Background: an optimization exercise with open tools, aiming at small area and a short achievable clock period. Do not read the settings as production practice.
RTL that was checked went through simulation tests only; none was proved equivalent to the original.
The series may have gaps, and a smaller design here may also do less where the tests do not look.
The RTL of runs 2, 3 and 6 to 8 was laid out without a check of its function.

==> flow/design.v <==
`timescale 1ns / 1ps
module EC(
input H0,L0,EC_prev,H1,  
output EC_out,EC_next 
    );
wire w;  
assign w = ~(H0 | L0);
assign EC_next = (w & EC_prev);
assign EC_out = (EC_next & H1);
endmodule
`timescale 1ns / 1ps
module TBC(
input X0,X1,Y0,Y1,  
output H,L  
    );
assign H = ((X0) & (!Y1)) | (X1 & (!Y1)) | (X1 & (!Y0));
assign L = (!X1) & Y1;
endmodule
`timescale 1ns / 1ps
module mux8bit(
input sel,
input [7:0]I1,I0,
output [7:0]Y
    );
assign Y = sel ? I1 : I0;
endmodule
`timescale 1ns / 1ps
module TDS(
input [7:0]P0,P1,P2,
output [7:0]Min,Med,Max
    );
wire [20:0]w;
wire [5:0]EC_next;
wire [8:0]EC_out;
wire [2:0]mux_sel;
wire [7:0]Temp_max,Temp_min_1,Temp_min_2;
TBC TBC_1_MSB_67(.X0(P0[6]),.X1(P0[7]),.Y0(P1[6]),.Y1(P1[7]),.H(w[0]),.L(w[1]));
TBC TBC_1_BITS45(.X0(P0[4]),.X1(P0[5]),.Y0(P1[4]),.Y1(P1[5]),.H(w[2]),.L(w[3]));
TBC TBC_1_BITS23(.X0(P0[2]),.X1(P0[3]),.Y0(P1[2]),.Y1(P1[3]),.H(w[4]),.L(w[5]));
TBC TBC_1_LSB_01(.X0(P0[0]),.X1(P0[1]),.Y0(P1[0]),.Y1(P1[1]),.H(w[6]),.L());
EC EC_1_MSB_45(.H0(w[0]),.L0(w[1]),.EC_prev(1'b1),.H1(w[2]),.EC_next(EC_next[0]),.EC_out(EC_out[0]));
EC EC_1_BITS23(.H0(w[2]),.L0(w[3]),.EC_prev(EC_next[0]),.H1(w[4]),.EC_next(EC_next[1]),.EC_out(EC_out[1]));
EC EC_1_LSB_01(.H0(w[4]),.L0(w[5]),.EC_prev(EC_next[1]),.H1(w[6]),.EC_next(),.EC_out(EC_out[2]));
assign mux_sel[0] = EC_out[0] | EC_out[1] | EC_out[2] | w[0];  
mux8bit m_1_min(.sel(mux_sel[0]),.I1(P1),.I0(P0),.Y(Temp_min_1));
mux8bit m_1_max(.sel(mux_sel[0]),.I1(P0),.I0(P1),.Y(Temp_max));
TBC TBC_2_MSB_67(.X0(Temp_max[6]),.X1(Temp_max[7]),.Y0(P2[6]),.Y1(P2[7]),.H(w[7]),.L(w[8]));
TBC TBC_2_BITS45(.X0(Temp_max[4]),.X1(Temp_max[5]),.Y0(P2[4]),.Y1(P2[5]),.H(w[9]),.L(w[10]));
TBC TBC_2_BITS23(.X0(Temp_max[2]),.X1(Temp_max[3]),.Y0(P2[2]),.Y1(P2[3]),.H(w[11]),.L(w[12]));
TBC TBC_2_LSB_01(.X0(Temp_max[0]),.X1(Temp_max[1]),.Y0(P2[0]),.Y1(P2[1]),.H(w[13]),.L());
EC EC_2_MSB_45(.H0(w[7]),.L0(w[8]),.EC_prev(1'b1),.H1(w[9]),.EC_next(EC_next[2]),.EC_out(EC_out[3]));
EC EC_2_BITS23(.H0(w[9]),.L0(w[10]),.EC_prev(EC_next[2]),.H1(w[11]),.EC_next(EC_next[3]),.EC_out(EC_out[4]));
EC EC_2_LSB_01(.H0(w[11]),.L0(w[12]),.EC_prev(EC_next[3]),.H1(w[13]),.EC_next(),.EC_out(EC_out[5]));
assign mux_sel[1] = EC_out[3] | EC_out[4] | EC_out[5] | w[7];
mux8bit m_2_min(.sel(mux_sel[1]),.I1(P2),.I0(Temp_max),.Y(Temp_min_2));
mux8bit m_2_max(.sel(mux_sel[1]),.I1(Temp_max),.I0(P2),.Y(Max));  
TBC TBC_3_MSB_67(.X0(Temp_min_1[6]),.X1(Temp_min_1[7]),.Y0(Temp_min_2[6]),.Y1(Temp_min_2[7]),.H(w[14]),.L(w[15]));
TBC TBC_3_BITS45(.X0(Temp_min_1[4]),.X1(Temp_min_1[5]),.Y0(Temp_min_2[4]),.Y1(Temp_min_2[5]),.H(w[16]),.L(w[17]));
TBC TBC_3_BITS23(.X0(Temp_min_1[2]),.X1(Temp_min_1[3]),.Y0(Temp_min_2[2]),.Y1(Temp_min_2[3]),.H(w[18]),.L(w[19]));
TBC TBC_3_LSB_01(.X0(Temp_min_1[0]),.X1(Temp_min_1[1]),.Y0(Temp_min_2[0]),.Y1(Temp_min_2[1]),.H(w[20]),.L());
EC EC_3_MSB_45(.H0(w[14]),.L0(w[15]),.EC_prev(1'b1),.H1(w[16]),.EC_next(EC_next[4]),.EC_out(EC_out[6]));
EC EC_3_BITS23(.H0(w[16]),.L0(w[17]),.EC_prev(EC_next[4]),.H1(w[18]),.EC_next(EC_next[5]),.EC_out(EC_out[7]));
EC EC_3_LSB_01(.H0(w[18]),.L0(w[19]),.EC_prev(EC_next[5]),.H1(w[20]),.EC_next(),.EC_out(EC_out[8]));
assign mux_sel[2] = EC_out[6] | EC_out[7] | EC_out[8] | w[14];
mux8bit m_3_min(.sel(mux_sel[2]),.I1(Temp_min_2),.I0(Temp_min_1),.Y(Min));  
mux8bit m_3_max(.sel(mux_sel[2]),.I1(Temp_min_1),.I0(Temp_min_2),.Y(Med));  
endmodule
`timescale 1ns / 1ps
module inexact_filter
# (parameter COUNT= 256) 
(input [7:0] Pixel_in,
input  clk,
output [7:0] Median
);
    reg [7:0]  line_buff1 [COUNT-1:0];
    reg [7:0]  line_buff2 [COUNT-1:0];
    reg [7:0]  R1_Max,R1_Med,R1_Min,R2_Max,R2_Med,R2_Min,Buffer_reg;
    wire [7:0] Min,Max,Med,Last_Max,Last_Med,Last_Min;
    integer i;
    always @(posedge clk)begin
    Buffer_reg <= Pixel_in;
    end
    always @ (posedge clk)
    begin
    line_buff2[COUNT-1] <= Buffer_reg;
    line_buff1[COUNT-1] <= line_buff2[0];
    for ( i=0 ; i<COUNT-1; i=i+1 )
        line_buff2[i] <= line_buff2[i+1];
    for ( i=0 ; i<COUNT-1; i=i+1 )
         line_buff1[i] <= line_buff1[i+1];
    end 
    TDS tds1_1(.P0(line_buff1[0]),.P1(line_buff2[0]),.P2(Buffer_reg),.Min(Min),.Max(Max),.Med(Med));
    always @(posedge clk) begin
    R1_Max <= Max;
    R1_Med <= Med;
    R1_Min <= Min;
    end
    always @(posedge clk) begin
    R2_Max <= R1_Max;
    R2_Med <= R1_Med;
    R2_Min <= R1_Min;
    end
    TDS tds2_1(.P0(Max),.P1(R1_Max),.P2(R2_Max),.Min(Last_Min),.Max(),.Med());
    TDS tds2_2(.P0(Med),.P1(R1_Med),.P2(R2_Med),.Min(),.Max(),.Med(Last_Med));
    TDS tds2_3(.P0(Min),.P1(R1_Min),.P2(R2_Min),.Min(),.Max(Last_Max),.Med());
    TDS tds_f(.P0(Last_Min),.P1(Last_Med),.P2(Last_Max),.Min(),.Max(),.Med(Median));
    endmodule
==> flow/run.sh <==
#!/bin/bash
# synth_recipe.tcl (not shown) runs the flow's synth.tcl, then flattens the netlist and writes it again
# the make line also repeats each setting of config.mk as NAME=value (left out here)
make -C /OpenROAD-flow-scripts/flow DESIGN_CONFIG=/design/flow/config.mk WORK_HOME=/design/flow/orfs CLKGATE_MAP_FILE= SYNTH_SCRIPT=/design/flow/synth_recipe.tcl finish
==> flow/config.mk <==
export PLATFORM = sky130hd
export DESIGN_NAME = inexact_filter
export DESIGN_NICKNAME = inexact_filter
export VERILOG_FILES = /design/flow/design.v
export SDC_FILE = /design/flow/constraint.sdc
export NUM_CORES = 4
export LEC_CHECK = 0
export CAP_MARGIN = 20
export CORE_MARGIN = 2
export CORE_UTILIZATION = 40
export SLEW_MARGIN = 20
==> flow/constraint.sdc <==
create_clock -name core_clock -period 11.0 [get_ports {clk}]
set_input_delay 2.2000 -clock core_clock [delete_from_list [all_inputs] [get_ports {clk}]]
set_output_delay 2.2000 -clock core_clock [all_outputs]
set_load 0.01 [all_outputs]
==> impl_metrics.toml, run 1 <==
[placed_design]
place_inst = 8159
gp_congestion = 0.764
hpwl_mm = 63.8
io_buffers = 16

[logic_synthesis]
yosys_warnings = 5
synthTopCellsByArea = "dfxtp_1 (94%), mux2i_1 (0.45%), nand2_1 (0.37%), a21oi_1 (0.36%), o21ai_0 (0.35%)"
synthFlopType = "dfxtp_1"
ys_types = 103
yosysSeqAreaShare_pct = 93.8
synth-edff-count = 0
syn_avg_cell_area_um2 = 17.7
async_flop_share_pct = 0
synth_fp_nets = 5017
syn-cell-area_um2 = 88600
synth_commonest_cells = "dfxtp_1 (4152), nand2_1 (87), nor2_1 (81)"
synth_top_area_cell = "dfxtp_1"
syn_inst = 5008
synth-seq-cells = 4152
synth_top_area_share_pct = 93.8
synth.most_common_cell = "dfxtp_1"

[timing]
worstMarginPinSlew_ns = 0.640
final_max_slew_viol_count = 0
max_slew_margin_pct = 57.2
hold_viol = 0
post-route-period-util_pct = 96.9
rsz0062_at_grt = "true"
fin_setup_tns_ns = 0
skew_ns = 0.0729
setup_viol = 0
clock.fmax_ghz = 0.0938
period_minus_slack_ns = 10.66

[worst_setup_path]
crit_fanout = 6
cp-end-kind = "primary output"
reg2reg_from = "line_buff1[0][5]"
crit_cells = 35
cp-endpoint = "Median[6]"
slowest_stage = "or4_1"
startpoint = "line_buff1[0][5]"
cpPeakStageDelay_ns = 0.46
cpMostUsedCell = "buf_6"
reg2reg_to = "R1_Min[2]"
critPathBufInv = 10
cp_data_required_time_ns = 8.80
ff2ff_setup_slack_ns = 7.46
r2r_cells = 15
start_kind = "flop"
worstSetupPathType = "reg2out"
path_delay_family = "compound AO/OA/AOI/OAI gates"
worstPathArrival_ns = 8.46

[floorplanning]
core_area_um2 = 220000
die_w_um = 475
die_area_um2 = 225000
rows = 172
io_pins = 17
start_util_pct = 40.3
dieHeight_um = 475

[detailed_routing]
antenna_left = 0
dr.first_iter.drc_count = 1417
routed_wl_mm = 118
vias_per_cell = 3.91
drc_errors = 0
first_pass_iters = 5

[cts]
clock_sinks = 4152
cts_max_level = 5
cts_tree = "yes"
clkTransAtPathRegs_ns = 0.06
root_buffer = "clkbuf_16"
worstSkewPairLatency_ns = 0.92
postCtsSetupBuffers = 11
hold_buffers = 0
clockBufferDepth = 4
cts_resized = 45

[global_routing]
antenna_found_initial = 1
grt_max_degree = 17
grt_pass1_vias = 35800
gr-total-overflow = 0
grt_pass1_wl_mm = 194

[final_layout]
syn2layout_area_growth_pct = 21.1
drive_above_1_share_pct = 17.2
finalNetCount = 5625
fin_cells = 8859

[worst_hold_path]
whs_path_depth = 0
hold_class = "reg2reg"
whs_endpoint = "line_buff2[1][0]"
hold_start = "line_buff2[2][0]"

[status]
status = "finished clean"

[job]
maxCapViolCount = 0
run 1: cells by family (layout without fill, tap and decap cells):
group,count (synthesis),in the layout,synth area share [%]
simple gates,331,331,1.85
mux,64,64,0.775
fa+ha+maj,1,1,0.0113
buf+inv,99,991,0.494
compound gates,359,359,3.02
xor+xnor,2,2,0.0198
flops,4152,4152,93.8
other cells,0,1,0
run 1: stage by stage:
| step | worst slack, ns | util, % | hold WS [ns] | instance area (um^2) |
|---|---|---|---|---|
| 6_report | 0.339 | 48.8 | 0.256 | 107000 |
| 4_1_cts | -0.223 | 48.5 | 0.260 | 107000 |
| 2_1_floorplan | 1.63 | - | 0.310 | 88600 |
| 5_1_grt | -0.119 | 48.8 | 0.262 | 107000 |
| 3_3_place_gp | 0.134 | 42.7 | 0.310 | 93900 |
| 3_5_place_dp | 0.00739 | 42.7 | 0.312 | 93900 |
run 1: routing by layer:
metal,track usage [%],part of all wire (%),vias up
li1,-,-,17400
met1,15.7,53,16400
met2,14.6,39,536
met3,2.95,4.7,295
met4,4.34,3.1,0
met5,0,0,-
run 1: layout make-up:
type | instances | area, um^2
sequential | 4152 | 83100
clock buffer | 532 | 10900
inverter | 46 | 173
fill | 18400 | 113000
multi-input combinational | 757 | 5500
timing repair buffer | 280 | 2200
antenna | 1 | 2.50
clock inverter | 133 | 1700
tap | 2958 | 3700
run 1: cell usage in the layout, fill, tap and decap left out, drive strengths merged, types with 37 or more instances in the layout:
| master | instances |
|---|---|
| a21oi | 66 |
| buf | 265 |
| clkbuf | 535 |
| clkinv | 68 |
| dfxtp | 4152 |
| inv | 58 |
| mux2i | 42 |
| nand2 | 89 |
| nor2 | 83 |
| nor3 | 37 |
| o21ai | 80 |
run 1: worst register-to-register path: cells and delay by family, from the launching register on:
family / cells / cell delay, ns
compound gates: 5 / 1.30
flops: 1 / 0.37
buf+inv: 5 / 0.83
mux: 1 / 0.33
simple gates: 4 / 0.52
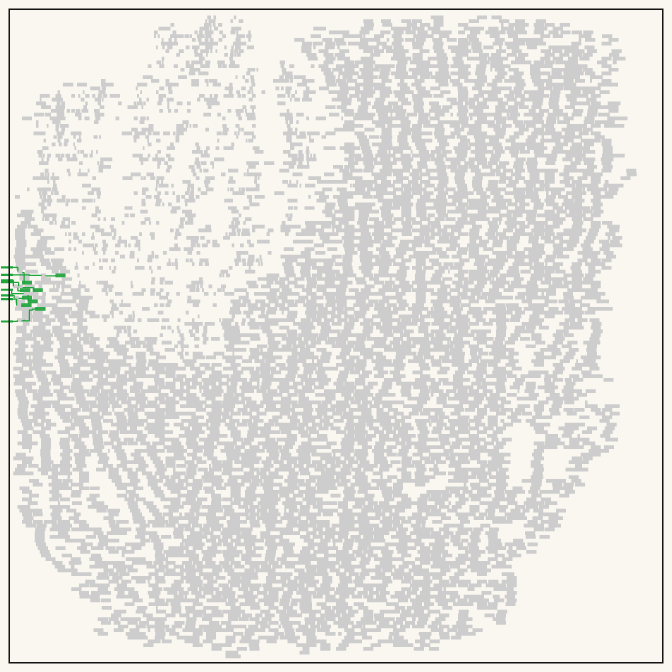
Figure 1: run 1, port wiring.
green -> Pixel_in  # bits 8, direction input, end cells 8, buffers 8, wire 143 um

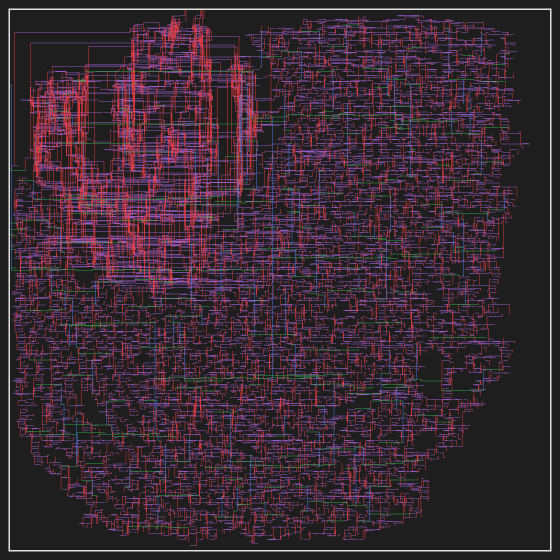
Figure 2: run 1, wiring by layer.
purple -> metal 1  # wire length 62.3 mm
red -> metal 2  # wire length 46.1 mm
green -> metal 3  # wire length 5500 um
blue -> metal 4  # wire length 3700 um
post-DR wirelength/cell: 13.3 um
Tot GR Track Use: 10.6%
vias: 34600

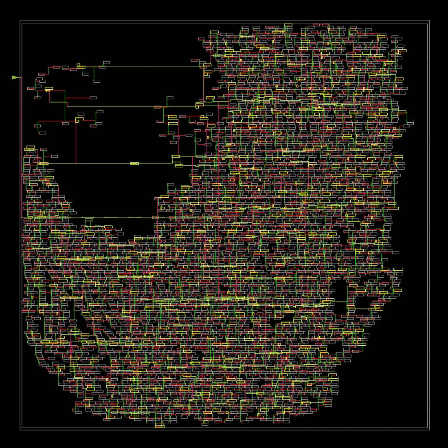
Figure 3: run 1, the clock network.
cts bufs inserted: 379

Figure 4. Path with the least slack (run 1).
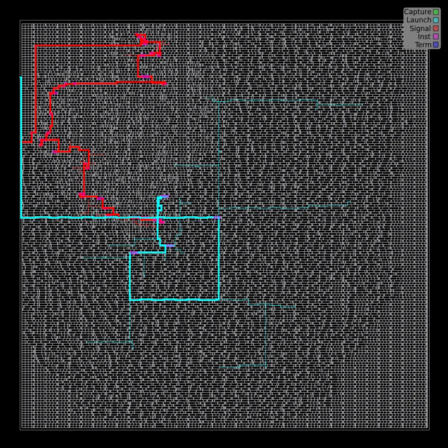

==> run 2, diff against run 1 <==
--- a/flow/design.v
+++ b/flow/design.v
@@ -69,3 +69,3 @@
 module inexact_filter
-# (parameter COUNT= 256) 
+# (parameter COUNT = 256)  
 (input [7:0] Pixel_in,
@@ -74,34 +74,118 @@
 );
-    reg [7:0]  line_buff1 [COUNT-1:0];
-    reg [7:0]  line_buff2 [COUNT-1:0];
-    reg [7:0]  R1_Max,R1_Med,R1_Min,R2_Max,R2_Med,R2_Min,Buffer_reg;
-    wire [7:0] Min,Max,Med,Last_Max,Last_Med,Last_Min;
+    function cmp;
+        input [7:0] X, Y;
+        reg [3:0] H, L;
+        integer k;
+        begin
+            for (k = 0; k < 4; k = k + 1) begin
+                H[k] = (X[2*k] & ~Y[2*k+1]) | (X[2*k+1] & ~Y[2*k+1]) | (X[2*k+1] & ~Y[2*k]);
+                L[k] = ~X[2*k+1] & Y[2*k+1];
+            end
+            cmp = H[3] | (~(H[3] | L[3]) & H[2])
+                       | (~(H[3] | L[3]) & ~(H[2] | L[2]) & H[1])
+                       | (~(H[3] | L[3]) & ~(H[2] | L[2]) & ~(H[1] | L[1]) & H[0]);
+        end
+    endfunction
+    reg [7:0] lb [0:2*COUNT-2];
     integer i;
-    always @(posedge clk)begin
-    Buffer_reg <= Pixel_in;
+    always @(posedge clk) begin
+        lb[0] <= Pixel_in;
+        for (i = 1; i < 2*COUNT-1; i = i + 1)
+            lb[i] <= lb[i-1];
     end
-    always @ (posedge clk)
-    begin
-    line_buff2[COUNT-1] <= Buffer_reg;
-    line_buff1[COUNT-1] <= line_buff2[0];
-    for ( i=0 ; i<COUNT-1; i=i+1 )
-        line_buff2[i] <= line_buff2[i+1];
-    for ( i=0 ; i<COUNT-1; i=i+1 )
-         line_buff1[i] <= line_buff1[i+1];
-    end 
-    TDS tds1_1(.P0(line_buff1[0]),.P1(line_buff2[0]),.P2(Buffer_reg),.Min(Min),.Max(Max),.Med(Med));
+    wire [7:0] A = lb[2*COUNT-2];
+    wire [7:0] B = lb[COUNT-2];
+    wire       s0 = cmp(A, B);
+    reg  [7:0] T1, Tx;   
     always @(posedge clk) begin
-    R1_Max <= Max;
-    R1_Med <= Med;
-    R1_Min <= Min;
+        T1 <= s0 ? B : A;
+        Tx <= s0 ? A : B;
     end
+    reg [7:0] M1, D1, N1, M2, D2, N2;
+    reg [7:0] Med_r;
+    wire [7:0] X = Pixel_in;
+    wire [7:0] v [0:8];
+    assign v[0] = X;  assign v[1] = T1; assign v[2] = Tx;
+    assign v[3] = M1; assign v[4] = M2; assign v[5] = D1;
+    assign v[6] = D2; assign v[7] = N1; assign v[8] = N2;
+    wire [80:0] G;   
+    genvar gi, gj;
+    generate
+        for (gi = 0; gi < 9; gi = gi + 1) begin : gr
+            for (gj = 0; gj < 9; gj = gj + 1) begin : gc
+                assign G[9*gi+gj] = cmp(v[gi], v[gj]);
+            end
+        end
+    endgenerate
+    function icmp;
+        input [8:0] u, w;
+        input [80:0] g;
+        integer a, b;
+        begin
+            icmp = 1'b0;
+            for (a = 0; a < 9; a = a + 1)
+                for (b = 0; b < 9; b = b + 1)
+                    icmp = icmp | (u[a] & w[b] & g[9*a+b]);
+        end
+    endfunction
+    function [8:0] isel;
+        input s;
+        input [8:0] u, w;
+        isel = s ? u : w;
+    endfunction
+    function [26:0] itds;   
+        input [8:0] P0, P1, P2;
+        input [80:0] g;
+        reg t0, t1, t2;
+        reg [8:0] m1, mx, m2, mn, md, mxo;
+        begin
+            t0  = icmp(P0, P1, g);
+            m1  = isel(t0, P1, P0);
+            mx  = isel(t0, P0, P1);
+            t1  = icmp(mx, P2, g);
+            m2  = isel(t1, P2, mx);
+            mxo = isel(t1, mx, P2);
+            t2  = icmp(m1, m2, g);
+            mn  = isel(t2, m2, m1);
+            md  = isel(t2, m1, m2);
+            itds = {mn, md, mxo};
+        end
+    endfunction
+    localparam [8:0] IX = 9'd1, IT1 = 9'd2, ITx = 9'd4, IM1 = 9'd8, IM2 = 9'd16,
+                     ID1 = 9'd32, ID2 = 9'd64, IN1 = 9'd128, IN2 = 9'd256;
+    wire p = G[9*2+0];   
+    wire [8:0] cmx = p ? ITx : IX;
+    wire [8:0] ct2 = p ? IX : ITx;
+    wire q  = icmp(IT1, ct2, G);
+    wire [8:0] cmn = q ? ct2 : IT1;
+    wire [8:0] cmd = q ? IT1 : ct2;
+    wire [26:0] ra = itds(cmx, IM1, IM2, G);
+    wire [26:0] rb = itds(cmd, ID1, ID2, G);
+    wire [26:0] rc = itds(cmn, IN1, IN2, G);
+    wire [8:0] ia = ra[26:18];   
+    wire [8:0] ib = rb[17:9];    
+    wire [8:0] ic = rc[8:0];     
+    wire [26:0] rf = itds(ia, ib, ic, G);
+    wire [8:0] im = rf[17:9];
+    function [7:0] ival;
+        input [8:0] u;
+        input [71:0] vv;
+        integer a;
+        begin
+            ival = 8'd0;
+            for (a = 0; a < 9; a = a + 1)
+                ival = ival | ({8{u[a]}} & vv[8*a +: 8]);
+        end
+    endfunction
+    wire [71:0] vall = {N2, N1, D2, D1, M2, M1, Tx, T1, X};
     always @(posedge clk) begin
-    R2_Max <= R1_Max;
-    R2_Med <= R1_Med;
-    R2_Min <= R1_Min;
+        M1 <= ival(cmx, vall);
+        D1 <= ival(cmd, vall);
+        N1 <= ival(cmn, vall);
+        M2 <= M1;
+        D2 <= D1;
+        N2 <= N1;
+        Med_r <= ival(im, vall);
     end
-    TDS tds2_1(.P0(Max),.P1(R1_Max),.P2(R2_Max),.Min(Last_Min),.Max(),.Med());
-    TDS tds2_2(.P0(Med),.P1(R1_Med),.P2(R2_Med),.Min(),.Max(),.Med(Last_Med));
-    TDS tds2_3(.P0(Min),.P1(R1_Min),.P2(R2_Min),.Min(),.Max(Last_Max),.Med());
-    TDS tds_f(.P0(Last_Min),.P1(Last_Med),.P2(Last_Max),.Min(),.Max(),.Med(Median));
-    endmodule
+    assign Median = Med_r;
+endmodule
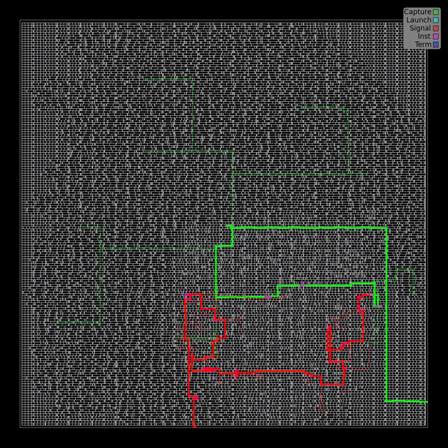
Figure 5: run 2, path with the least slack.
fin util: 47.7%
setup tns final: 0 ns

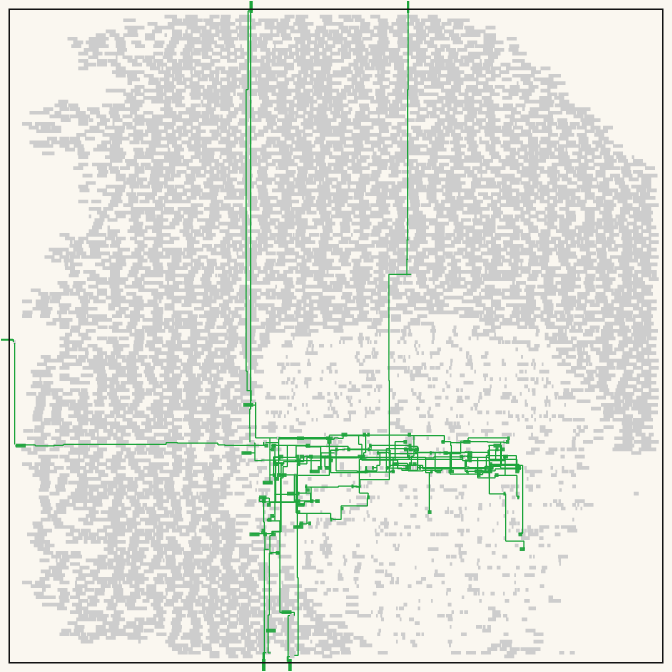
Figure 6: run 2, port wiring.
green -> Pixel_in  # bits 8, direction input, end cells 130, buffers 16, wire 4950 um

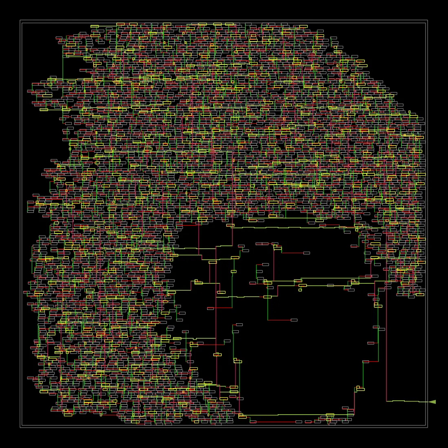
Figure 7: run 2, the clock network.
Num Clock Sinks: 4160
cts bufs inserted: 377
final sequential cell count: 4160
clock buffers: 524
Fin Clk Skew: 0.0970 ns

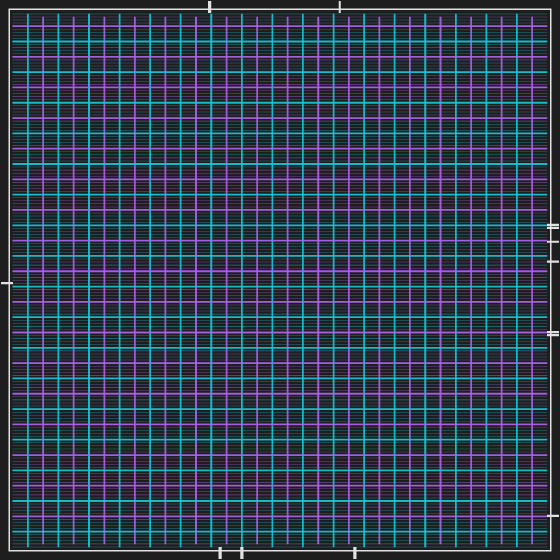
Figure 8: run 2, floorplan with the power grid.
Pins as bars on the die edge.
cyan -> VSS
purple -> VDD
met5 straps = 34
met1 rails = 175
rows = 174
signal pins = 17
Chip Width: 479 um
core area: 225000 um^2
Die Y: 479 um

==> run 2 against run 1 <==
Against the previous run: still clean on timing, DRC and antenna; core utilization decreased by 1.1 points; maximum frequency increased by 24%; non-clock buffer count decreased by 189; synthesized area increased by 2.1%; critical path depth decreased by 15; wire length increased by 36%; sequential share of layout area increased by 0.32 points; first-iteration DRC count increased by 56%; global-route usage increased by 3.4 points; critical path type is now in2reg; critical endpoint is now Med_r[3].
==> impl_metrics.toml, run 2 <==
[placed_design]
gp_congestion = 0.879
pre_cts_ws_ns = 1.38
hpwl_mm = 92.7
io_buffers = 16

[cts]
clkTransAtPathRegs_ns = 0.06
root_buffer = "clkbuf_16"
cts_resized = 0
cts_max_level = 5
worstSkewPairLatency_ns = 0.95
clockBufferDepth = 4
postCtsSetupBuffers = 0
hold_buffers = 0
cts_tree = "yes"

[detailed_routing]
antenna_left = 0
vias_per_cell = 4.17
routed_wl_mm = 160
first_pass_iters = 7
vias = 37300
dr.first_iter.drc_count = 2208
drc_errors = 0
wire_per_inst_um = 17.9

[global_routing]
grt_pass1_vias = 38200
antenna_found_initial = 12
grt_usage_pct = 14.0
grt_max_degree = 28
gr-total-overflow = 0
grt_pass1_wl_mm = 243

[worst_setup_path]
cp-end-kind = "flop"
crit_chain = "clkdlybuf4s50_1, and2_4, o2111ai_2, a31o_2, nor2_1, a32o_1, a2111oi_4, mux2i_1, mux2_2, and4_1, buf_4, nor3_2, o211ai_1, o31a_1, nor3_1, or2_1, buf_4, mux2_1, o21ai_1, a211o_1"
path_delay_family = "compound AO/OA/AOI/OAI gates"
r2r_cells = 20
start_kind = "primary input"
crit_fanout = 17
cp_data_required_time_ns = 11.83
reg2reg_to = "Med_r[3]"
worstPathArrival_ns = 9.45
cp-endpoint = "Med_r[3]"
slowest_stage = "nor3_2"
cpMostUsedCell = "buf_4"
ff2ff_setup_slack_ns = 3.31
reg2reg_from = "T1[3]"
critPathBufInv = 3
worstSetupPathType = "in2reg"
crit_cells = 20
cpPeakStageDelay_ns = 0.72
startpoint = "Pixel_in[5]"

[floorplanning]
start_util_pct = 40.2
rows = 174
die_area_um2 = 230000
io_pins = 17

[final_layout]
mostFrequentLayoutCells = "dfxtp_1 (4153), clkbuf_16 (380), nand2_1 (130)"
top_register = "lb"
fill_cells = 18800
drive_above_1_share_pct = 12.6
syn2layout_area_growth_pct = 18.4
layout_commonest_cell = "dfxtp_1"
finalNetCount = 5693
largest_register_ffs = 4088

[timing]
hold_ws_ns = 0.254
setup_slack_ns = 2.37
final_max_slew_viol_count = 0
rsz0062_at_grt = "false"
setup_viol = 0
period_minus_slack_ns = 8.63
post-route-period-util_pct = 78.4
hold_viol = 0
max_slew_margin_pct = 20.6
clock.fmax_ghz = 0.116
worstMarginPinSlew_ns = 1.18

[logic_synthesis]
syn_inst = 5314
syn_avg_cell_area_um2 = 17.0
syn-cell-area_um2 = 90400
ys_types = 105
yosysSeqAreaShare_pct = 92.1
synthFlopType = "dfxtp_1"
synth-seq-cells = 4160
synth_top_area_share_pct = 92.1
synth_commonest_cells = "dfxtp_1 (4160), nand2_1 (130), o21ai_0 (96)"
synth_fp_nets = 5323
synth_top_area_cell = "dfxtp_1"
async_flop_share_pct = 0
synth-edff-count = 0
yosys_warnings = 2
synthTopCellsByArea = "dfxtp_1 (92%), nand2_1 (0.54%), o21ai_0 (0.53%), a21oi_1 (0.49%), a22oi_1 (0.41%)"
synth.most_common_cell = "dfxtp_1"

[job]
maxCapViolCount = 0

[status]
status = "finished clean"

[worst_hold_path]
hold_start = "lb[336][3]"
hold_class = "reg2reg"
[run 2: final cells by class]
| class | count | area, um^2 | area share [%] |
|---|---|---|---|
| Inverter | 52 | 195 | 0.182 |
| Multi-Input combinational cell | 1002 | 6520 | 6.09 |
| Antenna cell | 2 | 5.00 | 0.00467 |
| Clock inverter | 132 | 1760 | 1.64 |
| Timing Repair Buffer | 91 | 718 | 0.671 |
| Sequential cell | 4160 | 83300 | 77.8 |
| Tap cell | 2992 | 3740 | 3.50 |
| Clock buffer | 524 | 10800 | 10.1 |
[run 2: kinds of logic after synthesis]
logic type / synth area share, %
DFF: 92.1
and+or+nand+nor: 2.39
buffers and inverters: 0.696
muxes: 0.379
AOI/OAI and AO/OA: 4.41
xor gates and xnor gates: 0.0291
[run 2: worst min-delay path by stage]
stage | to | slack, ns | depth (start not counted)
4_1_cts | lb[337][3] | 0.24 | 0
3_5_place_dp | lb[20][2] | 0.31 | 0
3_3_place_gp | lb[252][3] | 0.31 | 0
5_1_grt | lb[404][1] | 0.26 | 0
6_report | lb[337][3] | 0.25 | 0
2_1_floorplan | lb[100][0] | 0.31 | 0
[run 2: worst reg2reg max path, delay by kind of cell, from the launching register on]
kind | cells | cell delay [ns]
compound gates | 8 | 2.69
simple gates | 5 | 2.05
buf+inv | 4 | 1.31
mux | 3 | 1.20
flops | 1 | 0.31
[run 2: routing by layer]
layer  GRT usage [%]  part of all wire (%)
met1            20.0                    50
met2            20.3                    42
met3            3.24                   5.0
met4            5.87                   3.6
met5               0                     0
[run 2: per-stage QoR]
step / utilization [%] / instances / area [um^2]
2_1_floorplan: - / 5314 / 90400
3_3_place_gp: 42.0 / 8297 / 94500
3_5_place_dp: 42.0 / 8297 / 94500
6_report: 47.7 / 8955 / 107000
5_1_grt: 47.6 / 8953 / 107000
4_1_cts: 47.6 / 8953 / 107000
Figure 9. Signal metal coverage by tile (run 2).
The die is cut into 24 by 24 equal tiles; dark blue is low, red is high, scaled to the fullest tile. Values are wire area over tile area, all layers added.
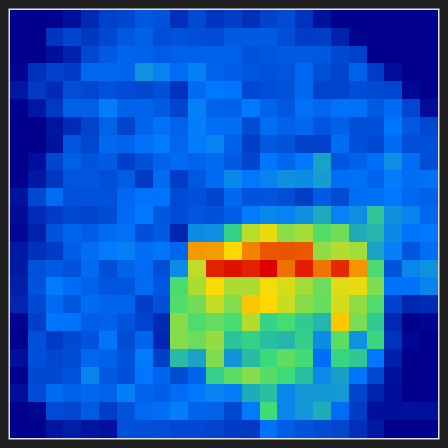

==> run 3, diff against run 2 <==
--- a/flow/config.mk
+++ b/flow/config.mk
@@ -7,2 +7,3 @@
 export LEC_CHECK = 0
+export ABC_CLOCK_PERIOD_IN_PS = 2000
 export CAP_MARGIN = 20
@@ -10,2 +11,3 @@
 export CORE_UTILIZATION = 40
+export SETUP_SLACK_MARGIN = 5
 export SLEW_MARGIN = 20
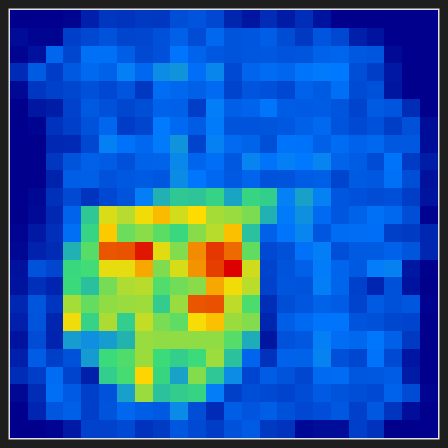
Figure 10: run 3, signal metal coverage by tile.
The die is cut into 24 by 24 equal tiles; dark blue is low, red is high, scaled to the fullest tile. Values are wire area over tile area, all layers added.
fullest tile = 0.47
densest ninth of the die = centre
tiles over half the peak = 13%
mean over tiles = 0.11

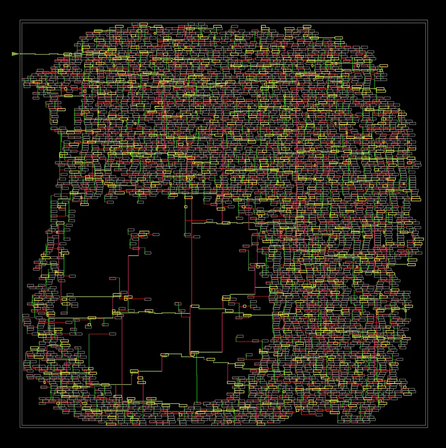
Figure 11: run 3, the clock network.
Fin Clk Skew: 0.0971 ns
Worst-Skew Late Latency: 0.96 ns
clock buffers: 557
cts bufs inserted: 382

==> run 3 against run 2 <==
Against the previous run: synthesized cell count is the same; critical path depth grew 3; first-iteration DRC count grew 3.6%; count of clock-buffer cells in the layout grew 33; final cell count grew 0.92%; wire length grew 0.52%; core utilization grew 0.59 points; non-clock buffer count grew 60.
==> impl_metrics.toml, run 3 <==
[placed_design]
hpwl_mm = 91.1
placed_cell_area_um2 = 94500
io_buffers = 16

[cts]
clkTransAtPathRegs_ns = 0.06
cts_max_level = 5
cts_tree = "yes"
clock_sinks = 4160
root_buffer = "clkbuf_16"

[final_layout]
syn2layout_area_growth_pct = 19.9
mostFrequentLayoutCells = "dfxtp_1 (4153), clkbuf_16 (386), nand2_1 (127)"
fill_cells = 18800
finalNetCount = 5759
drive_above_1_share_pct = 14.7

[detailed_routing]
maxUsedRoutingLayer = "met5"
vias_per_cell = 4.19
first_pass_iters = 7
antenna_left = 0
wl_met3_mm = 8.44
dr.first_iter.drc_count = 2287
drc_errors = 0

[logic_synthesis]
synth-edff-count = 0
synthFlopType = "dfxtp_1"
synth_top_area_share_pct = 92.1
synth.most_common_cell = "dfxtp_1"
synth-seq-cells = 4160
synth_commonest_cells = "dfxtp_1 (4160), nand2_1 (130), o21ai_0 (96)"
synthTopCellsByArea = "dfxtp_1 (92%), nand2_1 (0.54%), o21ai_0 (0.53%), a21oi_1 (0.49%), a22oi_1 (0.41%)"
ys_types = 105
async_flop_share_pct = 0

[worst_setup_path]
reg2reg_from = "T1[7]"
cp_data_required_time_ns = 11.75
crit_fanout = 7
startpoint = "Pixel_in[1]"
worstPathArrival_ns = 7.37

[global_routing]
antenna_found_initial = 8
gr-total-overflow = 0
grt_pass1_wl_mm = 246
grt_max_degree = 26
grt_pass1_vias = 38800

[timing]
hold_viol = 0
max_slew_margin_pct = 30.2
post-route-period-util_pct = 60.2
setup_slack_ns = 4.38
fin_setup_tns_ns = 0
worstMarginPinSlew_ns = 1.05
hold_ws_ns = 0.247

[worst_hold_path]
hold_class = "reg2reg"

[status]
status = "finished clean"

[floorplanning]
die_w_um = 479
die_area_um2 = 230000
dieHeight_um = 479
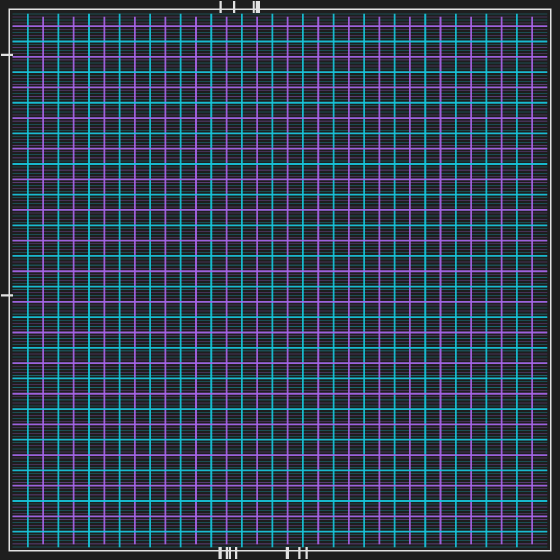
Figure 12: run 3, floorplan with the power grid.
Pins as bars on the die edge.
cyan -> VSS
purple -> VDD
met5 straps = 34
rows = 174

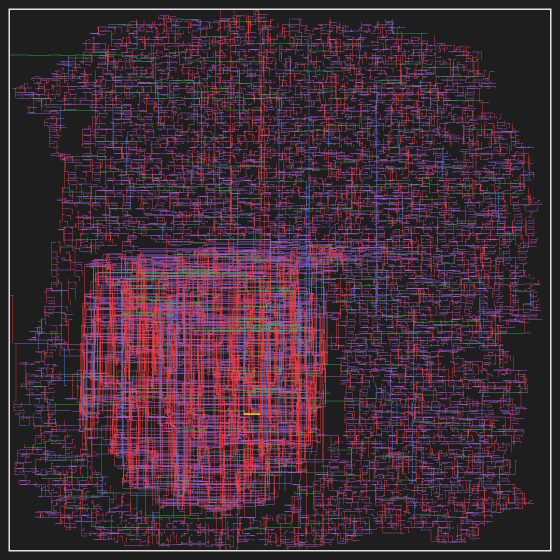
Figure 13: run 3, wiring by layer.
purple -> metal 1  # wire length 77.9 mm
red -> metal 2  # wire length 68.2 mm
blue -> metal 4  # wire length 6190 um
green -> metal 3  # wire length 8440 um
yellow -> metal 5  # wire length 12.9 um
post-DR wirelength/cell: 17.8 um
vias: 37900
routed wire length: 161 mm
Tot GR Track Use: 14.1%

[run 3: changes by cell type in the layout (fill, tap and decap cells not counted), moves of 6 or more]
cell	delta
buf_4	+50
clkbuf_1	+17
clkbuf_8	+11
buf_6	+8
clkdlybuf4s50_1	-7
a211oi_1	-6
clkbuf_16	+6
[run 3: final cells by class]
cell class	instances	area, um^2	area share [%]
flip-flops and latches	4160	83300	76.8
inverters	52	200	0.185
multi-input cells	1003	7060	6.52
clock inverters	120	1610	1.49
diodes	2	5.00	0.00462
repair buffers	151	1310	1.21
clock buffers	557	11200	10.3
well taps	2992	3740	3.45
[run 3: final timing paths]
kind | slack [ns] | end | depth (start not counted)
worst max-delay path | 4.38 | Med_r[6] | 23
worst min-delay path | 0.25 | lb[225][5] | 0
worst max register to register | 4.55 | Med_r[6] | 20
worst min register to register | 0.25 | lb[225][5] | 0
[run 3: critical path, stage by stage]
cell       delay (ns)
buf_4            0.18
buf_12           0.15
buf_4            0.16
a21boi_0         0.15
a2111oi_2        0.40
o22ai_4          0.20
buf_4            0.18
nand3_1          0.13
o211ai_1         0.15
mux2i_4          0.27
and2_4           0.24
buf_4            0.13
o31a_1           0.42
or2_2            0.20
o2111ai_1        0.12
mux2i_1          0.34
o221ai_4         0.16
a32oi_2          0.25
o2111ai_4        0.20
or2_4            0.31
o311a_4          0.36
a22o_1           0.24
a211o_1          0.22
[run 3: timing repair]
| item | in CTS | in global routing |
|---|---|---|
| cloned | 1 | 1 |
| setup buffers | 51 | 15 |
| resized for setup | 152 | 17 |
| pin swaps | 35 | 5 |
| endpoints found under the setup margin | 8 | 8 |
[run 3: cell families (layout without fill, tap and decap cells)]
logic type / Yosys count / in the layout / share of synthesized area, %
compound gates: 544 / 544 / 4.41
other cells: 0 / 2 / 0
xor+xnor: 3 / 3 / 0.0291
flops: 4160 / 4160 / 92.1
buf+inv: 152 / 880 / 0.696
simple gates: 424 / 425 / 2.39
mux: 31 / 31 / 0.379
[run 3: routing by layer]
metal,vias up,track usage (%)
met5,-,0
met4,2,6.16
met3,367,3.24
met2,876,20.9
met1,18400,19.8
li1,18200,-
Figure 14. Path with the least slack (run 3).
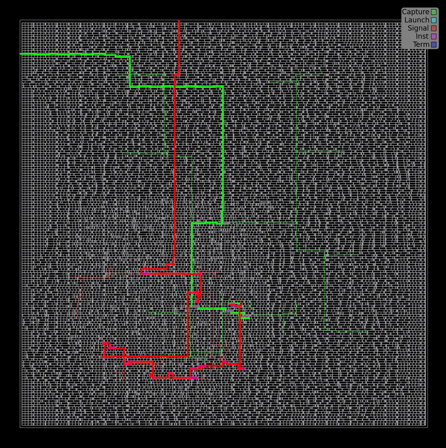

==> run 4, diff against run 3 <==
--- a/flow/design.v
+++ b/flow/design.v
@@ -99,2 +99,3 @@
     reg  [7:0] T1, Tx;   
+    reg        r;        
     always @(posedge clk) begin
@@ -102,2 +103,3 @@
         Tx <= s0 ? A : B;
+        r  <= s0 ? cmp(B, A) : cmp(A, B);
     end
@@ -155,16 +157,38 @@
                      ID1 = 9'd32, ID2 = 9'd64, IN1 = 9'd128, IN2 = 9'd256;
-    wire p = G[9*2+0];   
+    wire p = G[9*2+0];
+    wire q = G[9*1+0];
     wire [8:0] cmx = p ? ITx : IX;
-    wire [8:0] ct2 = p ? IX : ITx;
-    wire q  = icmp(IT1, ct2, G);
-    wire [8:0] cmn = q ? ct2 : IT1;
-    wire [8:0] cmd = q ? IT1 : ct2;
-    wire [26:0] ra = itds(cmx, IM1, IM2, G);
-    wire [26:0] rb = itds(cmd, ID1, ID2, G);
-    wire [26:0] rc = itds(cmn, IN1, IN2, G);
-    wire [8:0] ia = ra[26:18];   
-    wire [8:0] ib = rb[17:9];    
-    wire [8:0] ic = rc[8:0];     
-    wire [26:0] rf = itds(ia, ib, ic, G);
-    wire [8:0] im = rf[17:9];
+    wire [8:0] cmd = p ? (q ? IT1 : IX) : (r ? IT1 : ITx);
+    wire [8:0] cmn = p ? (q ? IX : IT1) : (r ? ITx : IT1);
+    wire [8:0] md0 = r ? IT1 : ITx;
+    wire [8:0] mn0 = r ? ITx : IT1;
+    wire [26:0] raK  = itds(ITx, IM1, IM2, G);
+    wire [26:0] rbK0 = itds(md0, ID1, ID2, G);
+    wire [26:0] rcK0 = itds(mn0, IN1, IN2, G);
+    wire [26:0] rbK1 = itds(IT1, ID1, ID2, G);
+    wire [26:0] rcK1 = itds(IT1, IN1, IN2, G);
+    wire [8:0] aK  = raK[26:18];
+    wire [8:0] bK0 = rbK0[17:9];
+    wire [8:0] cK0 = rcK0[8:0];
+    wire [8:0] bK1 = rbK1[17:9];
+    wire [8:0] cK1 = rcK1[8:0];
+    wire [26:0] raX = itds(IX, IM1, IM2, G);
+    wire [26:0] rbX = itds(IX, ID1, ID2, G);
+    wire [26:0] rcX = itds(IX, IN1, IN2, G);
+    wire [8:0] aX = raX[26:18];
+    wire [8:0] bX = rbX[17:9];
+    wire [8:0] cX = rcX[8:0];
+    wire [26:0] f0X  = itds(IX,  bK0, cK0, G);
+    wire [26:0] f0M1 = itds(IM1, bK0, cK0, G);
+    wire [26:0] f0M2 = itds(IM2, bK0, cK0, G);
+    wire [8:0] m0 = aX[0] ? f0X[17:9] : (aX[3] ? f0M1[17:9] : f0M2[17:9]);
+    wire [26:0] f1X  = itds(aK, bK1, IX,  G);
+    wire [26:0] f1N1 = itds(aK, bK1, IN1, G);
+    wire [26:0] f1N2 = itds(aK, bK1, IN2, G);
+    wire [8:0] m1 = cX[0] ? f1X[17:9] : (cX[7] ? f1N1[17:9] : f1N2[17:9]);
+    wire [26:0] f2X  = itds(aK, IX,  cK1, G);
+    wire [26:0] f2D1 = itds(aK, ID1, cK1, G);
+    wire [26:0] f2D2 = itds(aK, ID2, cK1, G);
+    wire [8:0] m2 = bX[0] ? f2X[17:9] : (bX[5] ? f2D1[17:9] : f2D2[17:9]);
+    wire [8:0] im = p ? (q ? m1 : m2) : m0;
     function [7:0] ival;
==> flow/flow/run.sh (new file) <==
#!/bin/bash
set -euo pipefail
MARGIN=${MARGIN:-7.5}
bash standard.sh SETUP_SLACK_MARGIN=$MARGIN finish > standard_flow.log 2>&1
==> flow/standard.sh (new file) <==
#!/bin/bash
# synth_recipe.tcl (not shown) runs the flow's synth.tcl, then flattens the netlist and writes it again
# the make line also repeats each setting of config.mk as NAME=value (left out here)
make -C /OpenROAD-flow-scripts/flow DESIGN_CONFIG=/design/flow/config.mk WORK_HOME=/design/flow/orfs CLKGATE_MAP_FILE= SYNTH_SCRIPT=/design/flow/synth_recipe.tcl "${@:-finish}"
removed: flow/run.sh
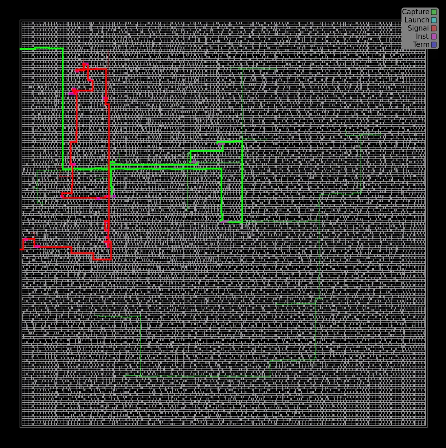
Figure 15: run 4, path with the least slack.
Final WS setup: 5.58 ns
time the worst path needs with I/O delays and setup: 5.42 ns
fin util: 48.6%
Final Instance Count excl. Fillers: 9544

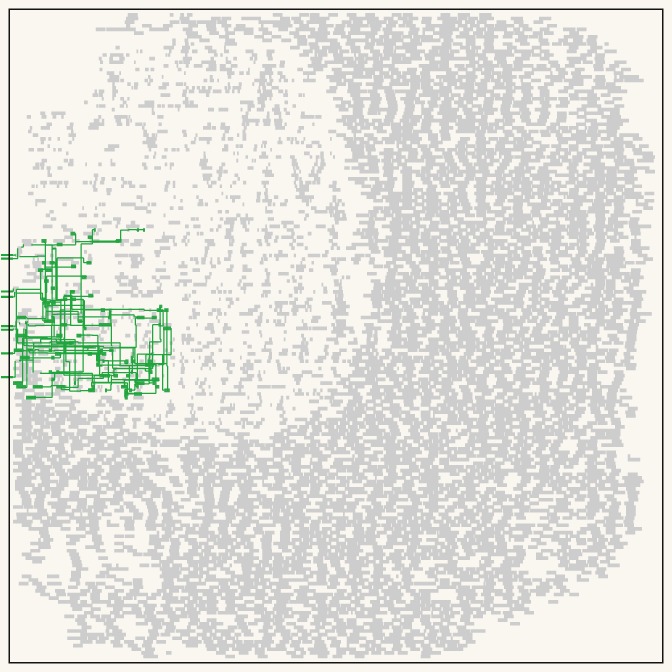
Figure 16: run 4, port wiring.
green -> Pixel_in  # bits 8, direction input, end cells 104, buffers 33, wire 3520 um
Top Ports: 17
port bufs: 16

==> run 4 against run 3 <==
Against the previous run: register-to-register slack gained 1.1 ns; worst hold slack is essentially flat; worst setup slack gained 1.2 ns; clock skew grew 0.0069 ns; maximum frequency grew 22%; sequential cell count grew 1; sequential share of layout area shrank 3.0 points; die area grew 2.9%; first-iteration DRC count grew 9.1%; cell area grew 4.2%; global-route usage grew 1.6 points; still clean on timing, DRC and antenna; highest routed layer unchanged.
==> impl_metrics.toml, run 4 <==
[final_layout]
syn2layout_area_growth_pct = 21.3
mostFrequentLayoutCells = "dfxtp_1 (4134), clkbuf_16 (387), buf_4 (165)"

[logic_synthesis]
synth_xor_area_share_pct = 0.0188
ys_types = 115
synth_top_area_share_pct = 89.5
synth_commonest_cells = "dfxtp_1 (4161), nand2_1 (164), nor2_1 (124)"
synth.most_common_cell = "dfxtp_1"
synth.area.mux_share_pct = 0.281
synth_top_family_by_area = "compound AO/OA/AOI/OAI gates"
synth-seq-cells = 4161
synth_compound_area_share_pct = 5.96
synthFlopType = "dfxtp_1"

[worst_setup_path]
startpoint = "Pixel_in[1]"
crit_chain = "buf_8, buf_12, a21boi_4, or4_1, a22o_1, a22oi_2, buf_6, nor2_4, buf_4, nand2_1, and3_4, nand4_1, a31oi_2, and2_4, and4_4, nor4_4, buf_12, buf_12, a221o_1, a2111oi_2, o221ai_1"
slowest_stage = "or4_1"
crit_fanout = 7
cpPeakStageDelay_ns = 0.54
cp-endpoint = "Med_r[3]"
ff2ff_setup_slack_ns = 5.65
cpMostUsedCell = "buf_12"
reg2reg_from = "T1[1]"
r2r_cells = 18

[timing]
hold_ws_ns = 0.246
fin_setup_tns_ns = 0
worstMarginPinSlew_ns = 1.15
hold_viol = 0

[detailed_routing]
antenna_left = 0
dr.first_iter.drc_count = 2494
first_pass_iters = 5
drc_errors = 0
wire_per_inst_um = 19.5
vias = 42100
routed_wl_mm = 186

[status]
status = "finished clean"

[placed_design]
hpwl_mm = 113
placed_cell_area_um2 = 97400

[cts]
root_buffer = "clkbuf_16"
cts_max_level = 5
clock_sinks = 4161
clkTransAtPathRegs_ns = 0.06
numCtsBuffers = 377

[global_routing]
antenna_found_initial = 8
grt_usage_pct = 15.7
grt_max_degree = 34

[floorplanning]
die_area_um2 = 237000
die_w_um = 486
dieHeight_um = 486

[worst_hold_path]
hold_class = "reg2reg"
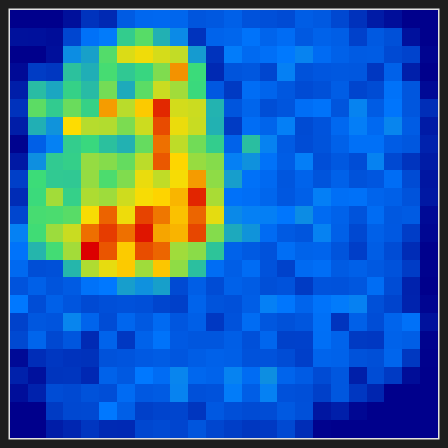
Figure 17: run 4, signal metal coverage by tile.
The die is cut into 24 by 24 equal tiles; dark blue is low, red is high, scaled to the fullest tile. Values are wire area over tile area, all layers added.
fullest tile = 0.47
densest ninth of the die = middle left
mean over tiles = 0.13
nearly empty tiles = 6.6%

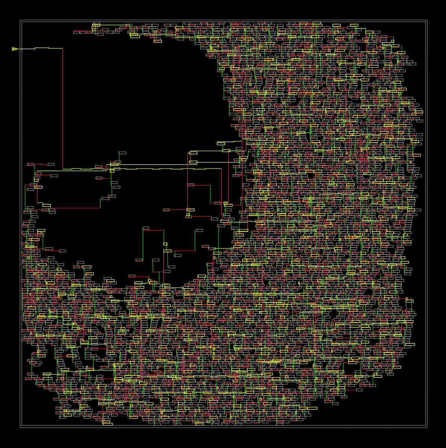
Figure 18: run 4, the clock network.
clock buffers: 550

==> run 4: cell count changes after synthesis, moves of 15 or more <==
cell	before	now
a22oi_1	49	28
nand3_1	21	45
nor3_1	29	48
nor2_1	86	124
nand2_1	130	164
nand4_1	3	18
o211ai_1	6	25
o21a_1	4	21
==> run 4: repair_timing <==
item,CTS,global route
setup buffers,105,20
resized for setup,389,71
gates cloned,3,2
setup endpoints to repair,39,36
pin swaps,69,38
==> run 4: how the worst min path moves through the flow <==
stage | from | slack, ns | endpoint | cells after the start
floorplan | lb[99][0] | 0.31 | lb[100][0] | 0
global placement | lb[482][7] | 0.31 | lb[483][7] | 0
detailed placement | lb[155][7] | 0.31 | lb[156][7] | 0
CTS | lb[244][6] | 0.25 | lb[245][6] | 0
global route | lb[495][1] | 0.24 | lb[496][1] | 0
finish | lb[491][3] | 0.25 | lb[492][3] | 0
==> run 4: layout make-up <==
class | instances | area (um^2)
Fill cell | 19400 | 119000
Timing Repair Buffer | 236 | 2320
Antenna cell | 3 | 7.51
Clock inverter | 119 | 1410
Inverter | 60 | 280
Clock buffer | 550 | 11200
Sequential cell | 4161 | 83400
Multi-Input combinational cell | 1372 | 10500
Tap cell | 3043 | 3810
==> run 4: critical path: cells and delay by family <==
family | cells | cell delay [ns]
simple gates | 8 | 1.53
buf+inv | 6 | 0.82
compound gates | 7 | 1.60
==> run 4: cell families after synthesis <==
group	Yosys count
AO/OA/AOI/OAI	721
XOR/XNOR	2
buffers and inverters	177
flip-flops	4161
multiplexers	24
AND/OR/NAND/NOR	624
==> run 4: layer usage <==
metal	wire, um	vias to the layer above	GRT usage (%)
li1	-	20100	-
met1	93900	20600	23.3
met2	74900	1031	22.1
met3	10000	384	3.56
met4	7030	2	6.54
met5	13	-	0
Figure 19. Wiring by layer (run 4).
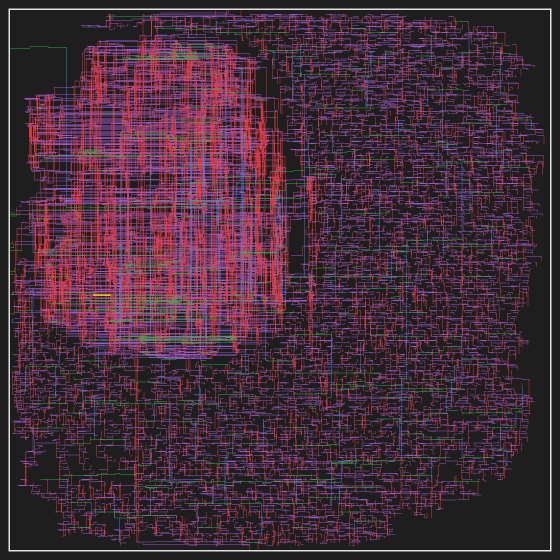

==> run 5, diff against run 4 <==
==> flow/run.sh (new file) <==
#!/bin/bash
# synth_recipe.tcl (not shown) runs the flow's synth.tcl, then flattens the netlist and writes it again
# the make line also repeats each setting of config.mk as NAME=value (left out here)
make -C /OpenROAD-flow-scripts/flow DESIGN_CONFIG=/design/flow/config.mk WORK_HOME=/design/flow/orfs CLKGATE_MAP_FILE= SYNTH_SCRIPT=/design/flow/synth_recipe.tcl finish
removed: flow/flow/run.sh
removed: flow/standard.sh
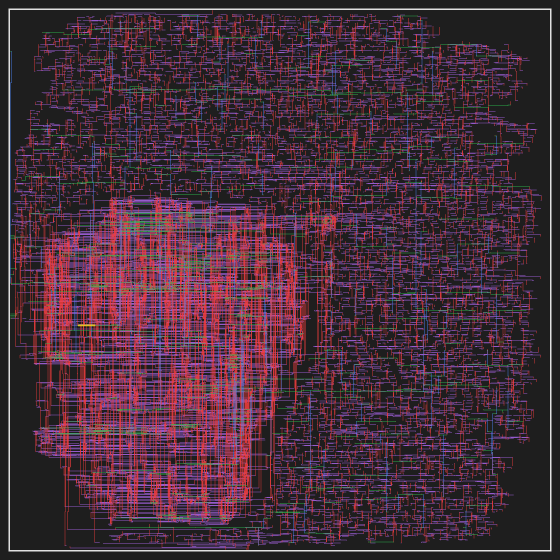
Figure 20: run 5, wiring by layer.
red -> metal 2  # wire length 77.0 mm
yellow -> metal 5  # wire length 13.8 um
purple -> metal 1  # wire length 93.7 mm
blue -> metal 4  # wire length 6220 um
green -> metal 3  # wire length 9800 um
routed wire length: 187 mm
Tot GR Track Use: 15.8%

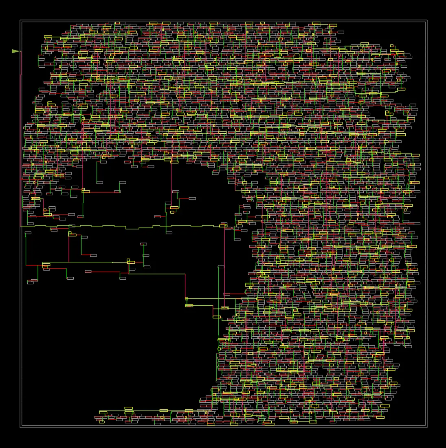
Figure 21: run 5, the clock network.
Worst-Skew Late Latency: 0.97 ns
cts bufs inserted: 376
Fin Clk Skew: 0.106 ns

==> run 5 against run 4 <==
Against the previous run: still clean on timing, DRC and antenna; worst setup slack got worse by 0.48 ns; final cell count fell by 1.0%; cell area down 1.9%; sequential cell count did not move.
==> impl_metrics.toml, run 5 <==
[placed_design]
hpwl_mm = 115
io_buffers = 16
gp_congestion = 0.893

[global_routing]
grt_max_degree = 34
gr-total-overflow = 0
grt_pass1_vias = 42700
antenna_found_initial = 12
grt_pass1_wl_mm = 280

[cts]
root_buffer = "clkbuf_16"
hold_buffers = 0
clock_sinks = 4161
cts_max_level = 5
clockBufferDepth = 4
clkTransAtPathRegs_ns = 0.06
cts_tree = "yes"

[logic_synthesis]
synth_xor_area_share_pct = 0.0188
synthSimpleGateAreaFrac_pct = 3.46
synth_fp_nets = 5718
synth-seq-cells = 4161
yosys_warnings = 2
syn-cell-area_um2 = 93100
synthFlopType = "dfxtp_1"
synth_top_area_share_pct = 89.5
synth.most_common_cell = "dfxtp_1"
synth-adder-area-share_pct = 0
async_flop_share_pct = 0
synth_compound_area_share_pct = 5.96
synth-edff-count = 0
ys_types = 115
synth.area.mux_share_pct = 0.281
yosysSeqAreaShare_pct = 89.5
syn_inst = 5709
synthTopCellsByArea = "dfxtp_1 (89%), nand2_1 (0.66%), nor2_1 (0.50%), o21ai_0 (0.49%), a21oi_1 (0.48%)"
synth_commonest_cells = "dfxtp_1 (4161), nand2_1 (164), nor2_1 (124)"
synth_top_family_by_area = "compound AO/OA/AOI/OAI gates"
syn_avg_cell_area_um2 = 16.3

[worst_setup_path]
ff2ff_setup_slack_ns = 5.09
cp_data_required_time_ns = 11.74
worstSetupPathType = "reg2reg"
cp-endpoint = "Med_r[4]"
startpoint = "T1[3]"
worstPathArrival_ns = 6.65
crit_fanout = 33
r2r_cells = 17
reg2reg_to = "Med_r[4]"
start_kind = "flop"
cp-end-kind = "flop"
reg2reg_from = "T1[3]"

[final_layout]
top_register = "lb"
finalNetCount = 6131
drive_above_1_share_pct = 14.4
layout_commonest_cell = "dfxtp_1"
mostFrequentLayoutCells = "dfxtp_1 (4146), clkbuf_16 (381), nand2_1 (158)"
syn2layout_area_growth_pct = 19.0
largest_register_ffs = 4088

[timing]
hold_ws_ns = 0.258
post-route-period-util_pct = 53.7
max_slew_margin_pct = 26.8
fin_setup_tns_ns = 0
rsz0062_at_grt = "false"
clock.fmax_ghz = 0.169
setup_viol = 0
hold_viol = 0
worstMarginPinSlew_ns = 1.08

[floorplanning]
core_area_um2 = 232000
dieHeight_um = 486
die_w_um = 486
rows = 177
start_util_pct = 40.1
die_area_um2 = 237000
io_pins = 17

[job]
maxCapViolCount = 0

[detailed_routing]
dr.first_iter.drc_count = 2651
antenna_left = 0
first_pass_iters = 6
vias = 41800
wire_per_inst_um = 19.8
vias_per_cell = 4.42
drc_errors = 0

[worst_hold_path]
hold_class = "reg2reg"
hold_start = "lb[258][1]"

[status]
status = "finished clean"
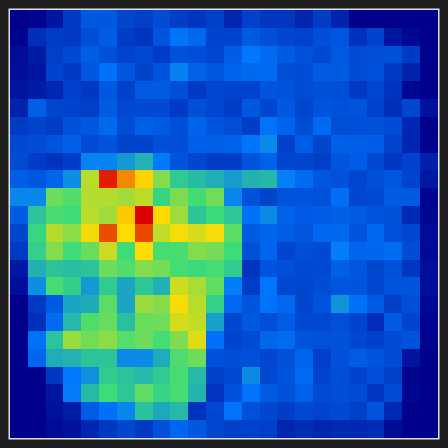
Figure 22: run 5, signal metal coverage by tile.
The die is cut into 24 by 24 equal tiles; dark blue is low, red is high, scaled to the fullest tile. Values are wire area over tile area, all layers added.
tiles over half the peak = 13%
mean over tiles = 0.13
densest ninth of the die = middle left

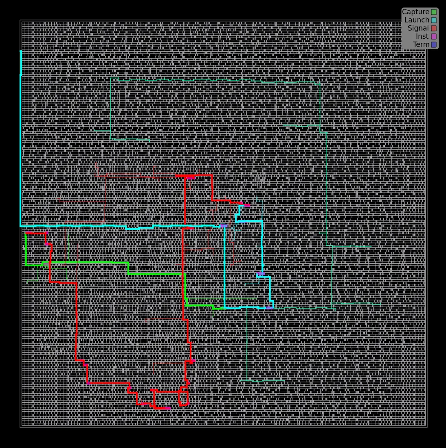
Figure 23: run 5, path with the least slack.
fin util: 47.7%
Final WS setup: 5.09 ns
time the worst path needs with I/O delays and setup: 5.91 ns

-- run 5: cell counts after synthesis --
Identical to the previous run, type by type.
-- run 5: through the flow --
stage	instances	area [um^2]	setup slack (ns)
floorplan	5709	93100	5.22
global placement	8754	97400	3.11
detailed placement	8756	97400	3.20
CTS	9427	110000	5.01
global route	9441	111000	5.00
finish	9446	111000	5.09
-- run 5: final cells by class --
class / count / area [um^2]
multi-input cells: 1371 / 9680
fillers: 19500 / 121000
diodes: 6 / 15.0
clock buffers: 551 / 11100
flip-flops and latches: 4161 / 83300
inverters: 60 / 241
well taps: 3043 / 3810
repair buffers: 152 / 1260
clock inverters: 102 / 1270
-- run 5: kinds of logic (layout without fill, tap and decap cells) --
family,Yosys count,in the layout
compound gates,721,721
simple gates,624,624
other cells,0,6
mux,24,24
flops,4161,4161
xor+xnor,2,2
buf+inv,177,865
-- run 5: worst min-delay path by stage --
stage / to / cells after the start
2_1_floorplan: lb[100][0] / 0
3_3_place_gp: lb[221][1] / 0
3_5_place_dp: lb[156][0] / 0
4_1_cts: lb[261][2] / 0
5_1_grt: lb[259][1] / 0
6_report: lb[259][1] / 0
-- run 5: metal layers --
layer / share of wire [%] / routed length, um / track usage [%]
met1: 50 / 93700 / 23.3
met2: 41 / 77000 / 22.9
met5: 0.0070 / 13 / 0
met4: 3.3 / 6220 / 5.84
met3: 5.2 / 9800 / 3.34
-- run 5: worst max-delay path, cell delays in order (launching register included) --
cell	delay, ns
dfxtp_2	0.33
buf_6	0.36
nand2_1	0.34
a2111oi_4	0.62
o21a_4	0.32
nor3_1	0.09
or4_4	0.47
a21o_1	0.27
or3_1	0.43
or4_4	0.47
a311oi_4	0.42
nand4b_2	0.24
a21oi_2	0.26
o2111a_1	0.25
nor4_2	0.05
buf_4	0.21
a2111oi_2	0.38
o221ai_1	0.20
-- run 5: timing repair --
action	CTS	global route
setup buffers	18	12
gates resized for setup	88	61
pin swaps	15	11
setup endpoints to repair	8	8
cloned	0	1
Figure 24. Port wiring (run 5).
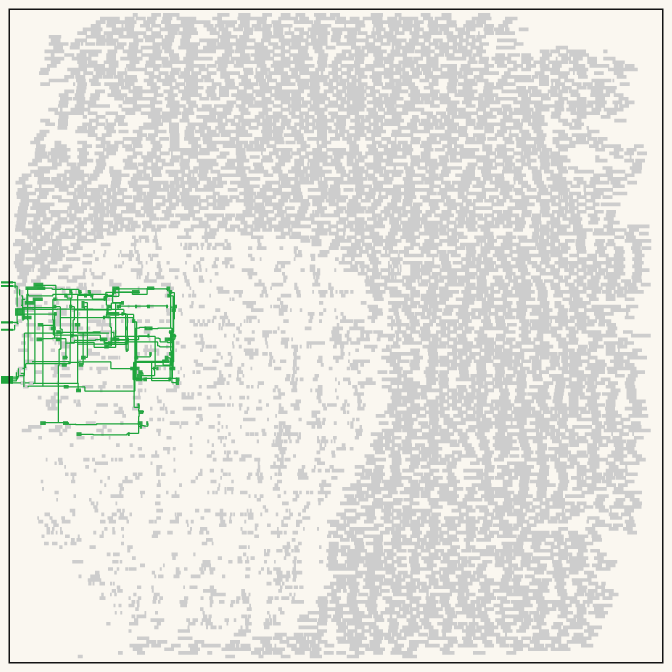

## Run 6: files that changed since run 5, shown whole
removed: flow/run.sh
==> flow/design.v <==
`timescale 1ns / 1ps
module EC(
input H0,L0,EC_prev,H1,  
output EC_out,EC_next 
    );
wire w;  
assign w = ~(H0 | L0);
assign EC_next = (w & EC_prev);
assign EC_out = (EC_next & H1);
endmodule
`timescale 1ns / 1ps
module TBC(
input X0,X1,Y0,Y1,  
output H,L  
    );
assign H = ((X0) & (!Y1)) | (X1 & (!Y1)) | (X1 & (!Y0));
assign L = (!X1) & Y1;
endmodule
`timescale 1ns / 1ps
module mux8bit(
input sel,
input [7:0]I1,I0,
output [7:0]Y
    );
assign Y = sel ? I1 : I0;
endmodule
`timescale 1ns / 1ps
module TDS(
input [7:0]P0,P1,P2,
output [7:0]Min,Med,Max
    );
wire [20:0]w;
wire [5:0]EC_next;
wire [8:0]EC_out;
wire [2:0]mux_sel;
wire [7:0]Temp_max,Temp_min_1,Temp_min_2;
TBC TBC_1_MSB_67(.X0(P0[6]),.X1(P0[7]),.Y0(P1[6]),.Y1(P1[7]),.H(w[0]),.L(w[1]));
TBC TBC_1_BITS45(.X0(P0[4]),.X1(P0[5]),.Y0(P1[4]),.Y1(P1[5]),.H(w[2]),.L(w[3]));
TBC TBC_1_BITS23(.X0(P0[2]),.X1(P0[3]),.Y0(P1[2]),.Y1(P1[3]),.H(w[4]),.L(w[5]));
TBC TBC_1_LSB_01(.X0(P0[0]),.X1(P0[1]),.Y0(P1[0]),.Y1(P1[1]),.H(w[6]),.L());
EC EC_1_MSB_45(.H0(w[0]),.L0(w[1]),.EC_prev(1'b1),.H1(w[2]),.EC_next(EC_next[0]),.EC_out(EC_out[0]));
EC EC_1_BITS23(.H0(w[2]),.L0(w[3]),.EC_prev(EC_next[0]),.H1(w[4]),.EC_next(EC_next[1]),.EC_out(EC_out[1]));
EC EC_1_LSB_01(.H0(w[4]),.L0(w[5]),.EC_prev(EC_next[1]),.H1(w[6]),.EC_next(),.EC_out(EC_out[2]));
assign mux_sel[0] = EC_out[0] | EC_out[1] | EC_out[2] | w[0];  
mux8bit m_1_min(.sel(mux_sel[0]),.I1(P1),.I0(P0),.Y(Temp_min_1));
mux8bit m_1_max(.sel(mux_sel[0]),.I1(P0),.I0(P1),.Y(Temp_max));
TBC TBC_2_MSB_67(.X0(Temp_max[6]),.X1(Temp_max[7]),.Y0(P2[6]),.Y1(P2[7]),.H(w[7]),.L(w[8]));
TBC TBC_2_BITS45(.X0(Temp_max[4]),.X1(Temp_max[5]),.Y0(P2[4]),.Y1(P2[5]),.H(w[9]),.L(w[10]));
TBC TBC_2_BITS23(.X0(Temp_max[2]),.X1(Temp_max[3]),.Y0(P2[2]),.Y1(P2[3]),.H(w[11]),.L(w[12]));
TBC TBC_2_LSB_01(.X0(Temp_max[0]),.X1(Temp_max[1]),.Y0(P2[0]),.Y1(P2[1]),.H(w[13]),.L());
EC EC_2_MSB_45(.H0(w[7]),.L0(w[8]),.EC_prev(1'b1),.H1(w[9]),.EC_next(EC_next[2]),.EC_out(EC_out[3]));
EC EC_2_BITS23(.H0(w[9]),.L0(w[10]),.EC_prev(EC_next[2]),.H1(w[11]),.EC_next(EC_next[3]),.EC_out(EC_out[4]));
EC EC_2_LSB_01(.H0(w[11]),.L0(w[12]),.EC_prev(EC_next[3]),.H1(w[13]),.EC_next(),.EC_out(EC_out[5]));
assign mux_sel[1] = EC_out[3] | EC_out[4] | EC_out[5] | w[7];
mux8bit m_2_min(.sel(mux_sel[1]),.I1(P2),.I0(Temp_max),.Y(Temp_min_2));
mux8bit m_2_max(.sel(mux_sel[1]),.I1(Temp_max),.I0(P2),.Y(Max));  
TBC TBC_3_MSB_67(.X0(Temp_min_1[6]),.X1(Temp_min_1[7]),.Y0(Temp_min_2[6]),.Y1(Temp_min_2[7]),.H(w[14]),.L(w[15]));
TBC TBC_3_BITS45(.X0(Temp_min_1[4]),.X1(Temp_min_1[5]),.Y0(Temp_min_2[4]),.Y1(Temp_min_2[5]),.H(w[16]),.L(w[17]));
TBC TBC_3_BITS23(.X0(Temp_min_1[2]),.X1(Temp_min_1[3]),.Y0(Temp_min_2[2]),.Y1(Temp_min_2[3]),.H(w[18]),.L(w[19]));
TBC TBC_3_LSB_01(.X0(Temp_min_1[0]),.X1(Temp_min_1[1]),.Y0(Temp_min_2[0]),.Y1(Temp_min_2[1]),.H(w[20]),.L());
EC EC_3_MSB_45(.H0(w[14]),.L0(w[15]),.EC_prev(1'b1),.H1(w[16]),.EC_next(EC_next[4]),.EC_out(EC_out[6]));
EC EC_3_BITS23(.H0(w[16]),.L0(w[17]),.EC_prev(EC_next[4]),.H1(w[18]),.EC_next(EC_next[5]),.EC_out(EC_out[7]));
EC EC_3_LSB_01(.H0(w[18]),.L0(w[19]),.EC_prev(EC_next[5]),.H1(w[20]),.EC_next(),.EC_out(EC_out[8]));
assign mux_sel[2] = EC_out[6] | EC_out[7] | EC_out[8] | w[14];
mux8bit m_3_min(.sel(mux_sel[2]),.I1(Temp_min_2),.I0(Temp_min_1),.Y(Min));  
mux8bit m_3_max(.sel(mux_sel[2]),.I1(Temp_min_1),.I0(Temp_min_2),.Y(Med));  
endmodule
`timescale 1ns / 1ps
module inexact_filter
# (parameter COUNT = 256)  
(input [7:0] Pixel_in,
input  clk,
output [7:0] Median
);
    function cmp;
        input [7:0] X, Y;
        reg [3:0] H, L;
        integer i;
        begin
            for (i = 0; i < 4; i = i + 1) begin
                H[i] = (X[2*i] & ~Y[2*i+1]) | (X[2*i+1] & ~Y[2*i+1]) | (X[2*i+1] & ~Y[2*i]);
                L[i] = ~X[2*i+1] & Y[2*i+1];
            end
            cmp = H[3] | (~(H[3] | L[3]) & H[2])
                       | (~(H[3] | L[3]) & ~(H[2] | L[2]) & H[1])
                       | (~(H[3] | L[3]) & ~(H[2] | L[2]) & ~(H[1] | L[1]) & H[0]);
        end
    endfunction
    function [2:0] tmin;
        input c01, c02, c12, c10;
        tmin = { c01 & c02 & c12 | ~c01 & c12 & c02,
                 c01 & c02 & ~c12 | c01 & ~c02 & ~c10,
                 c01 & ~c02 & c10 | ~c01 & c12 & ~c02 | ~c01 & ~c12 };
    endfunction
    function [2:0] tmed;
        input c01, c02, c12, c10;
        tmed = { c01 & c02 & ~c12 | ~c01 & c12 & ~c02,
                 c01 & c02 & c12 | c01 & ~c02 & c10 | ~c01 & ~c12,
                 c01 & ~c02 & ~c10 | ~c01 & c12 & c02 };
    endfunction
    function [2:0] tmax;
        input c01, c02, c12, c10;
        tmax = { c01 & ~c02 | ~c01 & ~c12,
                 ~c01 & c12,
                 c01 & c02 };
    endfunction
    function [7:0] pick;
        input [2:0] s;
        input [7:0] p0, p1, p2;
        pick = ({8{s[0]}} & p0) | ({8{s[1]}} & p1) | ({8{s[2]}} & p2);
    endfunction
    function [7:0] minv;
        input [7:0] p0, p1, p2;
        minv = pick(tmin(cmp(p0, p1), cmp(p0, p2), cmp(p1, p2), cmp(p1, p0)), p0, p1, p2);
    endfunction
    function [7:0] medv;
        input [7:0] p0, p1, p2;
        medv = pick(tmed(cmp(p0, p1), cmp(p0, p2), cmp(p1, p2), cmp(p1, p0)), p0, p1, p2);
    endfunction
    function [7:0] maxv;
        input [7:0] p0, p1, p2;
        maxv = pick(tmax(cmp(p0, p1), cmp(p0, p2), cmp(p1, p2), cmp(p1, p0)), p0, p1, p2);
    endfunction
    reg [7:0] lb [0:2*COUNT-3];
    integer li;
    always @(posedge clk) begin
        lb[0] <= Pixel_in;
        for (li = 1; li < 2*COUNT-2; li = li + 1)
            lb[li] <= lb[li-1];
    end
    reg [7:0] T1n, Txn;           
    reg [7:0] T1, Tx;             
    reg       r;                  
    reg [7:0] M1, D1, N1;         
    reg [7:0] M2, D2, N2;         
    reg [7:0] aK, bK0, cK0, bK1, cK1;
    reg [7:0] Med_r;
    wire [7:0] X = Pixel_in;
    wire p = cmp(Tx, X);
    wire q = cmp(T1, X);
    wire [2:0] aX = tmin(cmp(X, M1), cmp(X, M2), cmp(M1, M2), cmp(M1, X));
    wire [2:0] bX = tmed(cmp(X, D1), cmp(X, D2), cmp(D1, D2), cmp(D1, X));
    wire [2:0] cX = tmax(cmp(X, N1), cmp(X, N2), cmp(N1, N2), cmp(N1, X));
    wire [2:0] f0X  = tmed(cmp(X, bK0), cmp(X, cK0), cmp(bK0, cK0), cmp(bK0, X));
    wire [7:0] R0M1 = medv(M1, bK0, cK0);
    wire [7:0] R0M2 = medv(M2, bK0, cK0);
    wire [2:0] f1X  = tmed(cmp(aK, bK1), cmp(aK, X), cmp(bK1, X), cmp(bK1, aK));
    wire [7:0] R1N1 = medv(aK, bK1, N1);
    wire [7:0] R1N2 = medv(aK, bK1, N2);
    wire [2:0] f2X  = tmed(cmp(aK, X), cmp(aK, cK1), cmp(X, cK1), cmp(X, aK));
    wire [7:0] R2D1 = medv(aK, D1, cK1);
    wire [7:0] R2D2 = medv(aK, D2, cK1);
    wire c0 = ~p, c1 = p & q, c2 = p & ~q;
    wire sX    = c0 & aX[0] & f0X[0] | c1 & cX[0] & f1X[2] | c2 & bX[0] & f2X[1];
    wire sbK0  = c0 & aX[0] & f0X[1];
    wire scK0  = c0 & aX[0] & f0X[2];
    wire sR0M1 = c0 & aX[1];
    wire sR0M2 = c0 & aX[2];
    wire saK   = c1 & cX[0] & f1X[0] | c2 & bX[0] & f2X[0];
    wire sbK1  = c1 & cX[0] & f1X[1];
    wire sR1N1 = c1 & cX[1];
    wire sR1N2 = c1 & cX[2];
    wire scK1  = c2 & bX[0] & f2X[2];
    wire sR2D1 = c2 & bX[1];
    wire sR2D2 = c2 & bX[2];
    wire [7:0] med = {8{sX}} & X | {8{sbK0}} & bK0 | {8{scK0}} & cK0
                   | {8{sR0M1}} & R0M1 | {8{sR0M2}} & R0M2
                   | {8{saK}} & aK | {8{sbK1}} & bK1 | {8{sR1N1}} & R1N1 | {8{sR1N2}} & R1N2
                   | {8{scK1}} & cK1 | {8{sR2D1}} & R2D1 | {8{sR2D2}} & R2D2;
    wire [7:0] mx = p ? Tx : X;
    wire [7:0] md = p ? (q ? T1 : X) : (r ? T1 : Tx);
    wire [7:0] mn = p ? (q ? X : T1) : (r ? Tx : T1);
    wire md_X = p & ~q;              
    wire md_T = p | r;               
    wire mn_X = p & q;               
    wire mn_T = ~p & r;              
    wire       rn   = cmp(T1n, Txn);
    wire [7:0] md0n = rn ? T1n : Txn;
    wire [7:0] mn0n = rn ? Txn : T1n;
    wire [7:0] aKn  = p ? minv(Txn, Tx, M1) : minv(Txn, X, M1);
    wire [7:0] bK1n = md_X ? medv(T1n, X, D1) : md_T ? medv(T1n, T1, D1) : medv(T1n, Tx, D1);
    wire [7:0] cK1n = mn_X ? maxv(T1n, X, N1) : mn_T ? maxv(T1n, Tx, N1) : maxv(T1n, T1, N1);
    wire [7:0] bK0n = md_X ? medv(md0n, X, D1) : md_T ? medv(md0n, T1, D1) : medv(md0n, Tx, D1);
    wire [7:0] cK0n = mn_X ? maxv(mn0n, X, N1) : mn_T ? maxv(mn0n, Tx, N1) : maxv(mn0n, T1, N1);
    wire [7:0] A = lb[2*COUNT-3];
    wire [7:0] B = lb[COUNT-3];
    wire       s0 = cmp(A, B);
    always @(posedge clk) begin
        T1n <= s0 ? B : A;
        Txn <= s0 ? A : B;
        T1  <= T1n;
        Tx  <= Txn;
        r   <= rn;
        M1  <= mx;
        D1  <= md;
        N1  <= mn;
        M2  <= M1;
        D2  <= D1;
        N2  <= N1;
        aK  <= aKn;
        bK0 <= bK0n;
        cK0 <= cK0n;
        bK1 <= bK1n;
        cK1 <= cK1n;
        Med_r <= med;
    end
    assign Median = Med_r;
endmodule
==> flow/flow/run.sh <==
#!/bin/bash
set -euo pipefail
MARGIN=${MARGIN:-7.5}
bash standard.sh SETUP_SLACK_MARGIN=$MARGIN finish > standard_flow.log 2>&1
==> flow/standard.sh <==
#!/bin/bash
# synth_recipe.tcl (not shown) runs the flow's synth.tcl, then flattens the netlist and writes it again
# the make line also repeats each setting of config.mk as NAME=value (left out here)
make -C /OpenROAD-flow-scripts/flow DESIGN_CONFIG=/design/flow/config.mk WORK_HOME=/design/flow/orfs CLKGATE_MAP_FILE= SYNTH_SCRIPT=/design/flow/synth_recipe.tcl "${@:-finish}"
==> flow/config.mk <==
export PLATFORM = sky130hd
export DESIGN_NAME = inexact_filter
export DESIGN_NICKNAME = inexact_filter
export VERILOG_FILES = /design/flow/design.v
export SDC_FILE = /design/flow/constraint.sdc
export NUM_CORES = 4
export LEC_CHECK = 0
export ABC_CLOCK_PERIOD_IN_PS = 2000
export CAP_MARGIN = 20
export CORE_MARGIN = 2
export CORE_UTILIZATION = 40
export CTS_CLUSTER_DIAMETER = 100
export CTS_CLUSTER_SIZE = 32
export SETUP_SLACK_MARGIN = 5
export SLEW_MARGIN = 20
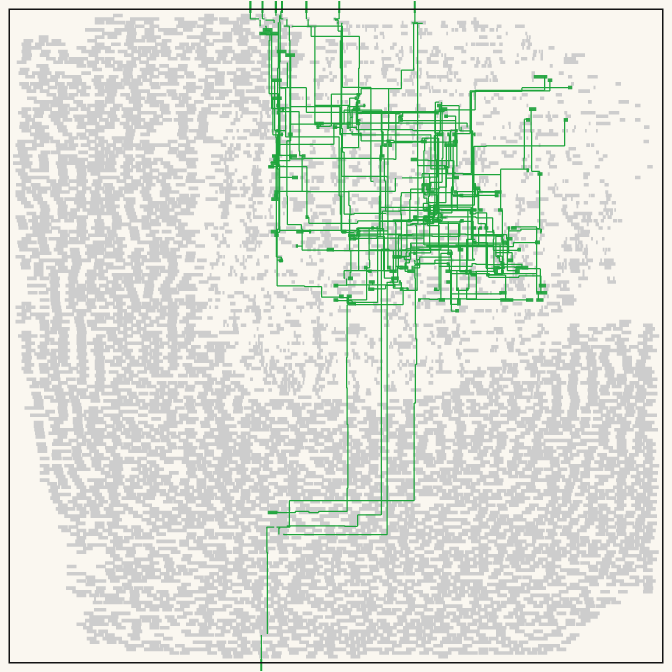
Figure 25: run 6, port wiring.
green -> Pixel_in  # bits 8, direction input, end cells 192, buffers 55, wire 11800 um

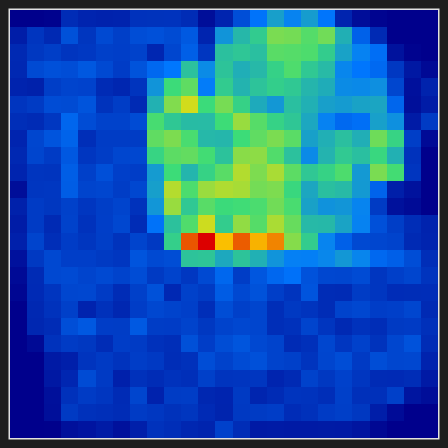
Figure 26: run 6, signal metal coverage by tile.
The die is cut into 25 by 25 equal tiles; dark blue is low, red is high, scaled to the fullest tile. Values are wire area over tile area, all layers added.
nearly empty tiles = 6.1%
fullest tile = 0.64
emptiest ninth of the die = lower left
mean over tiles = 0.13
tiles over half the peak = 10%
routed wire length: 205 mm
post-DR wirelength/cell: 21.4 um
vias: 43600

==> run 6 against run 5 <==
Against the previous run: count of clock-buffer cells in the layout down 386; maximum frequency up 35%; non-clock buffer count up 218; synthesized area up 2.5%; clock skew down 0.026 ns; worst hold slack better by 0.028 ns; sequential cell count up 48; largest cell class unchanged.
==> impl_metrics.toml, run 6 <==
[final_layout]
insertedDiodeCount = 3
inverters = 96
final_core_util_pct = 46.0
seqCellArea_um2 = 84300
fin_cells = 9581
multi_input_area_share_pct = 10.9
syn2layout_area_growth_pct = 14.7
buf_share_pct = 3.71
seq_share_pct = 77.1
finalNetCount = 6388
clockNetworkAreaShare_pct = 4.32
mostFrequentLayoutCells = "dfxtp_1 (4187), buf_4 (230), nand2_1 (183)"
largest_register_ffs = 4080
drive_above_1_share_pct = 14.4
layout_commonest_cell = "dfxtp_1"
multi_input_gates = 1540
signal_buffers = 370
top_register = "lb"
dominant_cells = "flip-flops and latches"
fill_cells = 20500

[job]
maxCapViolCount = 0

[floorplanning]
rows = 179
die_area_um2 = 242000
start_util_pct = 40.1
tapCellCount = 3167

[placed_design]
gp_congestion = 0.870
place_inst = 9107
hpwl_mm = 119
io_buffers = 16

[worst_hold_path]
hold_class = "reg2reg"
whs_path_depth = 0

[timing]
post-route-period-util_pct = 39.7
rsz0062_at_grt = "true"
hold_viol = 0
clock.fmax_ghz = 0.229
period_minus_slack_ns = 4.36
worstMarginPinSlew_ns = 1.21
max_slew_margin_pct = 17.3
skew_ns = 0.0803
setup_viol = 0

[detailed_routing]
drc_errors = 0
dr.first_iter.drc_count = 3102
antenna_left = 0
vias_per_cell = 4.55
first_pass_iters = 9

[worst_setup_path]
critPathBufInv = 7
worstSetupPathType = "in2reg"
crit_cells = 17
cp-end-kind = "flop"
cp_data_required_time_ns = 11.69
slowest_stage = "or3_1"
path_delay_family = "simple AND/OR/NAND/NOR gates"
cpPeakStageDelay_ns = 0.33
crit_chain = "buf_8, buf_12, buf_16, or2_4, buf_12, buf_6, a22oi_2, o21ai_1, o221ai_2, and3b_1, o21ai_2, buf_4, o31a_1, buf_6, o22ai_1, or3_1, or3_1"

[global_routing]
grt_use_met3_pct = 3.31
grt_pass1_wl_mm = 299
grtUsageMet2_pct = 24.1
gr-total-overflow = 0
grt_pass1_vias = 42800
grt_usage_pct = 16.7
antenna_found_initial = 7
grtUsageMet1_pct = 25.1
busiest_layer = "met1"
grt_max_degree = 33

[cts]
clock_sinks = 4209
cts_max_level = 4
clockBufferDepth = 3
root_buffer = "clkbuf_16"
clkTransAtPathRegs_ns = 0.11
cts_tree = "yes"

[logic_synthesis]
synth_top_area_share_pct = 88.3
synth_fp_nets = 6028
ys_types = 95
synth-edff-count = 0
syn-cell-area_um2 = 95400
syn_inst = 6019
yosysSeqAreaShare_pct = 88.3
synthTopCellsByArea = "dfxtp_1 (88%), nand2_1 (0.78%), o21ai_0 (0.63%), a21oi_1 (0.60%), clkbuf_1 (0.59%)"
synth.most_common_cell = "dfxtp_1"
async_flop_share_pct = 0
syn_avg_cell_area_um2 = 15.9
yosys_warnings = 2
synth-seq-cells = 4209
synth_commonest_cells = "dfxtp_1 (4209), nand2_1 (198), clkbuf_1 (149)"

[status]
status = "finished clean"
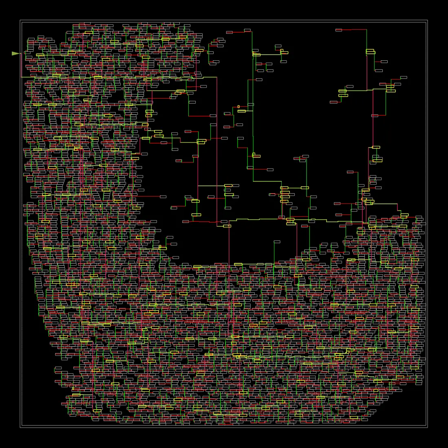
Figure 27: run 6, the clock network.
Worst-Skew Late Latency: 0.85 ns
final sequential cell count: 4209
clock buffers: 165
cts bufs inserted: 162

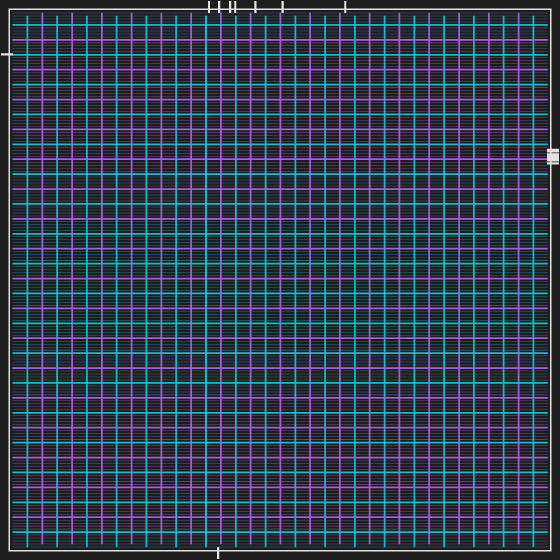
Figure 28: run 6, floorplan with the power grid.
Pins as bars on the die edge.
cyan -> VSS
purple -> VDD
rows = 179
signal pins = 17
Chip Width: 492 um
core area: 238000 um^2
Die Y: 492 um

## run 6: cell count changes in the layout (fill, tap and decap cells not counted), moves of 57 or more
cell | before | now
clkbuf_16 | 381 | 163
buf_4 | 126 | 230
clkbuf_8 | 99 | 1
clkbuf_1 | 72 | 2
buf_6 | 6 | 63
## run 6: worst register-to-register path, cell delays in order, from the launching register on
cell,delay [ns]
dfxtp_1,0.33
buf_4,0.33
nor2_1,0.24
a21o_1,0.22
a31oi_1,0.24
o221ai_1,0.22
a2111oi_0,1.09
a211oi_1,0.14
buf_4,0.24
a22o_1,0.29
a221oi_2,0.28
nand4bb_1,0.18
a211o_1,0.29
## run 6: logic make-up (layout without fill, tap and decap cells)
logic type	count (synthesis)	count (layout)	share of synthesized area (%)
other	0	3	0
AOI/OAI and AO/OA	831	831	6.50
DFF	4209	4209	88.3
buffers and inverters	274	662	1.14
and+or+nand+nor	635	639	3.22
muxes	70	70	0.817
## run 6: repair_timing
action / in CTS / in global routing
setup endpoints to repair: 79 / 69
cloned: 20 / 1
pin swaps: 119 / 76
setup buffers: 219 / 35
gates resized for setup: 466 / 90
## run 6: final timing paths
path | start | end | slack [ns]
max | Pixel_in[5] | Med_r[3] | 6.64
min reg2reg | lb[249][6] | lb[250][6] | 0.29
max reg2reg | aK[1] | Med_r[7] | 6.78
min | lb[249][6] | lb[250][6] | 0.29
## run 6: metal layers
metal	up-vias	routed length (um)
met5	-	13
met2	1121	83200
met4	2	6920
met3	364	11400
met1	21500	103000
li1	20700	-
## run 6: metrics by stage
| step | setup slack (ns) | hold slack, ns | cell area [um^2] |
|---|---|---|---|
| after global placement | 4.16 | 0.310 | 99800 |
| after CTS | 6.72 | 0.288 | 109000 |
| after detailed placement | 4.24 | 0.312 | 99900 |
| final | 6.64 | 0.286 | 109000 |
| after global routing | 6.57 | 0.306 | 109000 |
| after floorplan | 6.42 | 0.310 | 96100 |
Figure 29. Path with the least slack (run 6).
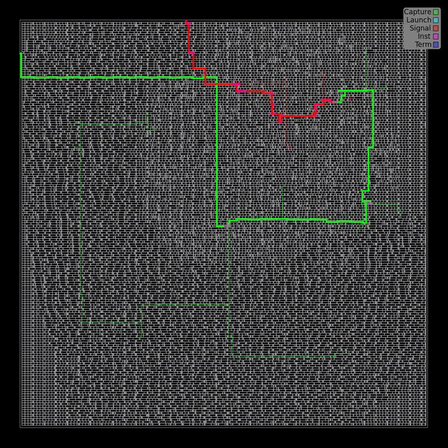

--- run 7 (changed files replaced; the others as in run 6) ---
removed: flow/flow/run.sh
removed: flow/standard.sh
==> flow/design.v <==
`timescale 1ns / 1ps
module EC(
input H0,L0,EC_prev,H1,  
output EC_out,EC_next 
    );
wire w;  
assign w = ~(H0 | L0);
assign EC_next = (w & EC_prev);
assign EC_out = (EC_next & H1);
endmodule
`timescale 1ns / 1ps
module TBC(
input X0,X1,Y0,Y1,  
output H,L  
    );
assign H = ((X0) & (!Y1)) | (X1 & (!Y1)) | (X1 & (!Y0));
assign L = (!X1) & Y1;
endmodule
`timescale 1ns / 1ps
module mux8bit(
input sel,
input [7:0]I1,I0,
output [7:0]Y
    );
assign Y = sel ? I1 : I0;
endmodule
`timescale 1ns / 1ps
module TDS(
input [7:0]P0,P1,P2,
output [7:0]Min,Med,Max
    );
wire [20:0]w;
wire [5:0]EC_next;
wire [8:0]EC_out;
wire [2:0]mux_sel;
wire [7:0]Temp_max,Temp_min_1,Temp_min_2;
TBC TBC_1_MSB_67(.X0(P0[6]),.X1(P0[7]),.Y0(P1[6]),.Y1(P1[7]),.H(w[0]),.L(w[1]));
TBC TBC_1_BITS45(.X0(P0[4]),.X1(P0[5]),.Y0(P1[4]),.Y1(P1[5]),.H(w[2]),.L(w[3]));
TBC TBC_1_BITS23(.X0(P0[2]),.X1(P0[3]),.Y0(P1[2]),.Y1(P1[3]),.H(w[4]),.L(w[5]));
TBC TBC_1_LSB_01(.X0(P0[0]),.X1(P0[1]),.Y0(P1[0]),.Y1(P1[1]),.H(w[6]),.L());
EC EC_1_MSB_45(.H0(w[0]),.L0(w[1]),.EC_prev(1'b1),.H1(w[2]),.EC_next(EC_next[0]),.EC_out(EC_out[0]));
EC EC_1_BITS23(.H0(w[2]),.L0(w[3]),.EC_prev(EC_next[0]),.H1(w[4]),.EC_next(EC_next[1]),.EC_out(EC_out[1]));
EC EC_1_LSB_01(.H0(w[4]),.L0(w[5]),.EC_prev(EC_next[1]),.H1(w[6]),.EC_next(),.EC_out(EC_out[2]));
assign mux_sel[0] = EC_out[0] | EC_out[1] | EC_out[2] | w[0];  
mux8bit m_1_min(.sel(mux_sel[0]),.I1(P1),.I0(P0),.Y(Temp_min_1));
mux8bit m_1_max(.sel(mux_sel[0]),.I1(P0),.I0(P1),.Y(Temp_max));
TBC TBC_2_MSB_67(.X0(Temp_max[6]),.X1(Temp_max[7]),.Y0(P2[6]),.Y1(P2[7]),.H(w[7]),.L(w[8]));
TBC TBC_2_BITS45(.X0(Temp_max[4]),.X1(Temp_max[5]),.Y0(P2[4]),.Y1(P2[5]),.H(w[9]),.L(w[10]));
TBC TBC_2_BITS23(.X0(Temp_max[2]),.X1(Temp_max[3]),.Y0(P2[2]),.Y1(P2[3]),.H(w[11]),.L(w[12]));
TBC TBC_2_LSB_01(.X0(Temp_max[0]),.X1(Temp_max[1]),.Y0(P2[0]),.Y1(P2[1]),.H(w[13]),.L());
EC EC_2_MSB_45(.H0(w[7]),.L0(w[8]),.EC_prev(1'b1),.H1(w[9]),.EC_next(EC_next[2]),.EC_out(EC_out[3]));
EC EC_2_BITS23(.H0(w[9]),.L0(w[10]),.EC_prev(EC_next[2]),.H1(w[11]),.EC_next(EC_next[3]),.EC_out(EC_out[4]));
EC EC_2_LSB_01(.H0(w[11]),.L0(w[12]),.EC_prev(EC_next[3]),.H1(w[13]),.EC_next(),.EC_out(EC_out[5]));
assign mux_sel[1] = EC_out[3] | EC_out[4] | EC_out[5] | w[7];
mux8bit m_2_min(.sel(mux_sel[1]),.I1(P2),.I0(Temp_max),.Y(Temp_min_2));
mux8bit m_2_max(.sel(mux_sel[1]),.I1(Temp_max),.I0(P2),.Y(Max));  
TBC TBC_3_MSB_67(.X0(Temp_min_1[6]),.X1(Temp_min_1[7]),.Y0(Temp_min_2[6]),.Y1(Temp_min_2[7]),.H(w[14]),.L(w[15]));
TBC TBC_3_BITS45(.X0(Temp_min_1[4]),.X1(Temp_min_1[5]),.Y0(Temp_min_2[4]),.Y1(Temp_min_2[5]),.H(w[16]),.L(w[17]));
TBC TBC_3_BITS23(.X0(Temp_min_1[2]),.X1(Temp_min_1[3]),.Y0(Temp_min_2[2]),.Y1(Temp_min_2[3]),.H(w[18]),.L(w[19]));
TBC TBC_3_LSB_01(.X0(Temp_min_1[0]),.X1(Temp_min_1[1]),.Y0(Temp_min_2[0]),.Y1(Temp_min_2[1]),.H(w[20]),.L());
EC EC_3_MSB_45(.H0(w[14]),.L0(w[15]),.EC_prev(1'b1),.H1(w[16]),.EC_next(EC_next[4]),.EC_out(EC_out[6]));
EC EC_3_BITS23(.H0(w[16]),.L0(w[17]),.EC_prev(EC_next[4]),.H1(w[18]),.EC_next(EC_next[5]),.EC_out(EC_out[7]));
EC EC_3_LSB_01(.H0(w[18]),.L0(w[19]),.EC_prev(EC_next[5]),.H1(w[20]),.EC_next(),.EC_out(EC_out[8]));
assign mux_sel[2] = EC_out[6] | EC_out[7] | EC_out[8] | w[14];
mux8bit m_3_min(.sel(mux_sel[2]),.I1(Temp_min_2),.I0(Temp_min_1),.Y(Min));  
mux8bit m_3_max(.sel(mux_sel[2]),.I1(Temp_min_1),.I0(Temp_min_2),.Y(Med));  
endmodule
`timescale 1ns / 1ps
module inexact_filter
# (parameter COUNT = 256)  
(input [7:0] Pixel_in,
input  clk,
output [7:0] Median
);
    function cmp;
        input [7:0] X, Y;
        reg [3:0] H, L;
        integer i;
        begin
            for (i = 0; i < 4; i = i + 1) begin
                H[i] = (X[2*i] & ~Y[2*i+1]) | (X[2*i+1] & ~Y[2*i+1]) | (X[2*i+1] & ~Y[2*i]);
                L[i] = ~X[2*i+1] & Y[2*i+1];
            end
            cmp = H[3] | (~(H[3] | L[3]) & H[2])
                       | (~(H[3] | L[3]) & ~(H[2] | L[2]) & H[1])
                       | (~(H[3] | L[3]) & ~(H[2] | L[2]) & ~(H[1] | L[1]) & H[0]);
        end
    endfunction
    function [2:0] tmin;
        input c01, c02, c12, c10;
        tmin = { c01 & c02 & c12 | ~c01 & c12 & c02,
                 c01 & c02 & ~c12 | c01 & ~c02 & ~c10,
                 c01 & ~c02 & c10 | ~c01 & c12 & ~c02 | ~c01 & ~c12 };
    endfunction
    function [2:0] tmed;
        input c01, c02, c12, c10;
        tmed = { c01 & c02 & ~c12 | ~c01 & c12 & ~c02,
                 c01 & c02 & c12 | c01 & ~c02 & c10 | ~c01 & ~c12,
                 c01 & ~c02 & ~c10 | ~c01 & c12 & c02 };
    endfunction
    function [2:0] tmax;
        input c01, c02, c12, c10;
        tmax = { c01 & ~c02 | ~c01 & ~c12,
                 ~c01 & c12,
                 c01 & c02 };
    endfunction
    localparam T1_ = 0, Tx_ = 1, M1_ = 2, M2_ = 3, D1_ = 4, D2_ = 5, N1_ = 6, N2_ = 7;
    function kk;
        input [7:0] u, w;
        input [63:0] k;
        integer i, j;
        begin
            kk = 1'b0;
            for (i = 0; i < 8; i = i + 1)
                for (j = 0; j < 8; j = j + 1)
                    if (i != j) kk = kk | (u[i] & w[j] & k[8*i+j]);
        end
    endfunction
    function kx;
        input [7:0] u, c;
        kx = |(u & c);
    endfunction
    function [7:0] val;
        input [7:0] u;
        input [63:0] v;
        integer i;
        begin
            val = 8'd0;
            for (i = 0; i < 8; i = i + 1)
                val = val | ({8{u[i]}} & v[8*i +: 8]);
        end
    endfunction
    function [7:0] pick;
        input [2:0] s;
        input [7:0] p0, p1, p2;
        pick = ({8{s[0]}} & p0) | ({8{s[1]}} & p1) | ({8{s[2]}} & p2);
    endfunction
    reg [7:0] lb [0:2*COUNT-2];
    integer li;
    always @(posedge clk) begin
        lb[0] <= Pixel_in;
        for (li = 1; li < 2*COUNT-1; li = li + 1)
            lb[li] <= lb[li-1];
    end
    reg [7:0] T1, Tx, M1, M2, D1, D2, N1, N2;
    reg [63:0] k;
    reg [7:0] Med_r;
    wire [7:0] X = Pixel_in;
    wire [63:0] vk = {N2, N1, D2, D1, M2, M1, Tx, T1};
    localparam [7:0] ET1 = 8'd1, ETx = 8'd2, EM1 = 8'd4, EM2 = 8'd8,
                     ED1 = 8'd16, ED2 = 8'd32, EN1 = 8'd64, EN2 = 8'd128;
    wire [7:0] xg, gx;   
    genvar gi;
    generate
        for (gi = 0; gi < 8; gi = gi + 1) begin : gxc
            assign xg[gi] = cmp(X, vk[8*gi +: 8]);
            assign gx[gi] = cmp(vk[8*gi +: 8], X);
        end
    endgenerate
    wire p = gx[Tx_];          
    wire q = gx[T1_];          
    wire r = k[8*T1_+Tx_];     
    wire [7:0] md0 = r ? ET1 : ETx;    
    wire [7:0] mn0 = r ? ETx : ET1;    
    wire [7:0] aK  = pick(tmin(k[8*Tx_+M1_], k[8*Tx_+M2_], k[8*M1_+M2_], k[8*M1_+Tx_]), ETx, EM1, EM2);
    wire [7:0] bK1 = pick(tmed(k[8*T1_+D1_], k[8*T1_+D2_], k[8*D1_+D2_], k[8*D1_+T1_]), ET1, ED1, ED2);
    wire [7:0] cK1 = pick(tmax(k[8*T1_+N1_], k[8*T1_+N2_], k[8*N1_+N2_], k[8*N1_+T1_]), ET1, EN1, EN2);
    wire [7:0] bK0 = pick(tmed(kk(md0, ED1, k), kk(md0, ED2, k), k[8*D1_+D2_], kk(ED1, md0, k)), md0, ED1, ED2);
    wire [7:0] cK0 = pick(tmax(kk(mn0, EN1, k), kk(mn0, EN2, k), k[8*N1_+N2_], kk(EN1, mn0, k)), mn0, EN1, EN2);
    wire [2:0] aX = tmin(xg[M1_], xg[M2_], k[8*M1_+M2_], gx[M1_]);
    wire [2:0] bX = tmed(xg[D1_], xg[D2_], k[8*D1_+D2_], gx[D1_]);
    wire [2:0] cX = tmax(xg[N1_], xg[N2_], k[8*N1_+N2_], gx[N1_]);
    wire [2:0] f0X  = tmed(kx(bK0, xg), kx(cK0, xg), kk(bK0, cK0, k), kx(bK0, gx));
    wire [2:0] f0M1 = tmed(kk(EM1, bK0, k), kk(EM1, cK0, k), kk(bK0, cK0, k), kk(bK0, EM1, k));
    wire [2:0] f0M2 = tmed(kk(EM2, bK0, k), kk(EM2, cK0, k), kk(bK0, cK0, k), kk(bK0, EM2, k));
    wire [2:0] f1X  = tmed(kk(aK, bK1, k), kx(aK, gx), kx(bK1, gx), kk(bK1, aK, k));
    wire [2:0] f1N1 = tmed(kk(aK, bK1, k), kk(aK, EN1, k), kk(bK1, EN1, k), kk(bK1, aK, k));
    wire [2:0] f1N2 = tmed(kk(aK, bK1, k), kk(aK, EN2, k), kk(bK1, EN2, k), kk(bK1, aK, k));
    wire [2:0] f2X  = tmed(kx(aK, gx), kk(aK, cK1, k), kx(cK1, xg), kx(aK, xg));
    wire [2:0] f2D1 = tmed(kk(aK, ED1, k), kk(aK, cK1, k), kk(ED1, cK1, k), kk(ED1, aK, k));
    wire [2:0] f2D2 = tmed(kk(aK, ED2, k), kk(aK, cK1, k), kk(ED2, cK1, k), kk(ED2, aK, k));
    wire [7:0] VaK  = val(aK, vk);
    wire [7:0] VbK0 = val(bK0, vk);
    wire [7:0] VcK0 = val(cK0, vk);
    wire [7:0] VbK1 = val(bK1, vk);
    wire [7:0] VcK1 = val(cK1, vk);
    wire [7:0] R0M1 = val(pick(f0M1, EM1, bK0, cK0), vk);
    wire [7:0] R0M2 = val(pick(f0M2, EM2, bK0, cK0), vk);
    wire [7:0] R1N1 = val(pick(f1N1, aK, bK1, EN1), vk);
    wire [7:0] R1N2 = val(pick(f1N2, aK, bK1, EN2), vk);
    wire [7:0] R2D1 = val(pick(f2D1, aK, ED1, cK1), vk);
    wire [7:0] R2D2 = val(pick(f2D2, aK, ED2, cK1), vk);
    wire c0 = ~p, c1 = p & q, c2 = p & ~q;
    wire sX    = c0 & aX[0] & f0X[0] | c1 & cX[0] & f1X[2] | c2 & bX[0] & f2X[1];
    wire sbK0  = c0 & aX[0] & f0X[1];
    wire scK0  = c0 & aX[0] & f0X[2];
    wire sR0M1 = c0 & aX[1];
    wire sR0M2 = c0 & aX[2];
    wire saK   = c1 & cX[0] & f1X[0] | c2 & bX[0] & f2X[0];
    wire sbK1  = c1 & cX[0] & f1X[1];
    wire sR1N1 = c1 & cX[1];
    wire sR1N2 = c1 & cX[2];
    wire scK1  = c2 & bX[0] & f2X[2];
    wire sR2D1 = c2 & bX[1];
    wire sR2D2 = c2 & bX[2];
    wire [7:0] med = {8{sX}} & X | {8{sbK0}} & VbK0 | {8{scK0}} & VcK0
                   | {8{sR0M1}} & R0M1 | {8{sR0M2}} & R0M2
                   | {8{saK}} & VaK | {8{sbK1}} & VbK1 | {8{sR1N1}} & R1N1 | {8{sR1N2}} & R1N2
                   | {8{scK1}} & VcK1 | {8{sR2D1}} & R2D1 | {8{sR2D2}} & R2D2;
    wire [7:0] A = lb[2*COUNT-2];
    wire [7:0] B = lb[COUNT-2];
    wire       s0 = cmp(A, B);
    wire [7:0] T1n = s0 ? B : A;
    wire [7:0] Txn = s0 ? A : B;
    wire [2:0] cmx = p ? 3'b100 : 3'b001;
    wire [2:0] cmd = p ? (q ? 3'b010 : 3'b001) : (r ? 3'b010 : 3'b100);
    wire [2:0] cmn = p ? (q ? 3'b001 : 3'b010) : (r ? 3'b100 : 3'b010);
    wire [63:0] vn = {Txn, T1n, N1, D1, M1, Tx, T1, X};
    wire [63:0] cn;
    genvar ga, gb;
    generate
        for (ga = 0; ga < 8; ga = ga + 1) begin : gna
            for (gb = 0; gb < 8; gb = gb + 1) begin : gnb
                if (ga == gb) begin : gd
                    assign cn[8*ga+gb] = 1'b0;
                end else if (ga == 0 && gb <= 5) begin : gxa
                    assign cn[8*ga+gb] = xg[gb == 1 ? T1_ : gb == 2 ? Tx_ : gb == 3 ? M1_ : gb == 4 ? D1_ : N1_];
                end else if (gb == 0 && ga <= 5) begin : gxb
                    assign cn[8*ga+gb] = gx[ga == 1 ? T1_ : ga == 2 ? Tx_ : ga == 3 ? M1_ : ga == 4 ? D1_ : N1_];
                end else if (ga >= 1 && ga <= 5 && gb >= 1 && gb <= 5) begin : gkk
                    localparam integer KA = ga == 1 ? T1_ : ga == 2 ? Tx_ : ga == 3 ? M1_ : ga == 4 ? D1_ : N1_;
                    localparam integer KB = gb == 1 ? T1_ : gb == 2 ? Tx_ : gb == 3 ? M1_ : gb == 4 ? D1_ : N1_;
                    assign cn[8*ga+gb] = k[8*KA+KB];
                end else begin : gnew
                    assign cn[8*ga+gb] = cmp(vn[8*ga +: 8], vn[8*gb +: 8]);
                end
            end
        end
    endgenerate
    wire [7:0] nsel [0:7];
    assign nsel[T1_] = 8'b0100_0000;
    assign nsel[Tx_] = 8'b1000_0000;
    assign nsel[M1_] = {5'd0, cmx};
    assign nsel[M2_] = 8'b0000_1000;
    assign nsel[D1_] = {5'd0, cmd};
    assign nsel[D2_] = 8'b0001_0000;
    assign nsel[N1_] = {5'd0, cmn};
    assign nsel[N2_] = 8'b0010_0000;
    function nc;
        input [7:0] u, w;
        input [63:0] c;
        integer i, j;
        begin
            nc = 1'b0;
            for (i = 0; i < 8; i = i + 1)
                for (j = 0; j < 8; j = j + 1)
                    if (i != j) nc = nc | (u[i] & w[j] & c[8*i+j]);
        end
    endfunction
    wire [63:0] kn;
    genvar gu, gw;
    generate
        for (gu = 0; gu < 8; gu = gu + 1) begin : gku
            for (gw = 0; gw < 8; gw = gw + 1) begin : gkw
                if (gu == gw) begin : gd
                    assign kn[8*gu+gw] = 1'b0;
                end else begin : gc
                    assign kn[8*gu+gw] = nc(nsel[gu], nsel[gw], cn);
                end
            end
        end
    endgenerate
    always @(posedge clk) begin
        T1 <= T1n;
        Tx <= Txn;
        M1 <= p ? Tx : X;
        D1 <= p ? (q ? T1 : X) : (r ? T1 : Tx);
        N1 <= p ? (q ? X : T1) : (r ? Tx : T1);
        M2 <= M1;
        D2 <= D1;
        N2 <= N1;
        k  <= kn;
        Med_r <= med;
    end
    assign Median = Med_r;
endmodule
==> flow/run.sh <==
#!/bin/bash
# synth_recipe.tcl (not shown) runs the flow's synth.tcl, then flattens the netlist and writes it again
# the make line also repeats each setting of config.mk as NAME=value (left out here)
make -C /OpenROAD-flow-scripts/flow DESIGN_CONFIG=/design/flow/config.mk WORK_HOME=/design/flow/orfs CLKGATE_MAP_FILE= SYNTH_SCRIPT=/design/flow/synth_recipe.tcl finish
==> flow/config.mk <==
export PLATFORM = sky130hd
export DESIGN_NAME = inexact_filter
export DESIGN_NICKNAME = inexact_filter
export VERILOG_FILES = /design/flow/design.v
export SDC_FILE = /design/flow/constraint.sdc
export NUM_CORES = 4
export LEC_CHECK = 0
export ABC_CLOCK_PERIOD_IN_PS = 2000
export CAP_MARGIN = 20
export CORE_MARGIN = 2
export CORE_UTILIZATION = 40
export SETUP_SLACK_MARGIN = 5
export SLEW_MARGIN = 20
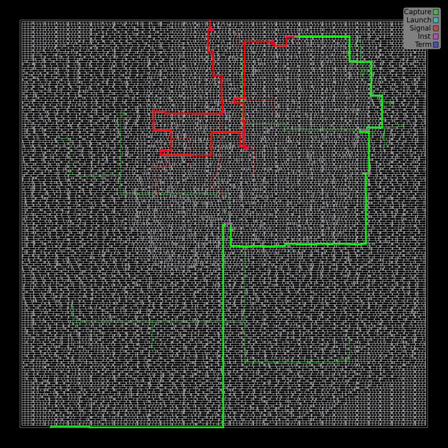
Figure 30: run 7, path with the least slack.
Final WS setup: 5.04 ns
time the worst path needs with I/O delays and setup: 5.96 ns
fin util: 47.6%
Final Instance Count excl. Fillers: 9366

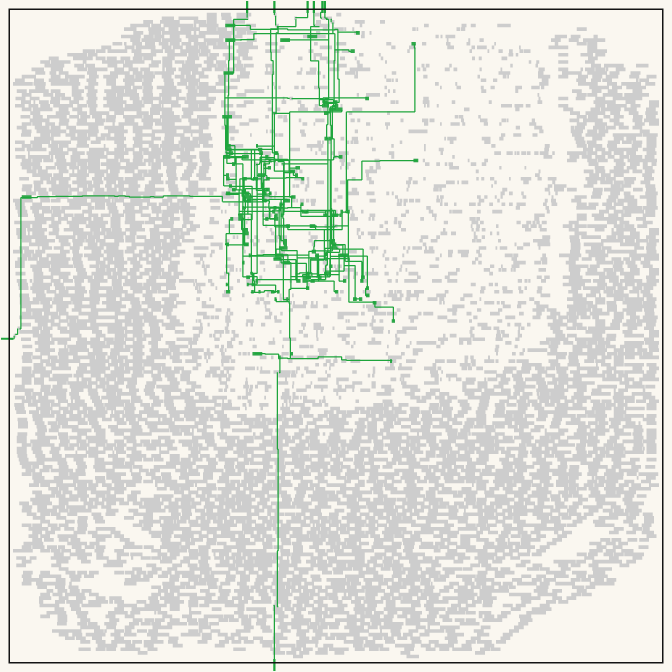
Figure 31: run 7, port wiring.
green -> Pixel_in  # bits 8, direction input, end cells 158, buffers 17, wire 5740 um

==> run 7 against run 6 <==
Against the previous run: still clean on timing, DRC and antenna; cell area increased by 0.94%; maximum frequency decreased by 27%; clock skew increased by 0.045 ns; non-clock buffer count decreased by 243; synthesized area decreased by 2.5%; die area decreased by 2.5%; count of clock-buffer cells in the layout increased by 377; wire length decreased by 6.5%; register-to-register slack got worse by 1.5 ns; worst hold slack got worse by 0.040 ns; largest cell class unchanged.
==> impl_metrics.toml, run 7 <==
[logic_synthesis]
synthSimpleGateAreaFrac_pct = 2.85
synth_top_area_share_pct = 90.4
yosysSeqAreaShare_pct = 90.4
synth-seq-cells = 4201
synth_commonest_cells = "dfxtp_1 (4201), nand2_1 (163), nor2_1 (117)"
synth-edff-count = 0
syn_inst = 5638
syn-cell-area_um2 = 93000
synth_compound_area_share_pct = 5.36
synth-adder-area-share_pct = 0.0108

[placed_design]
gp_congestion = 0.856
pre_cts_ws_ns = 3.16
io_buffers = 16
placed_cell_area_um2 = 97400

[cts]
cts_tree = "yes"
cts_max_level = 5
clock_sinks = 4201
root_buffer = "clkbuf_16"

[detailed_routing]
dr.first_iter.drc_count = 2491
antenna_left = 0
vias_per_cell = 4.37
first_pass_iters = 10

[global_routing]
antenna_found_initial = 14
grt_pass1_vias = 41200
grt_max_degree = 30

[timing]
worstMarginPinSlew_ns = 1.19
hold_ws_ns = 0.246
max_slew_margin_pct = 20.4
rsz0062_at_grt = "true"
skew_ns = 0.125
post-route-period-util_pct = 54.2

[final_layout]
fin_area_um2 = 110000
largest_register_ffs = 4088
layout_commonest_cell = "dfxtp_1"
seqCellArea_um2 = 84100
mostFrequentLayoutCells = "dfxtp_1 (4199), clkbuf_16 (391), nand2_1 (163)"
drive_above_1_share_pct = 12.5
finalNetCount = 6029
top_register = "lb"

[floorplanning]
die_area_um2 = 236000
rows = 177
die_w_um = 486
start_util_pct = 40.1

[worst_hold_path]
hold_class = "reg2reg"

[worst_setup_path]
cp_data_required_time_ns = 11.83
ff2ff_setup_slack_ns = 5.33

[status]
status = "finished clean"
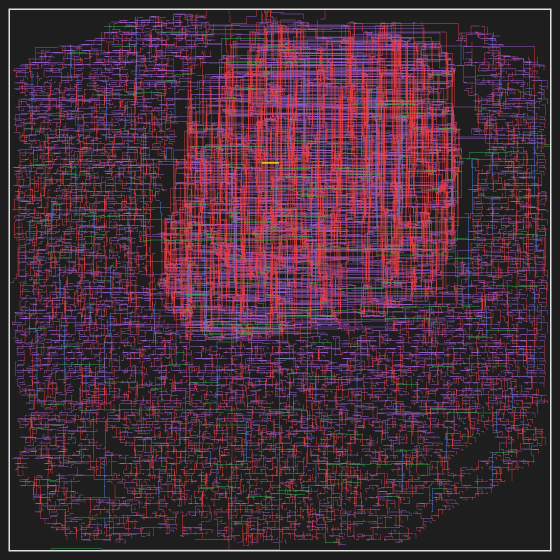
Figure 32: run 7, wiring by layer.
yellow -> metal 5  # wire length 13.8 um
red -> metal 2  # wire length 82.2 mm
purple -> metal 1  # wire length 95.6 mm
green -> metal 3  # wire length 7770 um
blue -> metal 4  # wire length 5990 um
Tot GR Track Use: 16.2%
post-DR wirelength/cell: 20.4 um

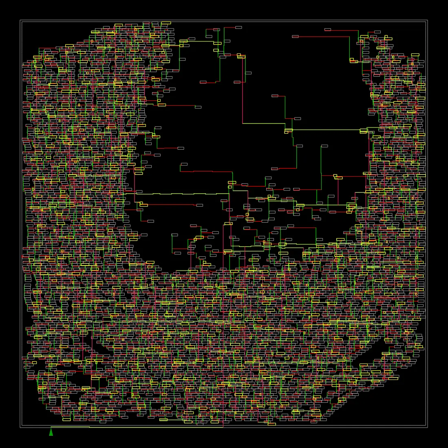
Figure 33: run 7, the clock network.
final sequential cell count: 4201
cts bufs inserted: 387

## run 7: stage by stage
step                      instances
final                          9366
after global placement         8674
after global routing           9359
after CTS                      9358
after detailed placement       8674
after floorplan                5638
## run 7: final cells by class
class                      count  share of cell area, %
antenna                        8                 0.0181
timing repair buffer         127                  0.882
multi-input combinational   1257                   7.57
sequential                  4201                   76.2
tap                         3043                   3.45
clock buffer                 542                   10.2
inverter                      46                  0.156
clock inverter               142                   1.60
## run 7: critical path, cell delays in order
cell and delay (ns):
clkdlybuf4s50_1 0.59, buf_4 0.33, o21ba_2 0.23, a2111oi_1 0.50, o21ai_1 0.41, o21ai_0 0.36, o221a_2 0.31, a2111oi_1 0.09
o21ai_1 0.36, nand3_1 0.45, a2111oi_0 0.76, nand4_1 0.17
## run 7: path summary, 6_finish.rpt
kind | start | to
min reg2reg | lb[496][5] | lb[497][5]
max | Pixel_in[0] | Med_r[6]
min | lb[496][5] | lb[497][5]
max reg2reg | cn[10] | Med_r[6]
## run 7: what timing repair did
item | CTS | global route
resized for setup | 12 | 8
endpoints found under the setup margin | 8 | 6
setup buffers | 0 | 0
## run 7: cells by family after synthesis
logic type      after synthesis
mux                          53
buf+inv                     180
flops                      4201
fa+ha+maj                     1
simple gates                527
compound gates              676
## run 7: layer usage
layer  routed length, um  global-route usage (%)  vias up
li1                    -                       -    19500
met3                7770                    2.88      388
met5                  13                       0        -
met2               82200                    24.3      916
met4                5990                    5.95        2
met1               95600                    23.4    20100
Figure 34. Floorplan with the power grid (run 7).
Pins as bars on the die edge.
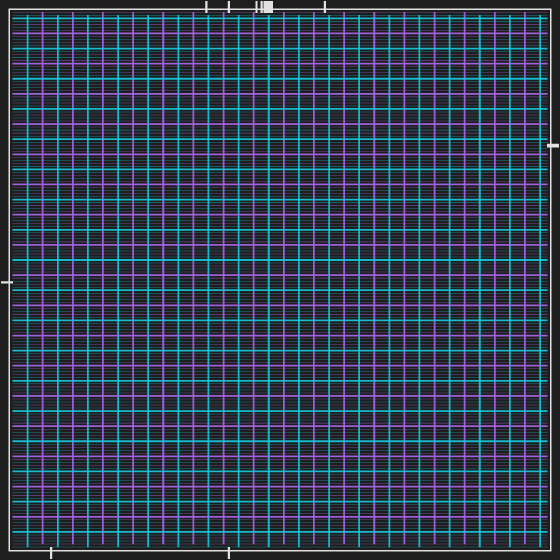

==> run 8, diff against run 7 <==
==> flow/flow/run.sh (new file) <==
#!/bin/bash
set -euo pipefail
MARGIN=${MARGIN:-7.5}
bash standard.sh SETUP_SLACK_MARGIN=$MARGIN finish > standard_flow.log 2>&1
==> flow/standard.sh (new file) <==
#!/bin/bash
# synth_recipe.tcl (not shown) runs the flow's synth.tcl, then flattens the netlist and writes it again
# the make line also repeats each setting of config.mk as NAME=value (left out here)
make -C /OpenROAD-flow-scripts/flow DESIGN_CONFIG=/design/flow/config.mk WORK_HOME=/design/flow/orfs CLKGATE_MAP_FILE= SYNTH_SCRIPT=/design/flow/synth_recipe.tcl "${@:-finish}"
removed: flow/run.sh
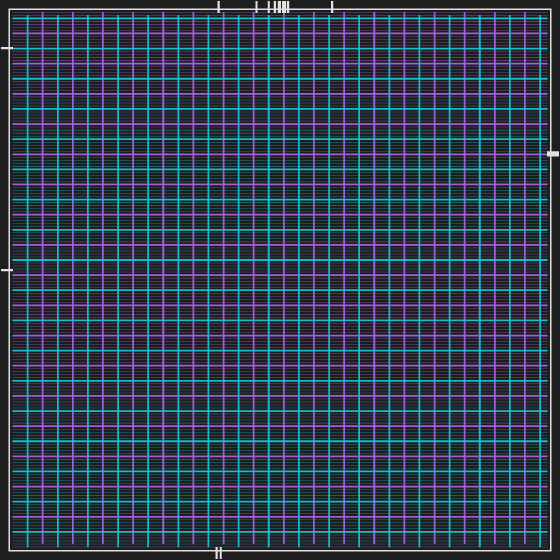
Figure 35: run 8, floorplan with the power grid.
Pins as bars on the die edge.
purple -> VDD
cyan -> VSS
met4 straps = 35
met5 straps = 35
met1 rails = 178
signal pins = 17

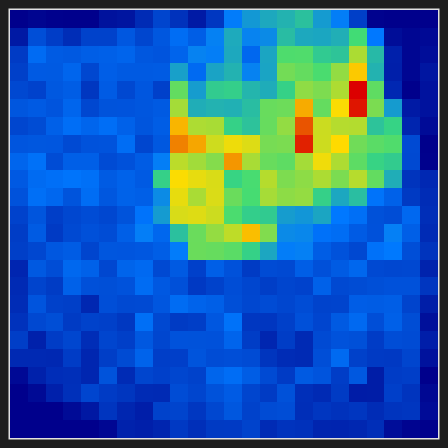
Figure 36: run 8, signal metal coverage by tile.
The die is cut into 24 by 24 equal tiles; dark blue is low, red is high, scaled to the fullest tile. Values are wire area over tile area, all layers added.
emptiest ninth of the die = lower left
tiles over half the peak = 15%
densest ninth of the die = centre

==> run 8 against run 7 <==
Against the previous run: synthesized cell count unchanged; highest routed layer unchanged; cell area increased by 1.9%; maximum frequency increased by 27%; die area unchanged; worst hold slack improved by 0.024 ns.
==> impl_metrics.toml, run 8 <==
[floorplanning]
io_pins = 17
rows = 177
core_area_um2 = 232000
die_w_um = 486
start_util_pct = 40.1
die_area_um2 = 236000

[detailed_routing]
vias_per_cell = 4.40
wl_met3_mm = 11.1
antenna_left = 0
maxUsedRoutingLayer = "met5"
wl_met2_mm = 79.4
dr.first_iter.drc_count = 2586
routed_wl_mm = 195
first_pass_iters = 9
wire_per_inst_um = 20.7
wl_met1_mm = 97.4

[worst_setup_path]
cp-end-kind = "flop"
path_delay_family = "simple AND/OR/NAND/NOR gates"
start_kind = "primary input"
crit_chain = "buf_2, buf_12, nor2b_1, a2111oi_4, o41ai_4, nand2_1, and3_4, mux2i_4, o22a_2, o22ai_1, or4_1, or4b_4"
crit_cells = 12
worstPathArrival_ns = 5.45
slowest_stage = "or4_1"
cp_data_required_time_ns = 11.76
startpoint = "Pixel_in[0]"
critPathBufInv = 2
ff2ff_setup_slack_ns = 6.32
reg2reg_from = "cn[10]"
cpPeakStageDelay_ns = 0.57

[placed_design]
hpwl_mm = 118
gp_congestion = 0.870
io_buffers = 16
placed_cell_area_um2 = 97600

[logic_synthesis]
synth_xor_area_share_pct = 0
yosysSeqAreaShare_pct = 90.4
synth.most_common_cell = "dfxtp_1"
synth_top_area_cell = "dfxtp_1"
syn_avg_cell_area_um2 = 16.5
synth-seq-cells = 4201
synth-adder-area-share_pct = 0.0108
synth-edff-count = 0
async_flop_share_pct = 0
synth_compound_area_share_pct = 5.36
synthSimpleGateAreaFrac_pct = 2.85
synth.area.mux_share_pct = 0.604
syn_inst = 5638
syn-cell-area_um2 = 93000
ys_types = 91
synth_commonest_cells = "dfxtp_1 (4201), nand2_1 (163), nor2_1 (117)"
synth_fp_nets = 5647
yosys_warnings = 2
synth_top_area_share_pct = 90.4

[timing]
post-route-period-util_pct = 42.7
worstMarginPinSlew_ns = 1.19
skew_ns = 0.0794
rsz0062_at_grt = "true"
period_minus_slack_ns = 4.69
setup_viol = 0
final_max_slew_viol_count = 0
hold_ws_ns = 0.270
max_slew_margin_pct = 20.8
hold_viol = 0

[cts]
root_buffer = "clkbuf_16"
numCtsBuffers = 383
clock_sinks = 4201
clkTransAtPathRegs_ns = 0.06
clockBufferDepth = 4
cts_tree = "yes"
cts_max_level = 5

[global_routing]
grt_max_degree = 29
gr-total-overflow = 0
antenna_found_initial = 15
grt_usage_pct = 16.5
grt_pass1_vias = 41800
grt_pass1_wl_mm = 288

[worst_hold_path]
hold_class = "reg2reg"
hold_start = "lb[471][2]"
whs_path_depth = 0

[status]
status = "finished clean"

[final_layout]
fin_area_um2 = 113000
drive_above_1_share_pct = 16.4
finalNetCount = 6116
top_register = "lb"
layout_commonest_cell = "dfxtp_1"
largest_register_ffs = 4088
syn2layout_area_growth_pct = 21.0
mostFrequentLayoutCells = "dfxtp_1 (4181), clkbuf_16 (391), buf_4 (165)"
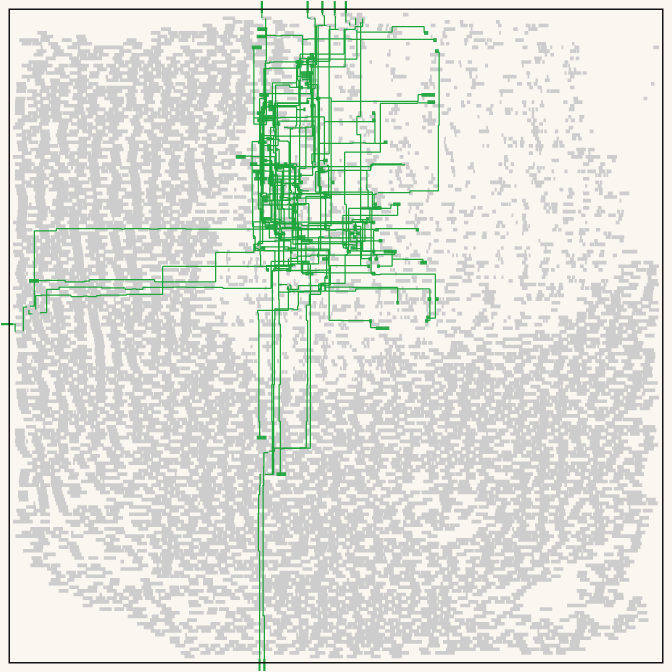
Figure 37: run 8, port wiring.
green -> Pixel_in  # bits 8, direction input, end cells 158, buffers 52, wire 10300 um

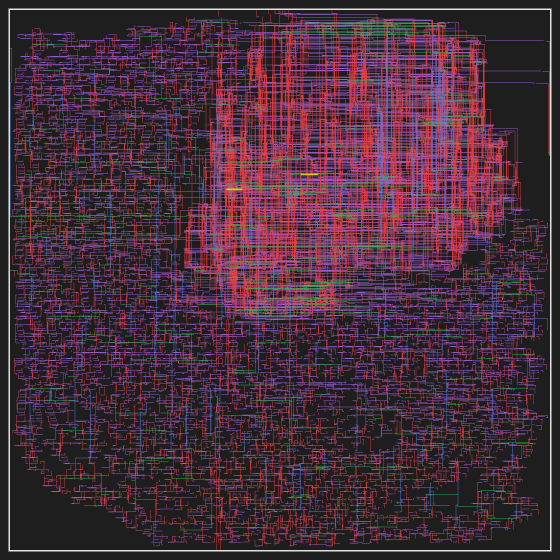
Figure 38: run 8, wiring by layer.
green -> metal 3  # wire length 11100 um
yellow -> metal 5  # wire length 26.7 um
red -> metal 2  # wire length 79.4 mm
purple -> metal 1  # wire length 97.4 mm
blue -> metal 4  # wire length 7460 um

-- run 8: cell count changes in the layout (fill, tap and decap cells not counted), moves of 11 or more --
| cell | change |
|---|---|
| nand2_1 | -12 |
| clkdlybuf4s50_1 | -11 |
| o21ai_0 | -21 |
| a2111oi_0 | -11 |
| clkbuf_8 | +15 |
| a211oi_1 | -15 |
| a211oi_2 | +12 |
| buf_6 | +14 |
| dfxtp_1 | -18 |
| a2111oi_4 | +13 |
| clkinv_2 | -12 |
| dfxtp_2 | +14 |
| buf_12 | +21 |
| buf_4 | +54 |
-- run 8: cell families (layout without fill, tap and decap cells) --
group / count (synthesis) / after routing
AOI/OAI and AO/OA: 676 / 676
adders and majority gates: 1 / 1
buffers and inverters: 180 / 935
DFF: 4201 / 4201
muxes: 53 / 53
other: 0 / 8
and+or+nand+nor: 527 / 527
-- run 8: through the flow --
stage	util, %	setup WS [ns]	cells
6_report	48.5	6.31	9444
3_3_place_gp	42.1	3.71	8659
4_1_cts	48.2	6.39	9401
5_1_grt	48.5	6.26	9437
3_5_place_dp	42.1	3.62	8660
2_1_floorplan	-	5.90	5638
-- run 8: path summary, 6_finish.rpt --
check	to
max	Med_r[3]
min	lb[472][2]
max reg2reg	Med_r[3]
min reg2reg	lb[472][2]
-- run 8: per-layer routing --
metal	global-route usage, %	vias to the layer above
li1	-	19700
met1	24.3	20400
met2	23.5	1093
met3	3.46	438
met4	6.87	4
met5	0	-
-- run 8: cell type report --
cell class                      count  area (um^2)
Tap cell                         3043         3810
Inverter                           46          185
Antenna cell                        8         20.0
Timing Repair Buffer              218         2140
Fill cell                       19400       119000
Clock inverter                    107         1270
Sequential cell                  4201        84100
Multi-Input combinational cell   1257         9580
Clock buffer                      564        11400
-- run 8: what timing repair did --
action | 4_1_cts | 5_1_grt
resized for setup | 280 | 64
gates cloned | 7 | 3
setup buffers | 63 | 32
pin swaps | 48 | 54
endpoints found under the setup margin | 76 | 51

==> afterwards: timing with drivers on the ports <==
No port has a modelled driver above. Below, the same layouts with a new extraction and two added sets of constraints. Step 1 assumes that a clkbuf_16 drives the clock port and a buf_2 every other input. Step 2, shift: input delay + t, output delay - t, t = (earliest + latest rising clock arrival at the registers) / 2. This alone moves slack from input paths to output paths. a / b / c = no drivers / after step 1 / after step 2; a / b = the first two.
run	t (ns)	setup slack, ns	hold slack, ns	slew at the worst register clock pin (ns)	worst data-port slew with drivers (ns)
run 1	0.962	0.339 / 0.259 / 1.221	0.256 / 0.256 / 0.256	0.07 / 0.07	0.04
run 2	1.006	2.374 / 2.416 / 1.409	0.254 / 0.254 / 0.254	0.07 / 0.07	0.20
run 3	0.994	4.381 / 4.254 / 3.260	0.247 / 0.247 / 0.247	0.07 / 0.07	0.29
run 4	0.997	5.576 / 5.625 / 4.628	0.246 / 0.246 / 0.246	0.08 / 0.08	0.05
run 5	0.995	5.092 / 5.092 / 4.193	0.258 / 0.258 / 0.258	0.07 / 0.07	0.04
run 6	0.910	6.637 / 6.697 / 5.787	0.286 / 0.286 / 0.286	0.12 / 0.12	0.09
run 7	0.995	5.042 / 5.096 / 4.101	0.246 / 0.246 / 0.246	0.08 / 0.08	0.05
run 8	0.987	6.305 / 6.317 / 5.348	0.270 / 0.270 / 0.270	0.08 / 0.08	0.11
After both steps setup and hold are still met in every run listed. The setup slack of run 3, which loses most, moves by -0.127 ns with the drivers and by -1.121 ns with both steps.
